From an optimization exercise on the open Yosys and OpenROAD flow, aimed at a short achievable clock period and few clock cycles; shortcuts taken in it are not production practice. RTL that was checked went through simulation tests only; none was proved equivalent to the original. Not every run is shown, and edits may drop behaviour that the tests do not exercise. The RTL of run 5 was laid out without a check of its function.

[design/flow/config.mk]
export PLATFORM = sky130hd
export DESIGN_NAME = cpu
export DESIGN_NICKNAME = cpu
export VERILOG_FILES = /design/flow/design.v
export SDC_FILE = /design/flow/constraint.sdc
export NUM_CORES = 4
export LEC_CHECK = 0
export ABC_AREA = 0
export CAP_MARGIN = 20
export CORE_MARGIN = 2
export CORE_UTILIZATION = 40
export SLEW_MARGIN = 20
[design/flow/constraint.sdc]
create_clock -name core_clock -period 24.0 [get_ports {clk}]
set_input_delay 4.8000 -clock core_clock [delete_from_list [all_inputs] [get_ports {clk}]]
set_output_delay 4.8000 -clock core_clock [all_outputs]
set_load 0.01 [all_outputs]
[design/flow/design.v]
module pc(
    input wire clk,
    input wire reset,
    input wire [31:0] next_pc,
    output reg [31:0] pc_out
);
    always @(posedge clk) begin
        if (reset)
            pc_out <= 32'h00000000;
        else
            pc_out <= next_pc;
    end
endmodule
module cpu_fetch (
    input  wire        clk,
    input  wire        reset,
    input  wire        halt,            
    input  wire        jal,             
    input  wire        jalr,            
    input  wire        branch,          
    input  wire        branch_taken,    
    input  wire [31:0] branch_target,   
    input  wire [31:0] jalr_target,     
    output wire [31:0] pc_out
);
    wire [31:0] next_pc;
    pc pc_inst (
        .clk(clk),
        .reset(reset),
        .next_pc(next_pc),
        .pc_out(pc_out)
    );
    wire [31:0] pc_plus4 = pc_out + 4;
    assign next_pc = halt ? pc_out        :
                     jal  ? branch_target :
                     jalr ? jalr_target  :
                     (branch && branch_taken) ? branch_target :
                     pc_plus4;
endmodule
module regfile (
    input wire clk,
    input wire reset,
    input wire we,                          
    input wire [4:0] rs1, rs2, rd,          
    input wire [31:0] wd,                   
    output wire [31:0] rd1, rd2             
);
    reg [31:0] regs [0:31];
    assign rd1 = (rs1 == 0) ? 0 : regs[rs1];
    assign rd2 = (rs2 == 0) ? 0 : regs[rs2];
    integer i;
    always @(posedge clk) begin
        if (reset) begin
            for (i = 0; i < 32; i = i + 1)
                regs[i] <= 0;
        end else if (we && (rd != 0)) begin
            regs[rd] <= wd;
        end
    end
endmodule
module imm_gen (
    input wire [31:0] instr,
    output reg [31:0] imm_out
);
    always @(*) begin
        case (instr[6:0])
            7'b0010011,  
            7'b0000011,  
            7'b1100111:  
                imm_out = {{20{instr[31]}}, instr[31:20]};
            7'b0100011:  
                imm_out = {{20{instr[31]}}, instr[31:25], instr[11:7]};
            7'b1100011:  
                imm_out = {{19{instr[31]}}, instr[31], instr[7], instr[30:25], instr[11:8], 1'b0};
            7'b0110111,  
            7'b0010111:  
                imm_out = {instr[31:12], 12'b0};
            7'b1101111:  
                imm_out = {{11{instr[31]}}, instr[31], instr[19:12], instr[20], instr[30:21], 1'b0};
            default:
                imm_out = 32'b0;
        endcase
    end
endmodule
module alu_control (
    input wire [1:0] ALUOp,
    input wire [2:0] funct3,
    input wire [6:0] funct7,
    output reg [3:0] alu_control
);
    always @(*) begin
        case (ALUOp)
            2'b00: alu_control = 4'b0010;   
            2'b01: alu_control = 4'b0110;   
            2'b10: begin   
                case ({funct7, funct3})
                    10'b0000000_000: alu_control = 4'b0010;  
                    10'b0100000_000: alu_control = 4'b0110;  
                    10'b0000000_001: alu_control = 4'b0100;  
                    10'b0000000_010: alu_control = 4'b0111;  
                    10'b0000000_011: alu_control = 4'b1000;  
                    10'b0000000_100: alu_control = 4'b0011;  
                    10'b0000000_101: alu_control = 4'b0101;  
                    10'b0100000_101: alu_control = 4'b1101;  
                    10'b0000000_110: alu_control = 4'b0001;  
                    10'b0000000_111: alu_control = 4'b0000;  
                    10'b0000001_000: alu_control = 4'b1001;  
                    default: alu_control = 4'b1111;  
                endcase
            end
            2'b11: begin   
                case (funct3)
                    3'b000: alu_control = 4'b0010;  
                    3'b010: alu_control = 4'b0111;  
                    3'b011: alu_control = 4'b1000;  
                    3'b100: alu_control = 4'b0011;  
                    3'b110: alu_control = 4'b0001;  
                    3'b111: alu_control = 4'b0000;  
                    3'b001: alu_control = 4'b0100;  
                    3'b101: alu_control = (funct7[5]) ? 4'b1101 : 4'b0101;  
                    default: alu_control = 4'b1111;
                endcase
            end
            default: alu_control = 4'b1111;
        endcase
    end
endmodule
module control_unit(
    input  wire [6:0] opcode,
    input  wire [2:0] funct3,
    input  wire [6:0] funct7,
    output reg  [1:0] ALUOp,
    output reg  RegWrite,
    output reg  MemRead,
    output reg  MemWrite,
    output reg  Branch,
    output reg  Jump,
    output reg  ALUSrc,
    output wire alu_ctrl_relu,
    output wire alu_ctrl_matmul,
    output wire alu_ctrl_dotprod
);
    wire is_custom0 = (opcode == 7'b0001011);
    assign alu_ctrl_relu    = is_custom0 && (funct3 == 3'b000);
    assign alu_ctrl_matmul  = is_custom0 && (funct3 == 3'b001);
    assign alu_ctrl_dotprod = is_custom0 && (funct3 == 3'b010);
    always @(*) begin
        ALUOp    = 2'b00;
        RegWrite = 0;
        MemRead  = 0;
        MemWrite = 0;
        Branch   = 0;
        Jump     = 0;
        ALUSrc   = 0;
        case (opcode)
            7'b0110011: begin  
                RegWrite = 1;
                ALUOp    = 2'b10;
                ALUSrc   = 0;
            end
            7'b0010011: begin  
                RegWrite = 1;
                ALUOp    = 2'b11;
                ALUSrc   = 1;
            end
            7'b0000011: begin  
                RegWrite = 1;
                MemRead  = 1;
                ALUOp    = 2'b00;
                ALUSrc   = 1;
            end
            7'b0100011: begin  
                MemWrite = 1;
                ALUOp    = 2'b00;
                ALUSrc   = 1;
            end
            7'b1100011: begin  
                Branch   = 1;
                ALUOp    = 2'b01;
                ALUSrc   = 0;
            end
            7'b1101111: begin  
                Jump     = 1;
                RegWrite = 1;
            end
            7'b1100111: begin  
                Jump     = 1;
                RegWrite = 1;
                ALUSrc   = 1;
                ALUOp    = 2'b00;
            end
            7'b0001011: begin  
                RegWrite = 1;
                ALUOp    = 2'b10;
            end
            default: begin
            end
        endcase
    end
endmodule
module alu (
    input wire [31:0] a, b,
    input wire [3:0] alu_control,
    input wire alu_ctrl_relu,
    input wire alu_ctrl_matmul,
    input wire alu_ctrl_dotprod,
    output reg [31:0] result,
    output wire zero
);
    assign zero = (result == 0);
    wire [31:0] relu_out = (a[31] == 1'b1) ? 32'd0 : a;
    wire [15:0] aa = a[15:0];
    wire [15:0] bb = a[31:16];
    wire [15:0] cc = b[15:0];
    wire [15:0] dd = b[31:16];
    wire [31:0] dot_out    = $signed(aa)*$signed(cc) + $signed(bb)*$signed(dd);
    wire [31:0] matmul_out = dot_out;
    always @(*) begin
        case (1'b1)
            alu_ctrl_relu:    result = relu_out;
            alu_ctrl_matmul:  result = matmul_out;
            alu_ctrl_dotprod: result = dot_out;
            default: begin
                case (alu_control)
                    4'b0000: result = a & b;                      
                    4'b0001: result = a | b;                      
                    4'b0010: result = a + b;                      
                    4'b0110: result = a - b;                      
                    4'b0011: result = a ^ b;                      
                    4'b0100: result = a << b[4:0];                
                    4'b0101: result = a >> b[4:0];                
                    4'b1101: result = $signed(a) >>> b[4:0];      
                    4'b0111: result = ($signed(a) < $signed(b)) ? 1 : 0;  
                    4'b1000: result = (a < b) ? 1 : 0;            
                    4'b1001: result = a * b;                      
                    default: result = 0;
                endcase
            end
        endcase
    end
endmodule
module execute (
    input wire clk,
    input wire reset,
    input wire we,                      
    input wire [1:0] alu_op,           
    input wire [4:0] rs1, rs2, rd,     
    input wire [31:0] instr,           
    input wire alu_src,                
    input wire [2:0] funct3,
    input wire [6:0] funct7,
    input wire alu_ctrl_relu,
    input wire alu_ctrl_matmul,
    input wire alu_ctrl_dotprod,
    input wire [31:0] wb_data,         
    output wire [31:0] alu_result,
    output wire zero,
    output wire [31:0] rd1, rd2
);
    wire [31:0] op2;
    wire [3:0] alu_control;
    wire [31:0] imm;
    regfile rf (
        .clk(clk),
        .reset(reset),
        .we(we),
        .rs1(rs1),
        .rs2(rs2),
        .rd(rd),
        .wd(wb_data),
        .rd1(rd1),
        .rd2(rd2)
    );
    alu_control alu_ctl (
        .ALUOp(alu_op),
        .funct3(funct3),
        .funct7(funct7),
        .alu_control(alu_control)
    );
    imm_gen imm_generator (
        .instr(instr),
        .imm_out(imm)
    );
    assign op2 = (alu_src) ? imm : rd2;
    alu alu_core (
        .a(rd1),
        .b(op2),
        .alu_control(alu_control),
        .alu_ctrl_relu(alu_ctrl_relu),
        .alu_ctrl_matmul(alu_ctrl_matmul),
        .alu_ctrl_dotprod(alu_ctrl_dotprod),
        .result(alu_result),
        .zero(zero)
    );
endmodule
module cpu (
    input  wire        clk,
    input  wire        reset,
    output wire [31:0] imem_addr,
    input  wire [31:0] imem_rdata,
    output wire [31:0] dmem_addr,
    output wire [31:0] dmem_wdata,
    output wire        dmem_we,
    input  wire [31:0] dmem_rdata,
    output wire        halted
);
    wire [31:0] instr = imem_rdata;
    wire [31:0] pc_out;
    wire jal, jalr;
    wire branch_taken;
    wire [31:0] branch_target, jalr_target;
    wire halt = (instr == 32'h0010_0073);
    cpu_fetch fetch_unit(
        .clk(clk),
        .reset(reset),
        .halt(halt),
        .jal(jal),
        .jalr(jalr),
        .branch(Branch),
        .branch_taken(branch_taken),
        .branch_target(branch_target),
        .jalr_target(jalr_target),
        .pc_out(pc_out)
    );
    assign imem_addr = pc_out;
    assign halted    = halt;
    wire [6:0] opcode = instr[6:0];
    wire [2:0] funct3 = instr[14:12];
    wire [6:0] funct7 = instr[31:25];
    wire [4:0] rd  = instr[11:7];
    wire [4:0] rs1 = instr[19:15];
    wire [4:0] rs2 = instr[24:20];
    wire [31:0] imm;
    imm_gen imm_unit(
        .instr(instr),
        .imm_out(imm)
    );
    wire [1:0] ALUOp;
    wire RegWrite, MemRead, MemWrite, Branch, Jump, ALUSrc;
    wire alu_ctrl_relu, alu_ctrl_matmul, alu_ctrl_dotprod;
    control_unit cu(
        .opcode(opcode),
        .funct3(funct3),
        .funct7(funct7),
        .ALUOp(ALUOp),
        .RegWrite(RegWrite),
        .MemRead(MemRead),
        .MemWrite(MemWrite),
        .Branch(Branch),
        .Jump(Jump),
        .ALUSrc(ALUSrc),
        .alu_ctrl_relu(alu_ctrl_relu),
        .alu_ctrl_matmul(alu_ctrl_matmul),
        .alu_ctrl_dotprod(alu_ctrl_dotprod)
    );
    wire [31:0] alu_result;
    wire zero;
    wire [31:0] rd1, rd2;
    wire [31:0] write_back_data;
    wire [31:0] mem_data = dmem_rdata;
    assign dmem_addr  = alu_result;
    assign dmem_wdata = rd2;
    assign dmem_we    = MemWrite;
    execute exec_unit(
        .clk(clk),
        .reset(reset),
        .we(RegWrite),
        .alu_op(ALUOp),
        .rs1(rs1),
        .rs2(rs2),
        .rd(rd),
        .instr(instr),
        .alu_src(ALUSrc),
        .funct3(funct3),
        .funct7(funct7),
        .alu_ctrl_relu(alu_ctrl_relu),
        .alu_ctrl_matmul(alu_ctrl_matmul),
        .alu_ctrl_dotprod(alu_ctrl_dotprod),
        .wb_data(write_back_data),
        .alu_result(alu_result),
        .zero(zero),
        .rd1(rd1),
        .rd2(rd2)
    );
    wire [31:0] pc_plus4 = pc_out + 4;
    assign branch_target = pc_out + imm;
    assign jalr_target   = (rd1 + imm) & 32'hffff_fffe;
    wire eq      = (rd1 == rd2);
    wire slt     = ($signed(rd1) < $signed(rd2));
    wire sltu    = (rd1 < rd2);
    reg branch_cond;
    always @(*) begin
        case (funct3)
            3'b000: branch_cond = eq;           
            3'b001: branch_cond = !eq;          
            3'b100: branch_cond = slt;          
            3'b101: branch_cond = !slt;         
            3'b110: branch_cond = sltu;         
            3'b111: branch_cond = !sltu;        
            default: branch_cond = 1'b0;
        endcase
    end
    assign branch_taken = Branch && branch_cond;
    assign jal  = Jump && (opcode == 7'b1101111);
    assign jalr = Jump && (opcode == 7'b1100111);
    assign write_back_data = jal | jalr ? pc_plus4 :
                              MemRead    ? mem_data  :
                              alu_result;
endmodule
[design/flow/run.sh]
#!/bin/bash
# synth_recipe.tcl (not shown) runs the flow's synth.tcl, then flattens the netlist and writes it again
# the make line also repeats each setting of config.mk as NAME=value (left out here)
make -C /OpenROAD-flow-scripts/flow DESIGN_CONFIG=/design/flow/config.mk WORK_HOME=/design/flow/orfs CLKGATE_MAP_FILE= SYNTH_SCRIPT=/design/flow/synth_recipe.tcl finish
**Run 1: register map, names as in the netlist**

Other cells in gray.
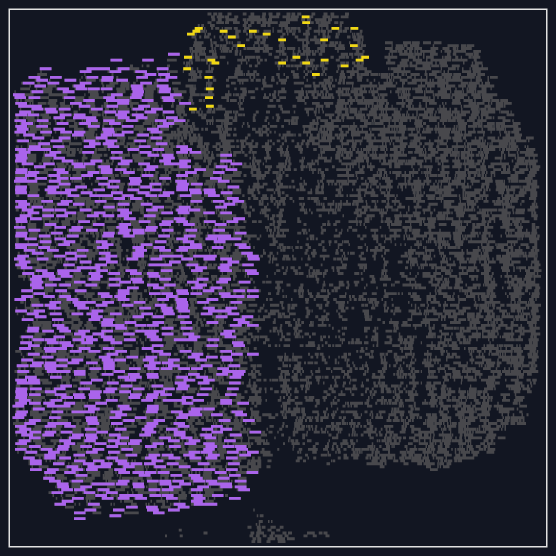
`exec_unit.rf.regs` -> purple  # flops 1024
`fetch_unit.pc_inst.pc_out` -> yellow  # flops 32, where top center

**Run 1: placed cells, one color a class**

Bar = 200 microns.
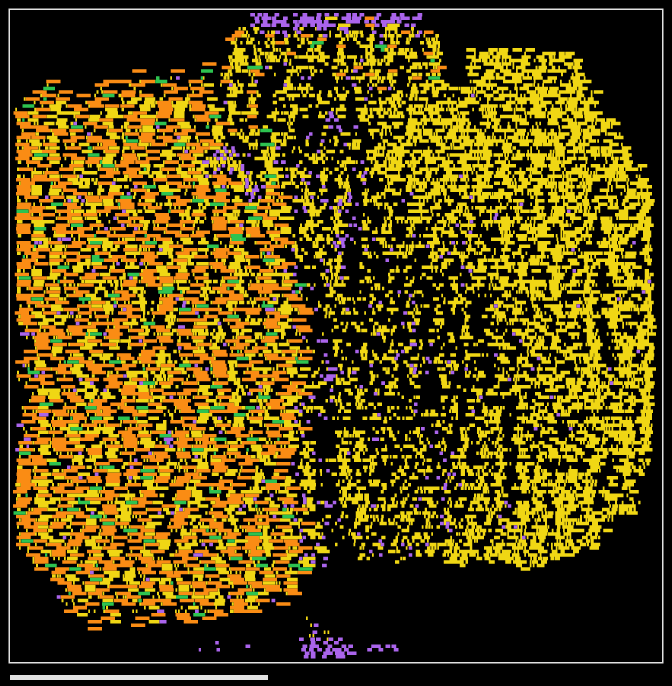
other buffers and delay cells -> purple  # cells 544, share of their area 4.3%
all other logic -> yellow  # cells 7873, share of their area 63%
flip-flops -> orange  # cells 1056, share of their area 30%
clock drivers and dummy loads -> green  # cells 188, share of their area 3.1%

**Run 1: local utilization**

25 x 25 tiles, from black (low) to pale yellow (high), 0 to 100% covered.
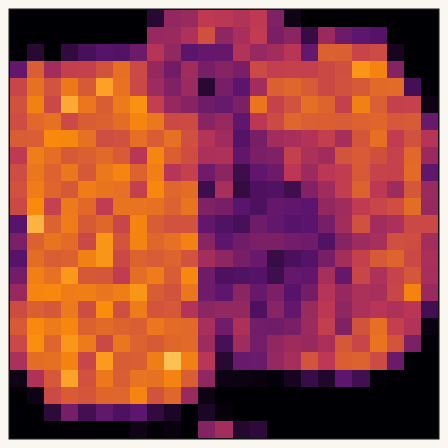
fullest tile = 87%
tiles over 75% full = 2.4%
densest ninth of the die = middle left
nearly empty tiles = 15%
mean over tiles = 42%
emptiest ninth of the die = lower right

==> results by group, run 1 <==
Outcome
  – Outcome: complete, no violations

Clocking
  – TritonCTS Buffers: 104
  – Clock Latency Late Sink: 0.76 ns
  – CTS tree: done
  – Post-cts sizing count: 0
  – Clock tree buffer depth: 3
  – H-tree depth: 3
  – Post-CTS Hold Buffers: 0

Critical path
  – CP most frequent cell: fa_1
  – CP Depth: 36
  – CP delay by family, top: adder cells
  – Peak per-stage delay on the critical path: 0.95 ns
  – Worst-path maximum fanout: 69
  – Reg-to-reg startpoint: exec_unit.rf.regs[13][5]$_SDFFCE_PN0P_
  – Worst setup endpoint: dmem_addr[31]
  – CP startpoint: imem_rdata[20]
  – Flop-to-flop setup slack: 10.51 ns

Floorplanning
  – Core area: 0.251 sq mm
  – Rows: 184
  – Io pins: 164
  – Die W: 506 microns
  – Die Y: 506 microns

Finish
  – Share of cells above drive strength 1: 0.138
  – Non-clock buffer share: 0.0417
  – NumNets Final: 11.0k
  – Commonest non-fill, non-tap cell in the layout: nor2_1
  – Clock-cell share: 0.0300
  – Fin cells: 13.0k
  – #MultiIn Comb: 6698
  – Non-clock buffers: 544
  – Commonest cells after routing, fill and taps aside: nor2_1 (1521), inv_1 (1137), edfxtp_1 (1024), fa_1 (898), nand2_1 (728)
  – Invs w/o clock: 1175

Routing
  – Post-DR wirelength/cell: 37.6 microns
  – ANT nets after route: 0
  – Vias: 84.6k
  – Routed wl met3: 61.0 mm

Yosys
  – Yosys warning count: 7
  – Post-synthesis mux area share: 0.144
  – Yosys top cell area share: 0.306
  – Post-synthesis simple-gate area fraction: 0.122
  – Sequential area share after synthesis: 0.312
  – Synth area leader: edfxtp_1
  – Count leader, synth: nor2_1
  – Synth Area in Compound Gates: 0.0914

STA
  – Final worst setup slack: 0.761 ns
  – Final period utilization: 0.968
  – Setup TNS: 0 ns
  – Max-Slew Margin vs Limit: 0.0992
  – Max frequency: 43.0 MHz
  – Final setup vio count: 0

GRT
  – Initial antenna violation count: 31
  – Met3 usage: 0.111
  – M1 GR Usage: 0.449

Placed design
  – Pre-CTS WS: 1.10 ns
  – IO Port Bufs: 163
Testbench counts for the RTL of run 1, summed over its fixed seeds: cycles 50,059.
## Run 2: large edit since run 1, in outline
design/flow/design.v: 409 -> 2417 lines; modules unchanged: 0
  mul_s1: new, 908 lines
  mul_s2: new, 121 lines
  dot_s1: new, 934 lines
  dot_s2: new, 125 lines
  cpu: edited, 114 -> 329 lines
  removed: pc, cpu_fetch, regfile, imm_gen, alu_control, control_unit, alu, execute
==> module dot_s2 as of run 2 <==
module dot_s2 (input wire [121:0] cs, output wire [31:0] p);
  wire dot_b0 = cs[2]^cs[3];
  wire dot_b1 = cs[2]&cs[3];
  wire dot_b2 = cs[6]^cs[7]^cs[8];
  wire dot_b3 = (cs[6]&cs[7])|(cs[6]&cs[8])|(cs[7]&cs[8]);
  wire dot_b4 = cs[10]^cs[11]^cs[12];
  wire dot_b5 = (cs[10]&cs[11])|(cs[10]&cs[12])|(cs[11]&cs[12]);
  wire dot_b6 = cs[14]^cs[15]^cs[16];
  wire dot_b7 = (cs[14]&cs[15])|(cs[14]&cs[16])|(cs[15]&cs[16]);
  wire dot_b8 = cs[18]^cs[19]^cs[20];
  wire dot_b9 = (cs[18]&cs[19])|(cs[18]&cs[20])|(cs[19]&cs[20]);
  wire dot_b10 = cs[22]^cs[23]^cs[24];
  wire dot_b11 = (cs[22]&cs[23])|(cs[22]&cs[24])|(cs[23]&cs[24]);
  wire dot_b12 = cs[26]^cs[27]^cs[28];
  wire dot_b13 = (cs[26]&cs[27])|(cs[26]&cs[28])|(cs[27]&cs[28]);
  wire dot_b14 = cs[30]^cs[31]^cs[32];
  wire dot_b15 = (cs[30]&cs[31])|(cs[30]&cs[32])|(cs[31]&cs[32]);
  wire dot_b16 = cs[34]^cs[35]^cs[36];
  wire dot_b17 = (cs[34]&cs[35])|(cs[34]&cs[36])|(cs[35]&cs[36]);
  wire dot_b18 = cs[38]^cs[39]^cs[40];
  wire dot_b19 = (cs[38]&cs[39])|(cs[38]&cs[40])|(cs[39]&cs[40]);
  wire dot_b20 = cs[42]^cs[43]^cs[44];
  wire dot_b21 = (cs[42]&cs[43])|(cs[42]&cs[44])|(cs[43]&cs[44]);
  wire dot_b22 = cs[46]^cs[47]^cs[48];
  wire dot_b23 = (cs[46]&cs[47])|(cs[46]&cs[48])|(cs[47]&cs[48]);
  wire dot_b24 = cs[50]^cs[51]^cs[52];
  wire dot_b25 = (cs[50]&cs[51])|(cs[50]&cs[52])|(cs[51]&cs[52]);
  wire dot_b26 = cs[54]^cs[55]^cs[56];
  wire dot_b27 = (cs[54]&cs[55])|(cs[54]&cs[56])|(cs[55]&cs[56]);
  wire dot_b28 = cs[58]^cs[59]^cs[60];
  wire dot_b29 = (cs[58]&cs[59])|(cs[58]&cs[60])|(cs[59]&cs[60]);
  wire dot_b30 = cs[62]^cs[63]^cs[64];
  wire dot_b31 = (cs[62]&cs[63])|(cs[62]&cs[64])|(cs[63]&cs[64]);
  wire dot_b32 = cs[66]^cs[67]^cs[68];
  wire dot_b33 = (cs[66]&cs[67])|(cs[66]&cs[68])|(cs[67]&cs[68]);
  wire dot_b34 = cs[70]^cs[71]^cs[72];
  wire dot_b35 = (cs[70]&cs[71])|(cs[70]&cs[72])|(cs[71]&cs[72]);
  wire dot_b36 = cs[74]^cs[75]^cs[76];
  wire dot_b37 = (cs[74]&cs[75])|(cs[74]&cs[76])|(cs[75]&cs[76]);
  wire dot_b38 = cs[78]^cs[79]^cs[80];
  wire dot_b39 = (cs[78]&cs[79])|(cs[78]&cs[80])|(cs[79]&cs[80]);
  wire dot_b40 = cs[82]^cs[83]^cs[84];
  wire dot_b41 = (cs[82]&cs[83])|(cs[82]&cs[84])|(cs[83]&cs[84]);
  wire dot_b42 = cs[86]^cs[87]^cs[88];
  wire dot_b43 = (cs[86]&cs[87])|(cs[86]&cs[88])|(cs[87]&cs[88]);
  wire dot_b44 = cs[90]^cs[91]^cs[92];
  wire dot_b45 = (cs[90]&cs[91])|(cs[90]&cs[92])|(cs[91]&cs[92]);
  wire dot_b46 = cs[94]^cs[95]^cs[96];
  wire dot_b47 = (cs[94]&cs[95])|(cs[94]&cs[96])|(cs[95]&cs[96]);
  wire dot_b48 = cs[98]^cs[99]^cs[100];
  wire dot_b49 = (cs[98]&cs[99])|(cs[98]&cs[100])|(cs[99]&cs[100]);
  wire dot_b50 = cs[102]^cs[103]^cs[104];
  wire dot_b51 = (cs[102]&cs[103])|(cs[102]&cs[104])|(cs[103]&cs[104]);
  wire dot_b52 = cs[106]^cs[107]^cs[108];
  wire dot_b53 = (cs[106]&cs[107])|(cs[106]&cs[108])|(cs[107]&cs[108]);
  wire dot_b54 = cs[110]^cs[111]^cs[112];
  wire dot_b55 = (cs[110]&cs[111])|(cs[110]&cs[112])|(cs[111]&cs[112]);
  wire dot_b56 = cs[114]^cs[115]^cs[116];
  wire dot_b57 = (cs[114]&cs[115])|(cs[114]&cs[116])|(cs[115]&cs[116]);
  wire dot_b58 = cs[118]^cs[119]^cs[120];
  wire dot_b59 = (cs[118]&cs[119])|(cs[118]&cs[120])|(cs[119]&cs[120]);
  wire dot_b60 = dot_b0^cs[4];
  wire dot_b61 = dot_b0&cs[4];
  wire dot_b62 = dot_b1^dot_b2^cs[9];
  wire dot_b63 = (dot_b1&dot_b2)|(dot_b1&cs[9])|(dot_b2&cs[9]);
  wire dot_b64 = dot_b3^dot_b4^cs[13];
  wire dot_b65 = (dot_b3&dot_b4)|(dot_b3&cs[13])|(dot_b4&cs[13]);
  wire dot_b66 = dot_b5^dot_b6^cs[17];
  wire dot_b67 = (dot_b5&dot_b6)|(dot_b5&cs[17])|(dot_b6&cs[17]);
  wire dot_b68 = dot_b7^dot_b8^cs[21];
  wire dot_b69 = (dot_b7&dot_b8)|(dot_b7&cs[21])|(dot_b8&cs[21]);
  wire dot_b70 = dot_b9^dot_b10^cs[25];
  wire dot_b71 = (dot_b9&dot_b10)|(dot_b9&cs[25])|(dot_b10&cs[25]);
  wire dot_b72 = dot_b11^dot_b12^cs[29];
  wire dot_b73 = (dot_b11&dot_b12)|(dot_b11&cs[29])|(dot_b12&cs[29]);
  wire dot_b74 = dot_b13^dot_b14^cs[33];
  wire dot_b75 = (dot_b13&dot_b14)|(dot_b13&cs[33])|(dot_b14&cs[33]);
  wire dot_b76 = dot_b15^dot_b16^cs[37];
  wire dot_b77 = (dot_b15&dot_b16)|(dot_b15&cs[37])|(dot_b16&cs[37]);
  wire dot_b78 = dot_b17^dot_b18^cs[41];
  wire dot_b79 = (dot_b17&dot_b18)|(dot_b17&cs[41])|(dot_b18&cs[41]);
  wire dot_b80 = dot_b19^dot_b20^cs[45];
  wire dot_b81 = (dot_b19&dot_b20)|(dot_b19&cs[45])|(dot_b20&cs[45]);
  wire dot_b82 = dot_b21^dot_b22^cs[49];
  wire dot_b83 = (dot_b21&dot_b22)|(dot_b21&cs[49])|(dot_b22&cs[49]);
  wire dot_b84 = dot_b23^dot_b24^cs[53];
  wire dot_b85 = (dot_b23&dot_b24)|(dot_b23&cs[53])|(dot_b24&cs[53]);
  wire dot_b86 = dot_b25^dot_b26^cs[57];
  wire dot_b87 = (dot_b25&dot_b26)|(dot_b25&cs[57])|(dot_b26&cs[57]);
  wire dot_b88 = dot_b27^dot_b28^cs[61];
  wire dot_b89 = (dot_b27&dot_b28)|(dot_b27&cs[61])|(dot_b28&cs[61]);
  wire dot_b90 = dot_b29^dot_b30^cs[65];
  wire dot_b91 = (dot_b29&dot_b30)|(dot_b29&cs[65])|(dot_b30&cs[65]);
  wire dot_b92 = dot_b31^dot_b32^cs[69];
  wire dot_b93 = (dot_b31&dot_b32)|(dot_b31&cs[69])|(dot_b32&cs[69]);
  wire dot_b94 = dot_b33^dot_b34^cs[73];
  wire dot_b95 = (dot_b33&dot_b34)|(dot_b33&cs[73])|(dot_b34&cs[73]);
  wire dot_b96 = dot_b35^dot_b36^cs[77];
  wire dot_b97 = (dot_b35&dot_b36)|(dot_b35&cs[77])|(dot_b36&cs[77]);
  wire dot_b98 = dot_b37^dot_b38^cs[81];
  wire dot_b99 = (dot_b37&dot_b38)|(dot_b37&cs[81])|(dot_b38&cs[81]);
  wire dot_b100 = dot_b39^dot_b40^cs[85];
  wire dot_b101 = (dot_b39&dot_b40)|(dot_b39&cs[85])|(dot_b40&cs[85]);
  wire dot_b102 = dot_b41^dot_b42^cs[89];
  wire dot_b103 = (dot_b41&dot_b42)|(dot_b41&cs[89])|(dot_b42&cs[89]);
  wire dot_b104 = dot_b43^dot_b44^cs[93];
  wire dot_b105 = (dot_b43&dot_b44)|(dot_b43&cs[93])|(dot_b44&cs[93]);
  wire dot_b106 = dot_b45^dot_b46^cs[97];
  wire dot_b107 = (dot_b45&dot_b46)|(dot_b45&cs[97])|(dot_b46&cs[97]);
  wire dot_b108 = dot_b47^dot_b48^cs[101];
  wire dot_b109 = (dot_b47&dot_b48)|(dot_b47&cs[101])|(dot_b48&cs[101]);
  wire dot_b110 = dot_b49^dot_b50^cs[105];
  wire dot_b111 = (dot_b49&dot_b50)|(dot_b49&cs[105])|(dot_b50&cs[105]);
  wire dot_b112 = dot_b51^dot_b52^cs[109];
  wire dot_b113 = (dot_b51&dot_b52)|(dot_b51&cs[109])|(dot_b52&cs[109]);
  wire dot_b114 = dot_b53^dot_b54^cs[113];
  wire dot_b115 = (dot_b53&dot_b54)|(dot_b53&cs[113])|(dot_b54&cs[113]);
  wire dot_b116 = dot_b55^dot_b56^cs[117];
  wire dot_b117 = (dot_b55&dot_b56)|(dot_b55&cs[117])|(dot_b56&cs[117]);
  wire dot_b118 = dot_b57^dot_b58^cs[121];
  wire dot_b119 = (dot_b57&dot_b58)|(dot_b57&cs[121])|(dot_b58&cs[121]);
  wire [31:0] r0 = {dot_b119, dot_b117, dot_b115, dot_b113, dot_b111, dot_b109, dot_b107, dot_b105, dot_b103, dot_b101, dot_b99, dot_b97, dot_b95, dot_b93, dot_b91, dot_b89, dot_b87, dot_b85, dot_b83, dot_b81, dot_b79, dot_b77, dot_b75, dot_b73, dot_b71, dot_b69, dot_b67, dot_b65, dot_b63, dot_b61, dot_b60, cs[0]};
  wire [31:0] r1 = {dot_b59, dot_b118, dot_b116, dot_b114, dot_b112, dot_b110, dot_b108, dot_b106, dot_b104, dot_b102, dot_b100, dot_b98, dot_b96, dot_b94, dot_b92, dot_b90, dot_b88, dot_b86, dot_b84, dot_b82, dot_b80, dot_b78, dot_b76, dot_b74, dot_b72, dot_b70, dot_b68, dot_b66, dot_b64, dot_b62, cs[5], cs[1]};
  assign p = r0 + r1;
endmodule
==> design/flow/flow/run.sh (new file) <==
#!/bin/bash
# Standard ORFS layout, with timing repair aimed below the clock period so that
# the optimiser keeps working after the constraint is met.
set -o pipefail
MARGIN=$(cat flow/margin.txt)
bash standard.sh SETUP_SLACK_MARGIN=$MARGIN finish > flow_make.log 2>&1
==> design/flow/flow/margin.txt (new file) <==
18
==> design/flow/standard.sh (new file) <==
#!/bin/bash
# synth_recipe.tcl (not shown) runs the flow's synth.tcl, then flattens the netlist and writes it again
# the make line also repeats each setting of config.mk as NAME=value (left out here)
make -C /OpenROAD-flow-scripts/flow DESIGN_CONFIG=/design/flow/config.mk WORK_HOME=/design/flow/orfs CLKGATE_MAP_FILE= SYNTH_SCRIPT=/design/flow/synth_recipe.tcl "${@:-finish}"
--- a/design/flow/config.mk
+++ b/design/flow/config.mk
@@ -9,4 +9,4 @@
 export CAP_MARGIN = 20
 export CORE_MARGIN = 2
-export CORE_UTILIZATION = 40
+export CORE_UTILIZATION = 30
 export SLEW_MARGIN = 20
removed: design/flow/run.sh
**Run 2: placed cells, one color a class**

Bar = 200 microns.
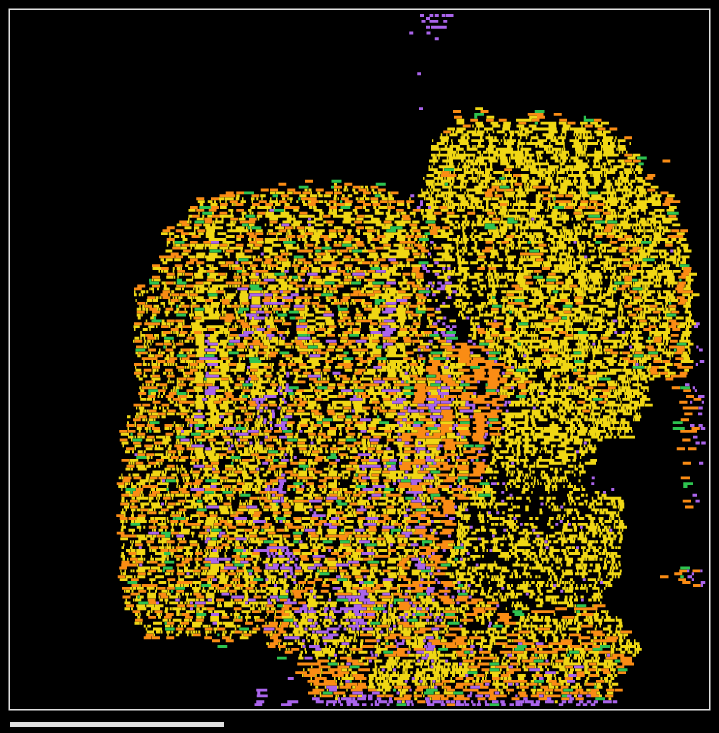
other buffers and delay cells -> purple  # cells 899, share of their area 7.9%
clock drivers and dummy loads -> green  # cells 375, share of their area 4.9%
flip-flops -> orange  # cells 1756, share of their area 27%
all other logic -> yellow  # cells 10456, share of their area 60%

**Run 2: M2 wires**

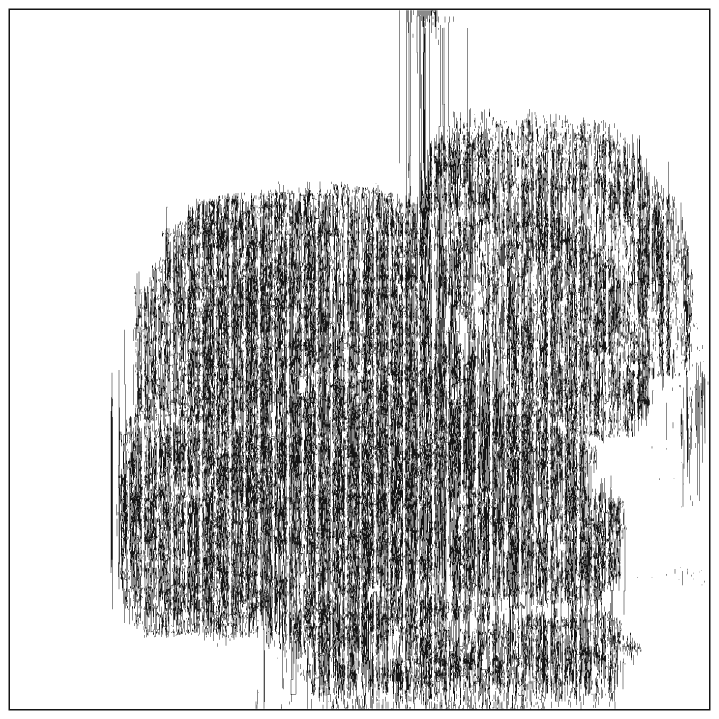
main direction = vertical
share of all routed wire = 41%
longest straight run = 185 microns
wire length on this layer = 248 mm
nets with wire on the layer = 11772

**Run 2: local utilization**

33 x 33 tiles, from black (low) to pale yellow (high), 0 to 100% covered.
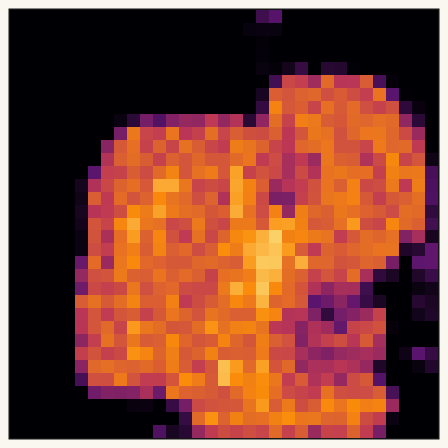
mean over tiles = 34%
emptiest ninth of the die = upper left
tiles over 75% full = 3.8%
densest ninth of the die = center
nearly empty tiles = 38%

==> run 2 against run 1 <==
Still clean on timing, DRC and antenna. Final area rose by 38%. Clock skew rose by 0.084 ns. Final cell count rose by 47%.
==> results by group, run 2 <==
Yosys
  – Yosys warning count: 2 (-5)
  – Synth area leader: dfxtp_1
  – Top FF cell, synth: dfxtp_1
  – Largest family of logic cells by synthesized area: compound AO/OA/AOI/OAI gates
  – Post-synthesis mux area share: 0.125 (-0.0188)
  – Sequential area share after synthesis: 0.305 (-0.00697)
  – Yosys top cell area share: 0.222 (-0.0833)
  – Count leader, synth: dfxtp_1
  – Post-synthesis simple-gate area fraction: 0.134 (+0.0121)

Finish
  – #MultiIn Comb: 9388 (+40%)
  – Commonest non-fill, non-tap cell in the layout: dfxtp_1
  – Clock-cell share: 0.0470 (+0.0170)
  – Non-clock buffers: 899 (+65%)
  – Non-clock buffer share: 0.0749 (+0.0332)
  – Utilization after layout: 0.361
  – Invs w/o clock: 1068 (-9.1%)
  – Commonest cells after routing, fill and taps aside: dfxtp_1 (1329), nor2_1 (1282), nand2_1 (1148), a211oi_1 (1042), inv_1 (1041)
  – Fin cells: 19.2k (+47%)
  – NumNets Final: 14.5k (+32%)
  – Share of cells above drive strength 1: 0.188 (+0.0499)

Critical path
  – Worst-path maximum fanout: 51 (-26%)
  – CP Depth: 11 (-69%)
  – Reg-to-reg startpoint: m_dcs[30]$_DFF_P_
  – CP startpoint: imem_rdata[21]
  – Worst setup endpoint: opb_x[25]$_DFFE_PP_
  – Peak per-stage delay on the critical path: 0.67 ns (-0.28 ns)
  – CP delay by family, top: multiplexers

STA
  – Layout Skew: 0.115 ns
  – Final worst setup slack: 17.07 ns (+16.31 ns)
  – Final setup vio count: 0 (unchanged)
  – Minimum clock period: 6.93 ns
  – Final period utilization: 0.289 (-0.680)
  – Max-Slew Margin vs Limit: 0.152 (+0.0533)
  – Setup TNS: 0 ns (unchanged)

Routing
  – Vias: 116k (+37%)
  – DRC viols: 0
  – Post-DR wirelength/cell: 31.2 microns (-17%)
  – Routed wl met3: 84.2 mm (+38%)

Clocking
  – Post-cts sizing count: 1299 (+1299)
  – Post-CTS Hold Buffers: 0 (unchanged)
  – Clock tree buffer depth: 4 (+1)
  – CTS tree: done
  – Clock Latency Late Sink: 1.00 ns (+0.24 ns)
  – H-tree depth: 4 (+1)
  – TritonCTS Buffers: 205 (+97%)

GRT
  – GRT Total Usage: 0.271
  – Met3 usage: 0.0946 (-0.0169)
  – Initial antenna violation count: 48 (+55%)
  – M1 GR Usage: 0.331 (-0.118)

Floorplanning
  – Die W: 654 microns (+29%)
  – Core area: 0.420 sq mm (+68%)
  – Rows: 238 (+29%)
  – Io pins: 164 (unchanged)
  – Die Y: 654 microns (+29%)

Placed design
  – Pre-CTS WS: 14.60 ns (+13.50 ns)
  – IO Port Bufs: 163 (unchanged)

Outcome
  – Outcome: complete, no violations
Testbench counts for the RTL of run 2, summed over its fixed seeds: cycles 52,385.
==> inputs of run 3 (changes only) <==
--- a/design/flow/design.v
+++ b/design/flow/design.v
@@ -2114,2 +2114,4 @@
     reg         jal_x;
+    reg         tbad_x;                 
+    reg         jbad_x;                 
     reg         pred_x;
@@ -2168,3 +2170,4 @@
     wire [31:0] tgt_x    = pc_x + immbj_x;
-    wire redirect = ex & ((br_x & (bcond ^ pred_x)) | ((jalr_x | jal_x) & ~pred_x));
+    wire redirect = ex & ((br_x & ((bcond ^ pred_x) | (bcond & pred_x & tbad_x))) |
+                          (jal_x & (~pred_x | tbad_x)) | (jalr_x & (~pred_x | jbad_x)));
     wire [31:0] redirect_pc = jalr_x ? {sum[31:1], 1'b0} :
@@ -2292,5 +2295,5 @@
     wire [10:0] lsum_j = {1'b0, pc_f[9:0]} + {1'b0, fi[29:21], 1'b0};
-    wire f_ok_b = (fi[7] == fi[31]) & (fi[30] == fi[31]) & (lsum_b[10] == fi[31]);
-    wire f_ok_j = (fi[19:12] == {8{fi[31]}}) & (fi[20] == fi[31]) & (fi[30] == fi[31]) &
-                  (lsum_j[10] == fi[31]);
+    wire f_ok_b = (fi[7] == fi[31]) & (fi[30] == fi[31]);
+    wire f_ok_j = (fi[19:12] == {8{fi[31]}}) & (fi[20] == fi[31]) & (fi[30] == fi[31]);
+    wire f_tbad = f_jal ? (lsum_j[10] != fi[31]) : (lsum_b[10] != fi[31]);
     wire [9:0]  f_tlo  = f_jal ? lsum_j[9:0] : lsum_b[9:0];
@@ -2301,3 +2304,4 @@
     wire [10:0] jlo    = {1'b0, sum[9:0]} + {1'b0, fi[29:20]};
-    wire        f_ok_r = (fi[30] == fi[31]) & (jlo[10] == fi[31]);
+    wire        f_ok_r = fi[30] == fi[31];
+    wire        f_jbad = jlo[10] != fi[31];     
     wire [31:0] f_jtgt = {sum[31:10], jlo[9:0]};
@@ -2366,3 +2370,3 @@
             end
-            opb_x    <= f_immb ? f_imm : f_rv2;
+            opb_x    <= (byx2 & ~f_immb) ? wa_val : f_immb ? f_imm : bym2 ? wb_val : rf2;
             link_x   <= f_seq;
@@ -2371,2 +2375,4 @@
             jal_x    <= f_jal;
+            tbad_x   <= f_tbad;
+            jbad_x   <= f_jbad;
             pred_x   <= f_pred;
**Run 3: placed cells, one color a class**

Bar = 200 microns.
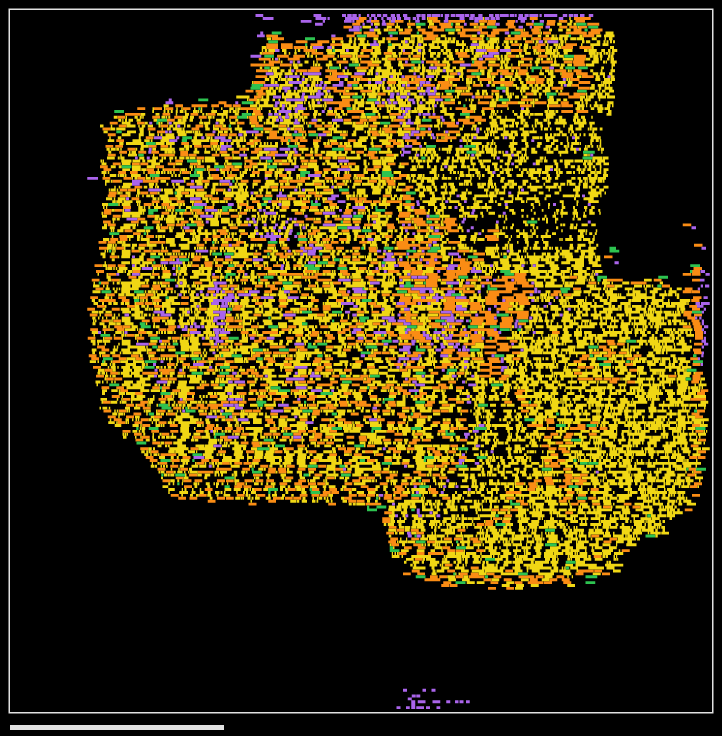
other buffers and delay cells -> purple  # cells 855, share of their area 7.2%
clock drivers and dummy loads -> green  # cells 379, share of their area 4.9%
flip-flops -> orange  # cells 1758, share of their area 27%
all other logic -> yellow  # cells 10616, share of their area 61%

**Run 3: track usage over the die**

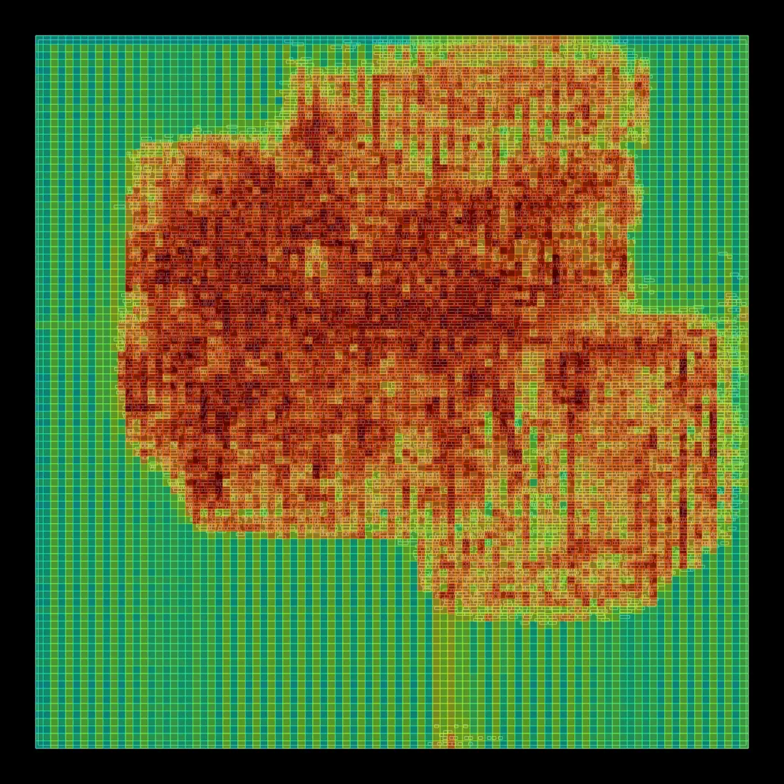
post-DR wirelength/cell: 32.2 microns
met3 usage: 0.111
M1 GR Usage: 0.338
GRT Total Usage: 0.276
Most Used Layer, Global Route: met2

==> run 3 against run 2 <==
Still clean. Routed wire length is 3.9% higher. Die area is 0.83% higher. Register-to-register slack worse by 0.27 ns. Critical path depth is 3 higher. Count of clock-buffer cells in the layout is 8 lower. Sequential share of layout area is 0.065 points higher. Area after synthesis is 0.83% higher. Global-route usage is 0.55 points higher. Highest routed layer unchanged.
==> results by group, run 3 <==
Critical path
  – Worst setup path class: primary input to flip-flop
  – Reg-to-reg startpoint: op1_x[31]$_DFFE_PP_
  – Buf/Inv on CP: 4
  – Crit path cell chain: buf_12 -> buf_12 -> and3b_2 -> a32o_1 -> a311oi_2 -> o21ai_1 -> and2_4 -> o41ai_4 -> buf_12 -> or3b_4 -> buf_12 -> nor3_4 -> a21oi_2 -> o21ai_2
  – CP delay by family, top: compound AO/OA/AOI/OAI gates
  – Worst setup endpoint: sh_x[27]$_DFFE_PP_
  – Crit. End Element: flip-flop
  – Peak per-stage delay on the critical path: 0.52 ns (-0.15 ns)
  – Crit path max-delay cell type: nor3_4
  – Flop-to-flop setup slack: 17.76 ns
  – Worst-path maximum fanout: 7 (-86%)
  – CP startpoint: imem_rdata[19]
  – Arrival time worst endpoint: 8.01 ns
  – Required @ worst endpoint: 24.73 ns
  – CP Depth: 14 (+3)
  – CP most frequent cell: buf_12
  – CP Launch Type: primary input
  – Reg-to-reg endpoint: imem_addr_r[19]$_SDFFE_PP0N_

Yosys
  – Yosys warning count: 2 (unchanged)
  – Post-synthesis area per instance: 9.40 sq um
  – Synth top cells by count: dfxtp_1 (1407), nand2_1 (1367), nor2_1 (1268)
  – Post-synth cell types: 113
  – Post-synthesis simple-gate area fraction: 0.140 (+0.00619)
  – Post-synthesis mux area share: 0.128 (+0.00306)
  – Post-Syn Instances: 13.6k
  – Largest family of logic cells by synthesized area: compound AO/OA/AOI/OAI gates
  – Synth area leader: dfxtp_1
  – Sequential area share after synthesis: 0.303 (-0.00205)
  – Count leader, synth: dfxtp_1
  – Synth Area in Adders: 0.161
  – Largest cells by area after synthesis: dfxtp_1 (22%), fa_1 (13%), mux4_2 (11%)
  – Post-Synth XOR/XNOR Area: 0.0168
  – Yosys top cell area share: 0.220 (-0.00183)
  – Async set-reset flop share out of synthesis: 0
  – Synth Area in Compound Gates: 0.179
  – Post-synth EDFFs: 351
  – Synth Cell Area: 0.128 sq mm
  – Synthesized flop and latch total: 1758
  – Top FF cell, synth: dfxtp_1

Finish
  – Register area: 0.0388 sq mm
  – Filler Cells Inserted: 42.2k
  – Clock-cell share: 0.0467 (-0.000298)
  – Seq area share: 0.256
  – Clock buffer count: 283
  – Fin cells: 19.3k (+0.75%)
  – Invs w/o clock: 1081 (+1.2%)
  – Multi-input combinational area share: 0.554
  – Biggest regs: regs (992), m_dcs (122), m_mcs (119)
  – Layout area overhead: 18.9%
  – Design area: 0.152 sq mm
  – Non-clock buffers: 855 (-4.9%)
  – Utilization after layout: 0.358 (-0.00315)
  – Diodes inserted: 30
  – Share of cells above drive strength 1: 0.189 (+0.000295)
  – NumNets Final: 14.6k (+0.83%)
  – #MultiIn Comb: 9535 (+1.6%)
  – Max FFs per register: 992
  – Top class by area: multi-input combinational cells
  – Commonest cells after routing, fill and taps aside: dfxtp_1 (1334), nand2_1 (1327), nor2_1 (1162), inv_1 (1056), fa_1 (846)
  – Area of the multi-input gates: 0.0842 sq mm
  – Count of flip-flops and latches: 1758
  – Non-clock buffer share: 0.0686 (-0.00629)
  – Most flop-heavy register: regs
  – Commonest non-fill, non-tap cell in the layout: dfxtp_1

Floorplanning
  – Io pins: 164 (unchanged)
  – Tap cells: 5663
  – Core area: 0.424 sq mm (+0.85%)
  – Die Y: 657 microns (+0.41%)
  – Initial Util: 0.301
  – Die W: 657 microns (+0.41%)
  – Rows: 239 (+0.42%)
  – Die Area: 0.431 sq mm

STA
  – Final hold violations: 0
  – Max-Slew Margin vs Limit: 0.111 (-0.0417)
  – Final setup vio count: 0 (unchanged)
  – Setup TNS: 0 ns (unchanged)
  – Final Max Tran Viols: 0
  – Least-Margin Pin Slew: 1.33 ns
  – Minimum clock period: 7.28 ns (+0.357 ns)
  – RSZ-0062 raised after global routing: yes
  – Final worst setup slack: 16.72 ns (-0.357 ns)
  – Final worst hold slack: 0.347 ns
  – Layout Skew: 0.100 ns (-0.0145 ns)
  – Max frequency: 137 MHz
  – Final period utilization: 0.303 (+0.0149)

Clocking
  – H-tree depth: 4 (unchanged)
  – Root Driver: clkbuf_16
  – TritonCTS Buffers: 206 (+0.49%)
  – CTS sink count: 1758
  – Clock Latency Late Sink: 0.99 ns (about the same)
  – Clock tree buffer depth: 4 (unchanged)
  – Post-cts sizing count: 1157 (-11%)
  – CTS tree: done
  – Post-CTS Hold Buffers: 0 (unchanged)
  – Clock slew at reported path FFs: 0.07 ns
  – Postcts setup bufs: 190

Placed design
  – Placed cell count: 18.5k
  – Post-Place Cell Area: 0.136 sq mm
  – IO Port Bufs: 163 (unchanged)
  – Hpwl dp: 381 mm
  – Pre-CTS WS: 13.65 ns (-0.958 ns)
  – RD Place Congestion: 0.999

Routing
  – M1 wire length: 218 mm
  – DRC viols: 0 (unchanged)
  – Vias: 120k (+3.4%)
  – Vias per Instance: 6.22
  – Routed WL: 622 mm
  – TritonRoute pass-1 iters: 10
  – DR top layer: met5
  – Routed wl met3: 95.6 mm (+14%)
  – ANT nets after route: 0
  – Metal2 WL: 251 mm
  – DR iter-0 viols: 21.0k

Run
  – Max cap viols: 0

Min path
  – Min-Delay Path Class: flip-flop to flip-flop
  – Hold path cells: 0
  – Hold path endpoint: m_dot$_DFF_P_
  – Critical hold path startpoint: dot_x$_DFFE_PN_

GRT
  – M2 GR Usage: 0.393
  – Vias in the first global route: 114k
  – Pin count of the biggest net entering global routing: 184
  – Initial antenna violation count: 57 (+19%)
  – First-pass GRT wire length: 865 mm
  – Grt total ovfl: 0

Outcome
  – Outcome: complete, no violations
Testbench counts for the RTL of run 3, summed over its fixed seeds: cycles 52,385.
**Run 3: local utilization**

33 x 33 tiles, from black (low) to pale yellow (high), 0 to 100% covered.
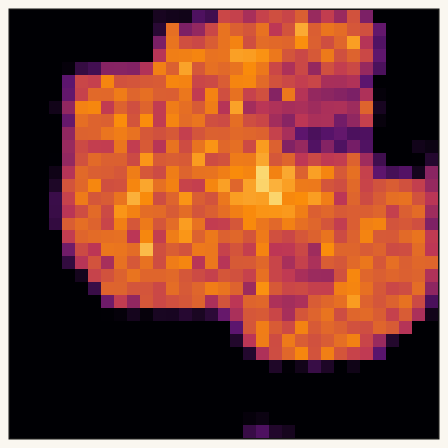
fullest tile = 92%
mean over tiles = 34%
nearly empty tiles = 40%

==> inputs of run 4 (changes only) <==
--- a/design/flow/design.v
+++ b/design/flow/design.v
@@ -2370,3 +2370,3 @@
             end
-            opb_x    <= (byx2 & ~f_immb) ? wa_val : f_immb ? f_imm : bym2 ? wb_val : rf2;
+            opb_x    <= f_immb ? f_imm : f_rv2;
             link_x   <= f_seq;
**Run 4: track usage over the die**

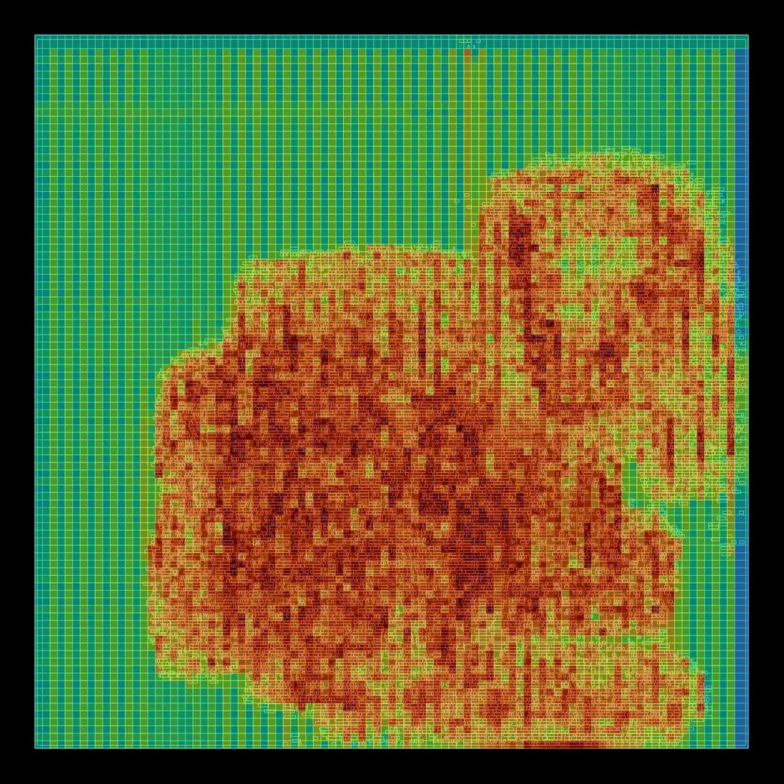
M1 GR Usage: 0.335
M2 GR Usage: 0.387
met3 usage: 0.0873
GRT Total Usage: 0.266

**Run 4: local utilization**

33 x 33 tiles, from black (low) to pale yellow (high), 0 to 100% covered.
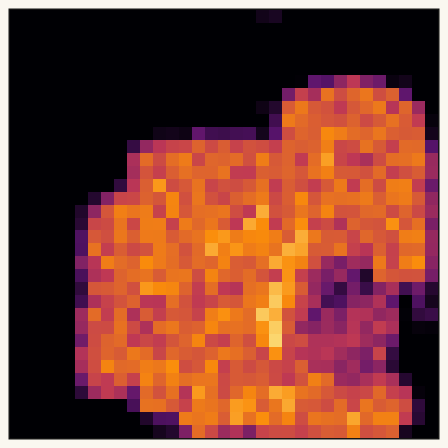
emptiest ninth of the die = upper left
nearly empty tiles = 40%
fullest tile = 91%

**Run 4: M2 wires**

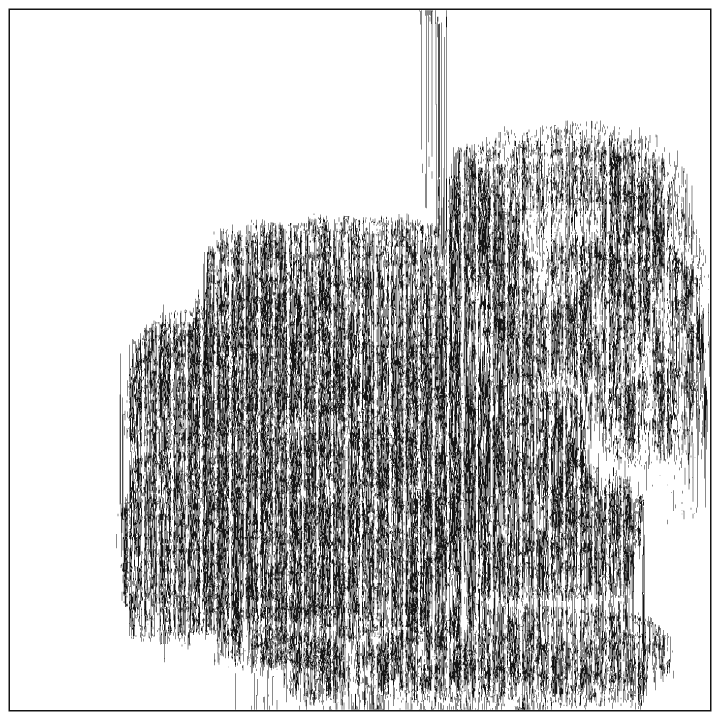
share of all routed wire = 41%
longest straight run = 219 microns

==> run 4 against run 3 <==
Clock skew rose by 0.027 ns. Critical path type unchanged. Area after synthesis down 0.74%. Count of clock-buffer cells in the layout shrank 8. Still clean on timing, DRC and antenna. Global-route usage fell by 1.0 points. Flip-flop and latch count unchanged. Critical path depth rose by 3.
==> results by group, run 4 <==
GRT
  – Most Used Layer, Global Route: met2
  – Vias in the first global route: 110k (-4.1%)
  – First-pass GRT wire length: 824 mm (-4.8%)
  – Initial antenna violation count: 52 (-8.8%)
  – Grt total ovfl: 0 (unchanged)
  – Pin count of the biggest net entering global routing: 220 (+20%)

STA
  – Final setup vio count: 0 (unchanged)
  – Max frequency: 140 MHz (+2.2%)
  – Layout Skew: 0.127 ns (+0.0271 ns)
  – Minimum clock period: 7.13 ns (-0.155 ns)
  – Setup TNS: 0 ns (unchanged)
  – RSZ-0062 raised after global routing: yes
  – Final worst hold slack: 0.410 ns (+0.0628 ns)
  – Final period utilization: 0.297 (-0.00648)
  – Max-Slew Margin vs Limit: 0.113 (+0.00266)
  – Final Max Tran Viols: 0 (unchanged)
  – Final hold violations: 0 (unchanged)
  – Least-Margin Pin Slew: 1.33 ns (-0.00542 ns)
  – Final worst setup slack: 16.87 ns (+0.155 ns)

Finish
  – NumNets Final: 14.4k (-1.4%)
  – Diodes inserted: 11 (-63%)
  – Utilization after layout: 0.357 (-0.00106)
  – #MultiIn Comb: 9376 (-1.7%)
  – Clock buffer count: 275 (-2.8%)
  – Max FFs per register: 992 (unchanged)
  – Invs w/o clock: 1084 (+0.28%)
  – Filler Cells Inserted: 41.7k (-1.3%)
  – Design area: 0.150 sq mm (-1.1%)
  – Share of cells above drive strength 1: 0.183 (-0.00603)
  – Commonest non-fill, non-tap cell in the layout: dfxtp_1
  – Commonest cells after routing, fill and taps aside: dfxtp_1 (1329), nor2_1 (1275), nand2_1 (1171), a211oi_1 (1108), inv_1 (1062)
  – Seq area share: 0.259 (+0.00289)
  – Non-clock buffer share: 0.0654 (-0.00322)
  – Multi-input combinational area share: 0.554 (about the same)
  – Layout area overhead: 18.4%
  – Register area: 0.0388 sq mm (about the same)
  – Count of flip-flops and latches: 1758 (unchanged)
  – Most flop-heavy register: regs
  – Area of the multi-input gates: 0.0832 sq mm (-1.2%)
  – Biggest regs: regs (992), m_dcs (122), m_mcs (119)
  – Top class by area: multi-input combinational cells
  – Clock-cell share: 0.0473 (+0.000603)
  – Fin cells: 19.1k (-1.3%)
  – Non-clock buffers: 808 (-5.5%)

Routing
  – Vias: 115k (-3.9%)
  – DR iter-0 viols: 18.0k (-14%)
  – TritonRoute pass-1 iters: 6 (-4)
  – DR top layer: met5
  – Routed wl met3: 83.8 mm (-12%)
  – M1 wire length: 212 mm (-2.8%)
  – DRC viols: 0 (unchanged)
  – Routed WL: 591 mm (-5.0%)
  – Post-DR wirelength/cell: 31.0 microns (-3.8%)
  – Metal2 WL: 245 mm (-2.5%)
  – ANT nets after route: 0 (unchanged)
  – Vias per Instance: 6.05 (-2.6%)

Yosys
  – Post-Syn Instances: 13.5k (-0.90%)
  – Post-Synth XOR/XNOR Area: 0.0175 (+0.000747)
  – Yosys top cell area share: 0.222 (+0.00164)
  – Synth Cell Area: 0.127 sq mm (-0.74%)
  – Async set-reset flop share out of synthesis: 0 (unchanged)
  – Post-synthesis simple-gate area fraction: 0.136 (-0.00452)
  – Post-synthesis area per instance: 9.41 sq um (+0.17%)
  – Sequential area share after synthesis: 0.305 (+0.00226)
  – Post-synth cell types: 114 (+0.88%)
  – Post-synth EDFFs: 351 (unchanged)
  – Synth Area in Compound Gates: 0.182 (+0.00281)
  – Synth area leader: dfxtp_1
  – Top FF cell, synth: dfxtp_1
  – Synth top cells by count: dfxtp_1 (1407), nor2_1 (1382), nand2_1 (1220)
  – Largest family of logic cells by synthesized area: compound AO/OA/AOI/OAI gates
  – Yosys warning count: 2 (unchanged)
  – Post-synthesis mux area share: 0.125 (-0.00300)
  – Largest cells by area after synthesis: dfxtp_1 (22%), fa_1 (13%), mux4_2 (10%)
  – Count leader, synth: dfxtp_1
  – Synth Area in Adders: 0.162 (+0.00120)
  – Synthesized flop and latch total: 1758 (unchanged)

Critical path
  – Crit path cell chain: buf_16 -> buf_16 -> buf_12 -> buf_16 -> nor4b_4 -> a32oi_1 -> a21oi_1 -> nor4b_2 -> o211ai_1 -> clkbuf_16 -> clkinvlp_4 -> buf_12 -> o211ai_1 -> o21ai_1 -> mux2_4 -> mux2i_2 -> o311ai_2
  – Worst setup path class: primary input to flip-flop
  – Reg-to-reg startpoint: op2_x[11]$_DFFE_PP_
  – CP delay by family, top: buffers and inverters
  – Peak per-stage delay on the critical path: 0.49 ns (-0.03 ns)
  – Reg-to-reg endpoint: imem_addr_r[30]$_SDFFE_PP0N_
  – Arrival time worst endpoint: 7.80 ns (-0.21 ns)
  – CP startpoint: imem_rdata[20]
  – CP Launch Type: primary input
  – Worst-path maximum fanout: 7 (unchanged)
  – Flop-to-flop setup slack: 17.68 ns (-0.08 ns)
  – Reg2reg path depth: 19
  – CP most frequent cell: buf_16
  – Required @ worst endpoint: 24.68 ns (-0.05 ns)
  – Crit path max-delay cell type: nor4b_4
  – CP Depth: 17 (+3)
  – Worst setup endpoint: shamt_x[0]$_DFFE_PP_
  – Buf/Inv on CP: 7 (+3)
  – Crit. End Element: flip-flop

Min path
  – Min-Delay Path Class: flip-flop to flip-flop
  – Hold path endpoint: m_dot$_DFF_P_
  – Critical hold path startpoint: dot_x$_DFFE_PN_
  – Hold path cells: 0 (unchanged)

Placed design
  – Placed cell count: 18.3k (-0.87%)
  – RD Place Congestion: 0.998 (-0.10%)
  – IO Port Bufs: 163 (unchanged)
  – Pre-CTS WS: 13.28 ns (-0.366 ns)
  – Hpwl dp: 373 mm (-2.0%)
  – Post-Place Cell Area: 0.135 sq mm (-0.81%)

Floorplanning
  – Rows: 238 (-0.42%)
  – Die Y: 654 microns (-0.37%)
  – Io pins: 164 (unchanged)
  – Initial Util: 0.302 (+0.000305)
  – Core area: 0.420 sq mm (-0.84%)
  – Tap cells: 5640 (-0.41%)
  – Die Area: 0.428 sq mm (-0.74%)
  – Die W: 654 microns (-0.37%)

Clocking
  – H-tree depth: 4 (unchanged)
  – Clock Latency Late Sink: 0.99 ns (about the same)
  – Post-CTS Hold Buffers: 0 (unchanged)
  – Postcts setup bufs: 162 (-15%)
  – Post-cts sizing count: 1218 (+5.3%)
  – Root Driver: clkbuf_16
  – Clock slew at reported path FFs: 0.06 ns (about the same)
  – Clock tree buffer depth: 4 (unchanged)
  – CTS sink count: 1758 (unchanged)
  – CTS tree: done
  – TritonCTS Buffers: 205 (-0.49%)

Run
  – Max cap viols: 0 (unchanged)

Outcome
  – Outcome: complete, no violations
Testbench counts for the RTL of run 4, summed over its fixed seeds: cycles 52,385.
==> inputs of run 5 (changes only) <==
--- a/design/flow/design.v
+++ b/design/flow/design.v
@@ -2107,18 +2107,9 @@
     reg  [31:0] op1_x, op2_x, opb_x;    
-    reg  [31:0] mop1_x, mop2_x;         
-    reg  [31:0] sh_x;                   
-    reg  [4:0]  shamt_x;                
     reg  [31:0] link_x;                 
-    reg  [31:0] pc_x;                   
-    reg  [31:0] immbj_x;                
-    reg         jal_x;
-    reg         tbad_x;                 
-    reg         jbad_x;                 
+    reg  [31:0] alt_x;                  
     reg         pred_x;
     reg  [4:0]  rd_x;
-    reg  [31:0] rdoh_x;                 
-    reg  [31:0] rdoh_m;                 
     reg         wx_x;                   
     reg         wl_x;                   
-    reg         ld_x, st_x, br_x, jalr_x, dot_x, mulop_x, ebreak_x, shift_x;
+    reg         ld_x, st_x, br_x, jalr_x, dot_x, mulop_x, ebreak_x;
     reg         stall_x;                
@@ -2149,4 +2140,4 @@
     wire        ltu  = op1_x < opb_x;
-    wire [31:0] shl  = sh_x << shamt_x;
-    wire [31:0] shr  = {{32{sel_x[7] & sh_x[31]}}, sh_x} >> shamt_x;
+    wire [31:0] shl  = op1_x << opb_x[4:0];
+    wire [31:0] shr  = {{32{sel_x[7] & op1_x[31]}}, op1_x} >> opb_x[4:0];
     wire [31:0] relu = op1_x[31] ? 32'd0 : op1_x;
@@ -2169,7 +2160,4 @@
                  (bc_x[3] & ~blt) | (bc_x[4] & bltu) | (bc_x[5] & ~bltu);
-    wire [31:0] tgt_x    = pc_x + immbj_x;
-    wire redirect = ex & ((br_x & ((bcond ^ pred_x) | (bcond & pred_x & tbad_x))) |
-                          (jal_x & (~pred_x | tbad_x)) | (jalr_x & (~pred_x | jbad_x)));
-    wire [31:0] redirect_pc = jalr_x ? {sum[31:1], 1'b0} :
-                              (jal_x | bcond) ? tgt_x : link_x;
+    wire redirect = ex & ((br_x & (bcond ^ pred_x)) | (jalr_x & ~pred_x));
+    wire [31:0] redirect_pc = jalr_x ? {sum[31:1], 1'b0} : alt_x;
     wire halt_now = ex & ebreak_x;
@@ -2177,4 +2165,4 @@
     wire [DOT_W-1:0] dcs;
-    mul_s1 u_mul1 (.a(mop1_x), .b(mop2_x), .cs(mcs));
-    dot_s1 u_dot1 (.a(mop1_x), .b(mop2_x), .cs(dcs));
+    mul_s1 u_mul1 (.a(op1_x), .b(op2_x), .cs(mcs));
+    dot_s1 u_dot1 (.a(op1_x), .b(op2_x), .cs(dcs));
     wire [31:0] mul_p, dot_p;
@@ -2246,3 +2234,2 @@
     end
-    wire f_shift = (f_i & (f_f3 == 3'b001 | f_f3 == 3'b101)) | (f_rtab & (f_f3 == 3'b001 | f_f3 == 3'b101));
     wire [12:0] f_sel = {1'b0, f_jal | f_jalr, f_relu,
@@ -2251,38 +2238,8 @@
                                         f_f3 == 3'b100, f_f3 == 3'b001, f_f3 == 3'b000};
-    wire [31:0] rs1_oh, rs2_oh;
-    genvar g;
-    generate
-        for (g = 0; g < 32; g = g + 1) begin : g_dec
-            assign rs1_oh[g] = f_rs1 == g;
-            assign rs2_oh[g] = f_rs2 == g;
-        end
-    endgenerate
-    wire byx1 = wa_en & |(rs1_oh & rdoh_x);
-    wire byx2 = wa_en & |(rs2_oh & rdoh_x);
-    wire bym1 = |(rs1_oh & rdoh_m);
-    wire bym2 = |(rs2_oh & rdoh_m);
-    wire [31:0] t1a [0:15], t1b [0:15];
-    wire [31:0] t2a [0:7],  t2b [0:7];
-    wire [31:0] t3a [0:3],  t3b [0:3];
-    wire [31:0] t4a [0:1],  t4b [0:1];
-    generate
-        for (g = 0; g < 16; g = g + 1) begin : g_t1
-            assign t1a[g] = f_rs1[0] ? regs[2*g+1] : regs[2*g];
-            assign t1b[g] = f_rs2[0] ? regs[2*g+1] : regs[2*g];
-        end
-        for (g = 0; g < 8; g = g + 1) begin : g_t2
-            assign t2a[g] = f_rs1[1] ? t1a[2*g+1] : t1a[2*g];
-            assign t2b[g] = f_rs2[1] ? t1b[2*g+1] : t1b[2*g];
-        end
-        for (g = 0; g < 4; g = g + 1) begin : g_t3
-            assign t3a[g] = f_rs1[2] ? t2a[2*g+1] : t2a[2*g];
-            assign t3b[g] = f_rs2[2] ? t2b[2*g+1] : t2b[2*g];
-        end
-        for (g = 0; g < 2; g = g + 1) begin : g_t4
-            assign t4a[g] = f_rs1[3] ? t3a[2*g+1] : t3a[2*g];
-            assign t4b[g] = f_rs2[3] ? t3b[2*g+1] : t3b[2*g];
-        end
-    endgenerate
-    wire [31:0] rf1 = rst_q ? 32'd0 : (f_rs1[4] ? t4a[1] : t4a[0]);
-    wire [31:0] rf2 = rst_q ? 32'd0 : (f_rs2[4] ? t4b[1] : t4b[0]);
+    wire byx1 = wa_en & (rd_x == f_rs1);
+    wire byx2 = wa_en & (rd_x == f_rs2);
+    wire bym1 = wb_en & (m_rd == f_rs1);
+    wire bym2 = wb_en & (m_rd == f_rs2);
+    wire [31:0] rf1 = rst_q ? 32'd0 : regs[f_rs1];
+    wire [31:0] rf2 = rst_q ? 32'd0 : regs[f_rs2];
     wire [31:0] f_rv1 = byx1 ? wa_val : bym1 ? wb_val : rf1;
@@ -2293,19 +2250,19 @@
     wire [31:0] f_seq = pc_f + 32'd4;
-    wire [10:0] lsum_b = {1'b0, pc_f[9:0]} + {1'b0, fi[29:25], fi[11:8], 1'b0};
-    wire [10:0] lsum_j = {1'b0, pc_f[9:0]} + {1'b0, fi[29:21], 1'b0};
-    wire f_ok_b = (fi[7] == fi[31]) & (fi[30] == fi[31]);
-    wire f_ok_j = (fi[19:12] == {8{fi[31]}}) & (fi[20] == fi[31]) & (fi[30] == fi[31]);
-    wire f_tbad = f_jal ? (lsum_j[10] != fi[31]) : (lsum_b[10] != fi[31]);
-    wire [9:0]  f_tlo  = f_jal ? lsum_j[9:0] : lsum_b[9:0];
-    wire [31:0] f_tgt  = {pc_f[31:10], f_tlo};
-    wire [31:0] f_immbj = f_jal ? f_imm_j : f_imm_b;
+    wire [19:0] pcb_hi   = pc_f[31:12];
+    wire [19:0] pcb_inc  = pcb_hi + 20'd1;
+    wire [19:0] pcb_dec  = pcb_hi - 20'd1;
+    wire [12:0] bsum     = {1'b0, pc_f[11:0]} + {1'b0, fi[7], fi[30:25], fi[11:8], 1'b0};
+    wire [19:0] bhi      = (fi[31] == bsum[12]) ? pcb_hi : (bsum[12] ? pcb_inc : pcb_dec);
+    wire [31:0] f_tgt_b  = {bhi, bsum[11:0]};
+    wire [11:0] pcj_hi   = pc_f[31:20];
+    wire [11:0] pcj_inc  = pcj_hi + 12'd1;
+    wire [11:0] pcj_dec  = pcj_hi - 12'd1;
+    wire [20:0] jsum     = {1'b0, pc_f[19:0]} + {1'b0, fi[19:12], fi[20], fi[30:21], 1'b0};
+    wire [11:0] jhi      = (fi[31] == jsum[20]) ? pcj_hi : (jsum[20] ? pcj_inc : pcj_dec);
+    wire [31:0] f_tgt_j  = {jhi, jsum[19:0]};
+    wire [31:0] f_tgt    = f_jal ? f_tgt_j : f_tgt_b;
     wire x_add  = wa_en & sel_x[0];             
     wire f_fast = x_add & (rd_x == f_rs1);      
-    wire [10:0] jlo    = {1'b0, sum[9:0]} + {1'b0, fi[29:20]};
-    wire        f_ok_r = fi[30] == fi[31];
-    wire        f_jbad = jlo[10] != fi[31];     
-    wire [31:0] f_jtgt = {sum[31:10], jlo[9:0]};
-    wire [31:0] zx    = op1_x ^ opb_x;
-    wire [31:0] zo    = op1_x | opb_x;
-    wire sum_z = (zx ^ {zo[30:0], 1'b0}) == 32'd0;
+    wire [31:0] f_jtgt = sum + f_imm_i;
+    wire sum_z = sum == 32'd0;
     reg  f_bz;    
@@ -2322,5 +2279,5 @@
     wire f_bfast  = f_branch & f_fast & (f_rs2 == 5'd0);
-    wire f_jfast  = f_jalr & f_fast & f_ok_r;
+    wire f_jfast  = f_jalr & f_fast;
     wire f_bstat  = fi[31] & (f_f3[2:1] != 2'b01);
-    wire f_pred   = (f_jal & f_ok_j) | f_jfast | (f_branch & f_ok_b & (f_bfast ? f_bz : f_bstat));
+    wire f_pred   = f_jal | f_jfast | (f_branch & (f_bfast ? f_bz : f_bstat));
     wire [31:0] f_npc = f_jfast ? {f_jtgt[31:1], 1'b0} : f_pred ? f_tgt : f_seq;
@@ -2339,3 +2296,2 @@
             m_mul     <= 1'b0;
-            rdoh_m    <= 32'd0;
         end else begin
@@ -2357,3 +2313,2 @@
             m_mul     <= ex & mulop_x & wl_x;
-            rdoh_m    <= (ex & wl_x) ? (32'd1 << rd_x) : 32'd0;
         end
@@ -2362,20 +2317,7 @@
             op2_x    <= f_rv2;
-            if (f_mul | f_dot) begin
-                mop1_x <= f_rv1;
-                mop2_x <= f_rv2;
-            end
-            if (f_shift) begin
-                sh_x    <= f_rv1;
-                shamt_x <= f_immb ? f_imm[4:0] : f_rv2[4:0];
-            end
             opb_x    <= f_immb ? f_imm : f_rv2;
             link_x   <= f_seq;
-            pc_x     <= pc_f;
-            immbj_x  <= f_immbj;
-            jal_x    <= f_jal;
-            tbad_x   <= f_tbad;
-            jbad_x   <= f_jbad;
+            alt_x    <= f_pred ? f_seq : f_tgt;
             pred_x   <= f_pred;
             rd_x     <= f_rd;
-            rdoh_x   <= (f_wx & f_rdnz) ? (32'd1 << f_rd) : 32'd0;
             wx_x     <= f_wx & f_rdnz;
@@ -2388,3 +2330,2 @@
             mulop_x  <= f_mul | f_dot;
-            shift_x  <= f_shift;
             ebreak_x <= f_ebreak;
@@ -2398,6 +2339,2 @@
             if (fix2_x) op2_x <= wb_val;
-            if (fix1_x & mulop_x) mop1_x <= wb_val;
-            if (fix1_x & shift_x) sh_x <= wb_val;
-            if (fixb_x & shift_x) shamt_x <= wb_val[4:0];
-            if (fix2_x & mulop_x) mop2_x <= wb_val;
             if (fixb_x) opb_x <= wb_val;
--- a/design/flow/config.mk
+++ b/design/flow/config.mk
@@ -11,2 +11,4 @@
 export CORE_UTILIZATION = 30
+export GPL_ROUTABILITY_DRIVEN = 1
+export MIN_ROUTING_LAYER = met2
 export SLEW_MARGIN = 20
==> run 5 against run 4 <==
Area after synthesis down 9.3%. The run now fails in global routing (5_1_grt). Synthesized cell count rose by 2.3%.
==> results by group, run 5 <==
Floorplanning
  – Rows: 227 (-4.6%)
  – Initial Util: 0.301 (-0.000624)
  – Io pins: 164 (unchanged)
  – Die Y: 623 microns (-4.8%)
  – Die W: 623 microns (-4.8%)

Yosys
  – Post-synthesis mux area share: 0.0171 (-0.108)
  – Largest family of logic cells by synthesized area: compound AO/OA/AOI/OAI gates
  – Count leader, synth: nor2_1
  – Synth Area in Compound Gates: 0.272 (+0.0894)
  – Post-Synth XOR/XNOR Area: 0.0200 (+0.00248)
  – Synth top cells by count: nor2_1 (1974), dfxtp_1 (1375), clkbuf_1 (1144)
  – Yosys warning count: 2 (unchanged)
  – Sequential area share after synthesis: 0.290 (-0.0149)
  – Synthesized flop and latch total: 1570 (-11%)
  – Post-synthesis simple-gate area fraction: 0.141 (+0.00552)
  – Largest cells by area after synthesis: dfxtp_1 (24%), fa_1 (15%), a211oi_1 (6.7%)
  – Async set-reset flop share out of synthesis: 0 (unchanged)
  – Yosys top cell area share: 0.239 (+0.0173)
  – Post-Syn Instances: 13.8k (+2.3%)
  – Post-synthesis area per instance: 8.34 sq um (-11%)
  – Top FF cell, synth: dfxtp_1
  – Synth area leader: dfxtp_1
  – Post-synth EDFFs: 195 (-44%)
  – Synth Area in Adders: 0.186 (+0.0234)
  – Post-synth cell types: 102 (-11%)
  – Synth Cell Area: 0.115 sq mm (-9.3%)

Placed design
  – Placed cell count: 18.3k (-0.47%)
  – IO Port Bufs: 163 (unchanged)
  – Pre-CTS WS: 12.95 ns (-0.330 ns)
  – Post-Place Cell Area: 0.126 sq mm (-6.8%)
  – RD Place Congestion: 1.15 (+15%)
  – Hpwl dp: 488 mm (+31%)

Clocking
  – H-tree depth: 4 (unchanged)
  – Root Driver: clkbuf_16
  – Postcts setup bufs: 450 (+180%)
  – CTS sink count: 1570 (-11%)
  – Clock tree buffer depth: 4 (unchanged)
  – Post-cts sizing count: 1577 (+29%)
  – TritonCTS Buffers: 197 (-3.9%)
  – Post-CTS Hold Buffers: 0 (unchanged)

Outcome
  – Outcome: did not finish
  – Exit stage: global routing (5_1_grt)
  – Err: [ERROR GRT-0116] Global routing finished with congestion. Check the congestion regions in the DRC Viewer.

GRT
  – Pin count of the biggest net entering global routing: 100

[static timing again, ports no longer ideal]
How much do the figures lean on ideal ports? The routed layouts below were timed once more, with nothing changed but the port constraints. Step 1 (the two cells are an assumption about what drives the block):
set clk [get_ports {clk}]
set_driving_cell -lib_cell sky130_fd_sc_hd__clkbuf_16 $clk
set_driving_cell -lib_cell sky130_fd_sc_hd__buf_2 [delete_from_list [all_inputs] $clk]
Step 2 also shifts input and output timing later by t, the mid clock arrival at the registers, as if the neighbouring blocks saw the same clock. Slacks: ideal ports / drivers / drivers and shift; pairs: ideal ports / drivers.
run | shift t [ns] | setup slack, ns | worst data-port slew with drivers (ns) | cell pins on the clock port's net
run 1 | 0.819 | 0.761 / 0.695 / 0.695 | 0.13 | 1
run 2 | 1.059 | 17.075 / 16.810 / 15.751 | 0.43 | 1
run 3 | 1.057 | 16.718 / 16.556 / 15.499 | 0.51 | 1
run 4 | 1.040 | 16.873 / 16.782 / 15.741 | 0.34 | 1
After both steps every run listed still meets setup and hold. The setup slack of run 2, which loses most, moves by -0.265 ns with the drivers and by -1.324 ns with both steps.
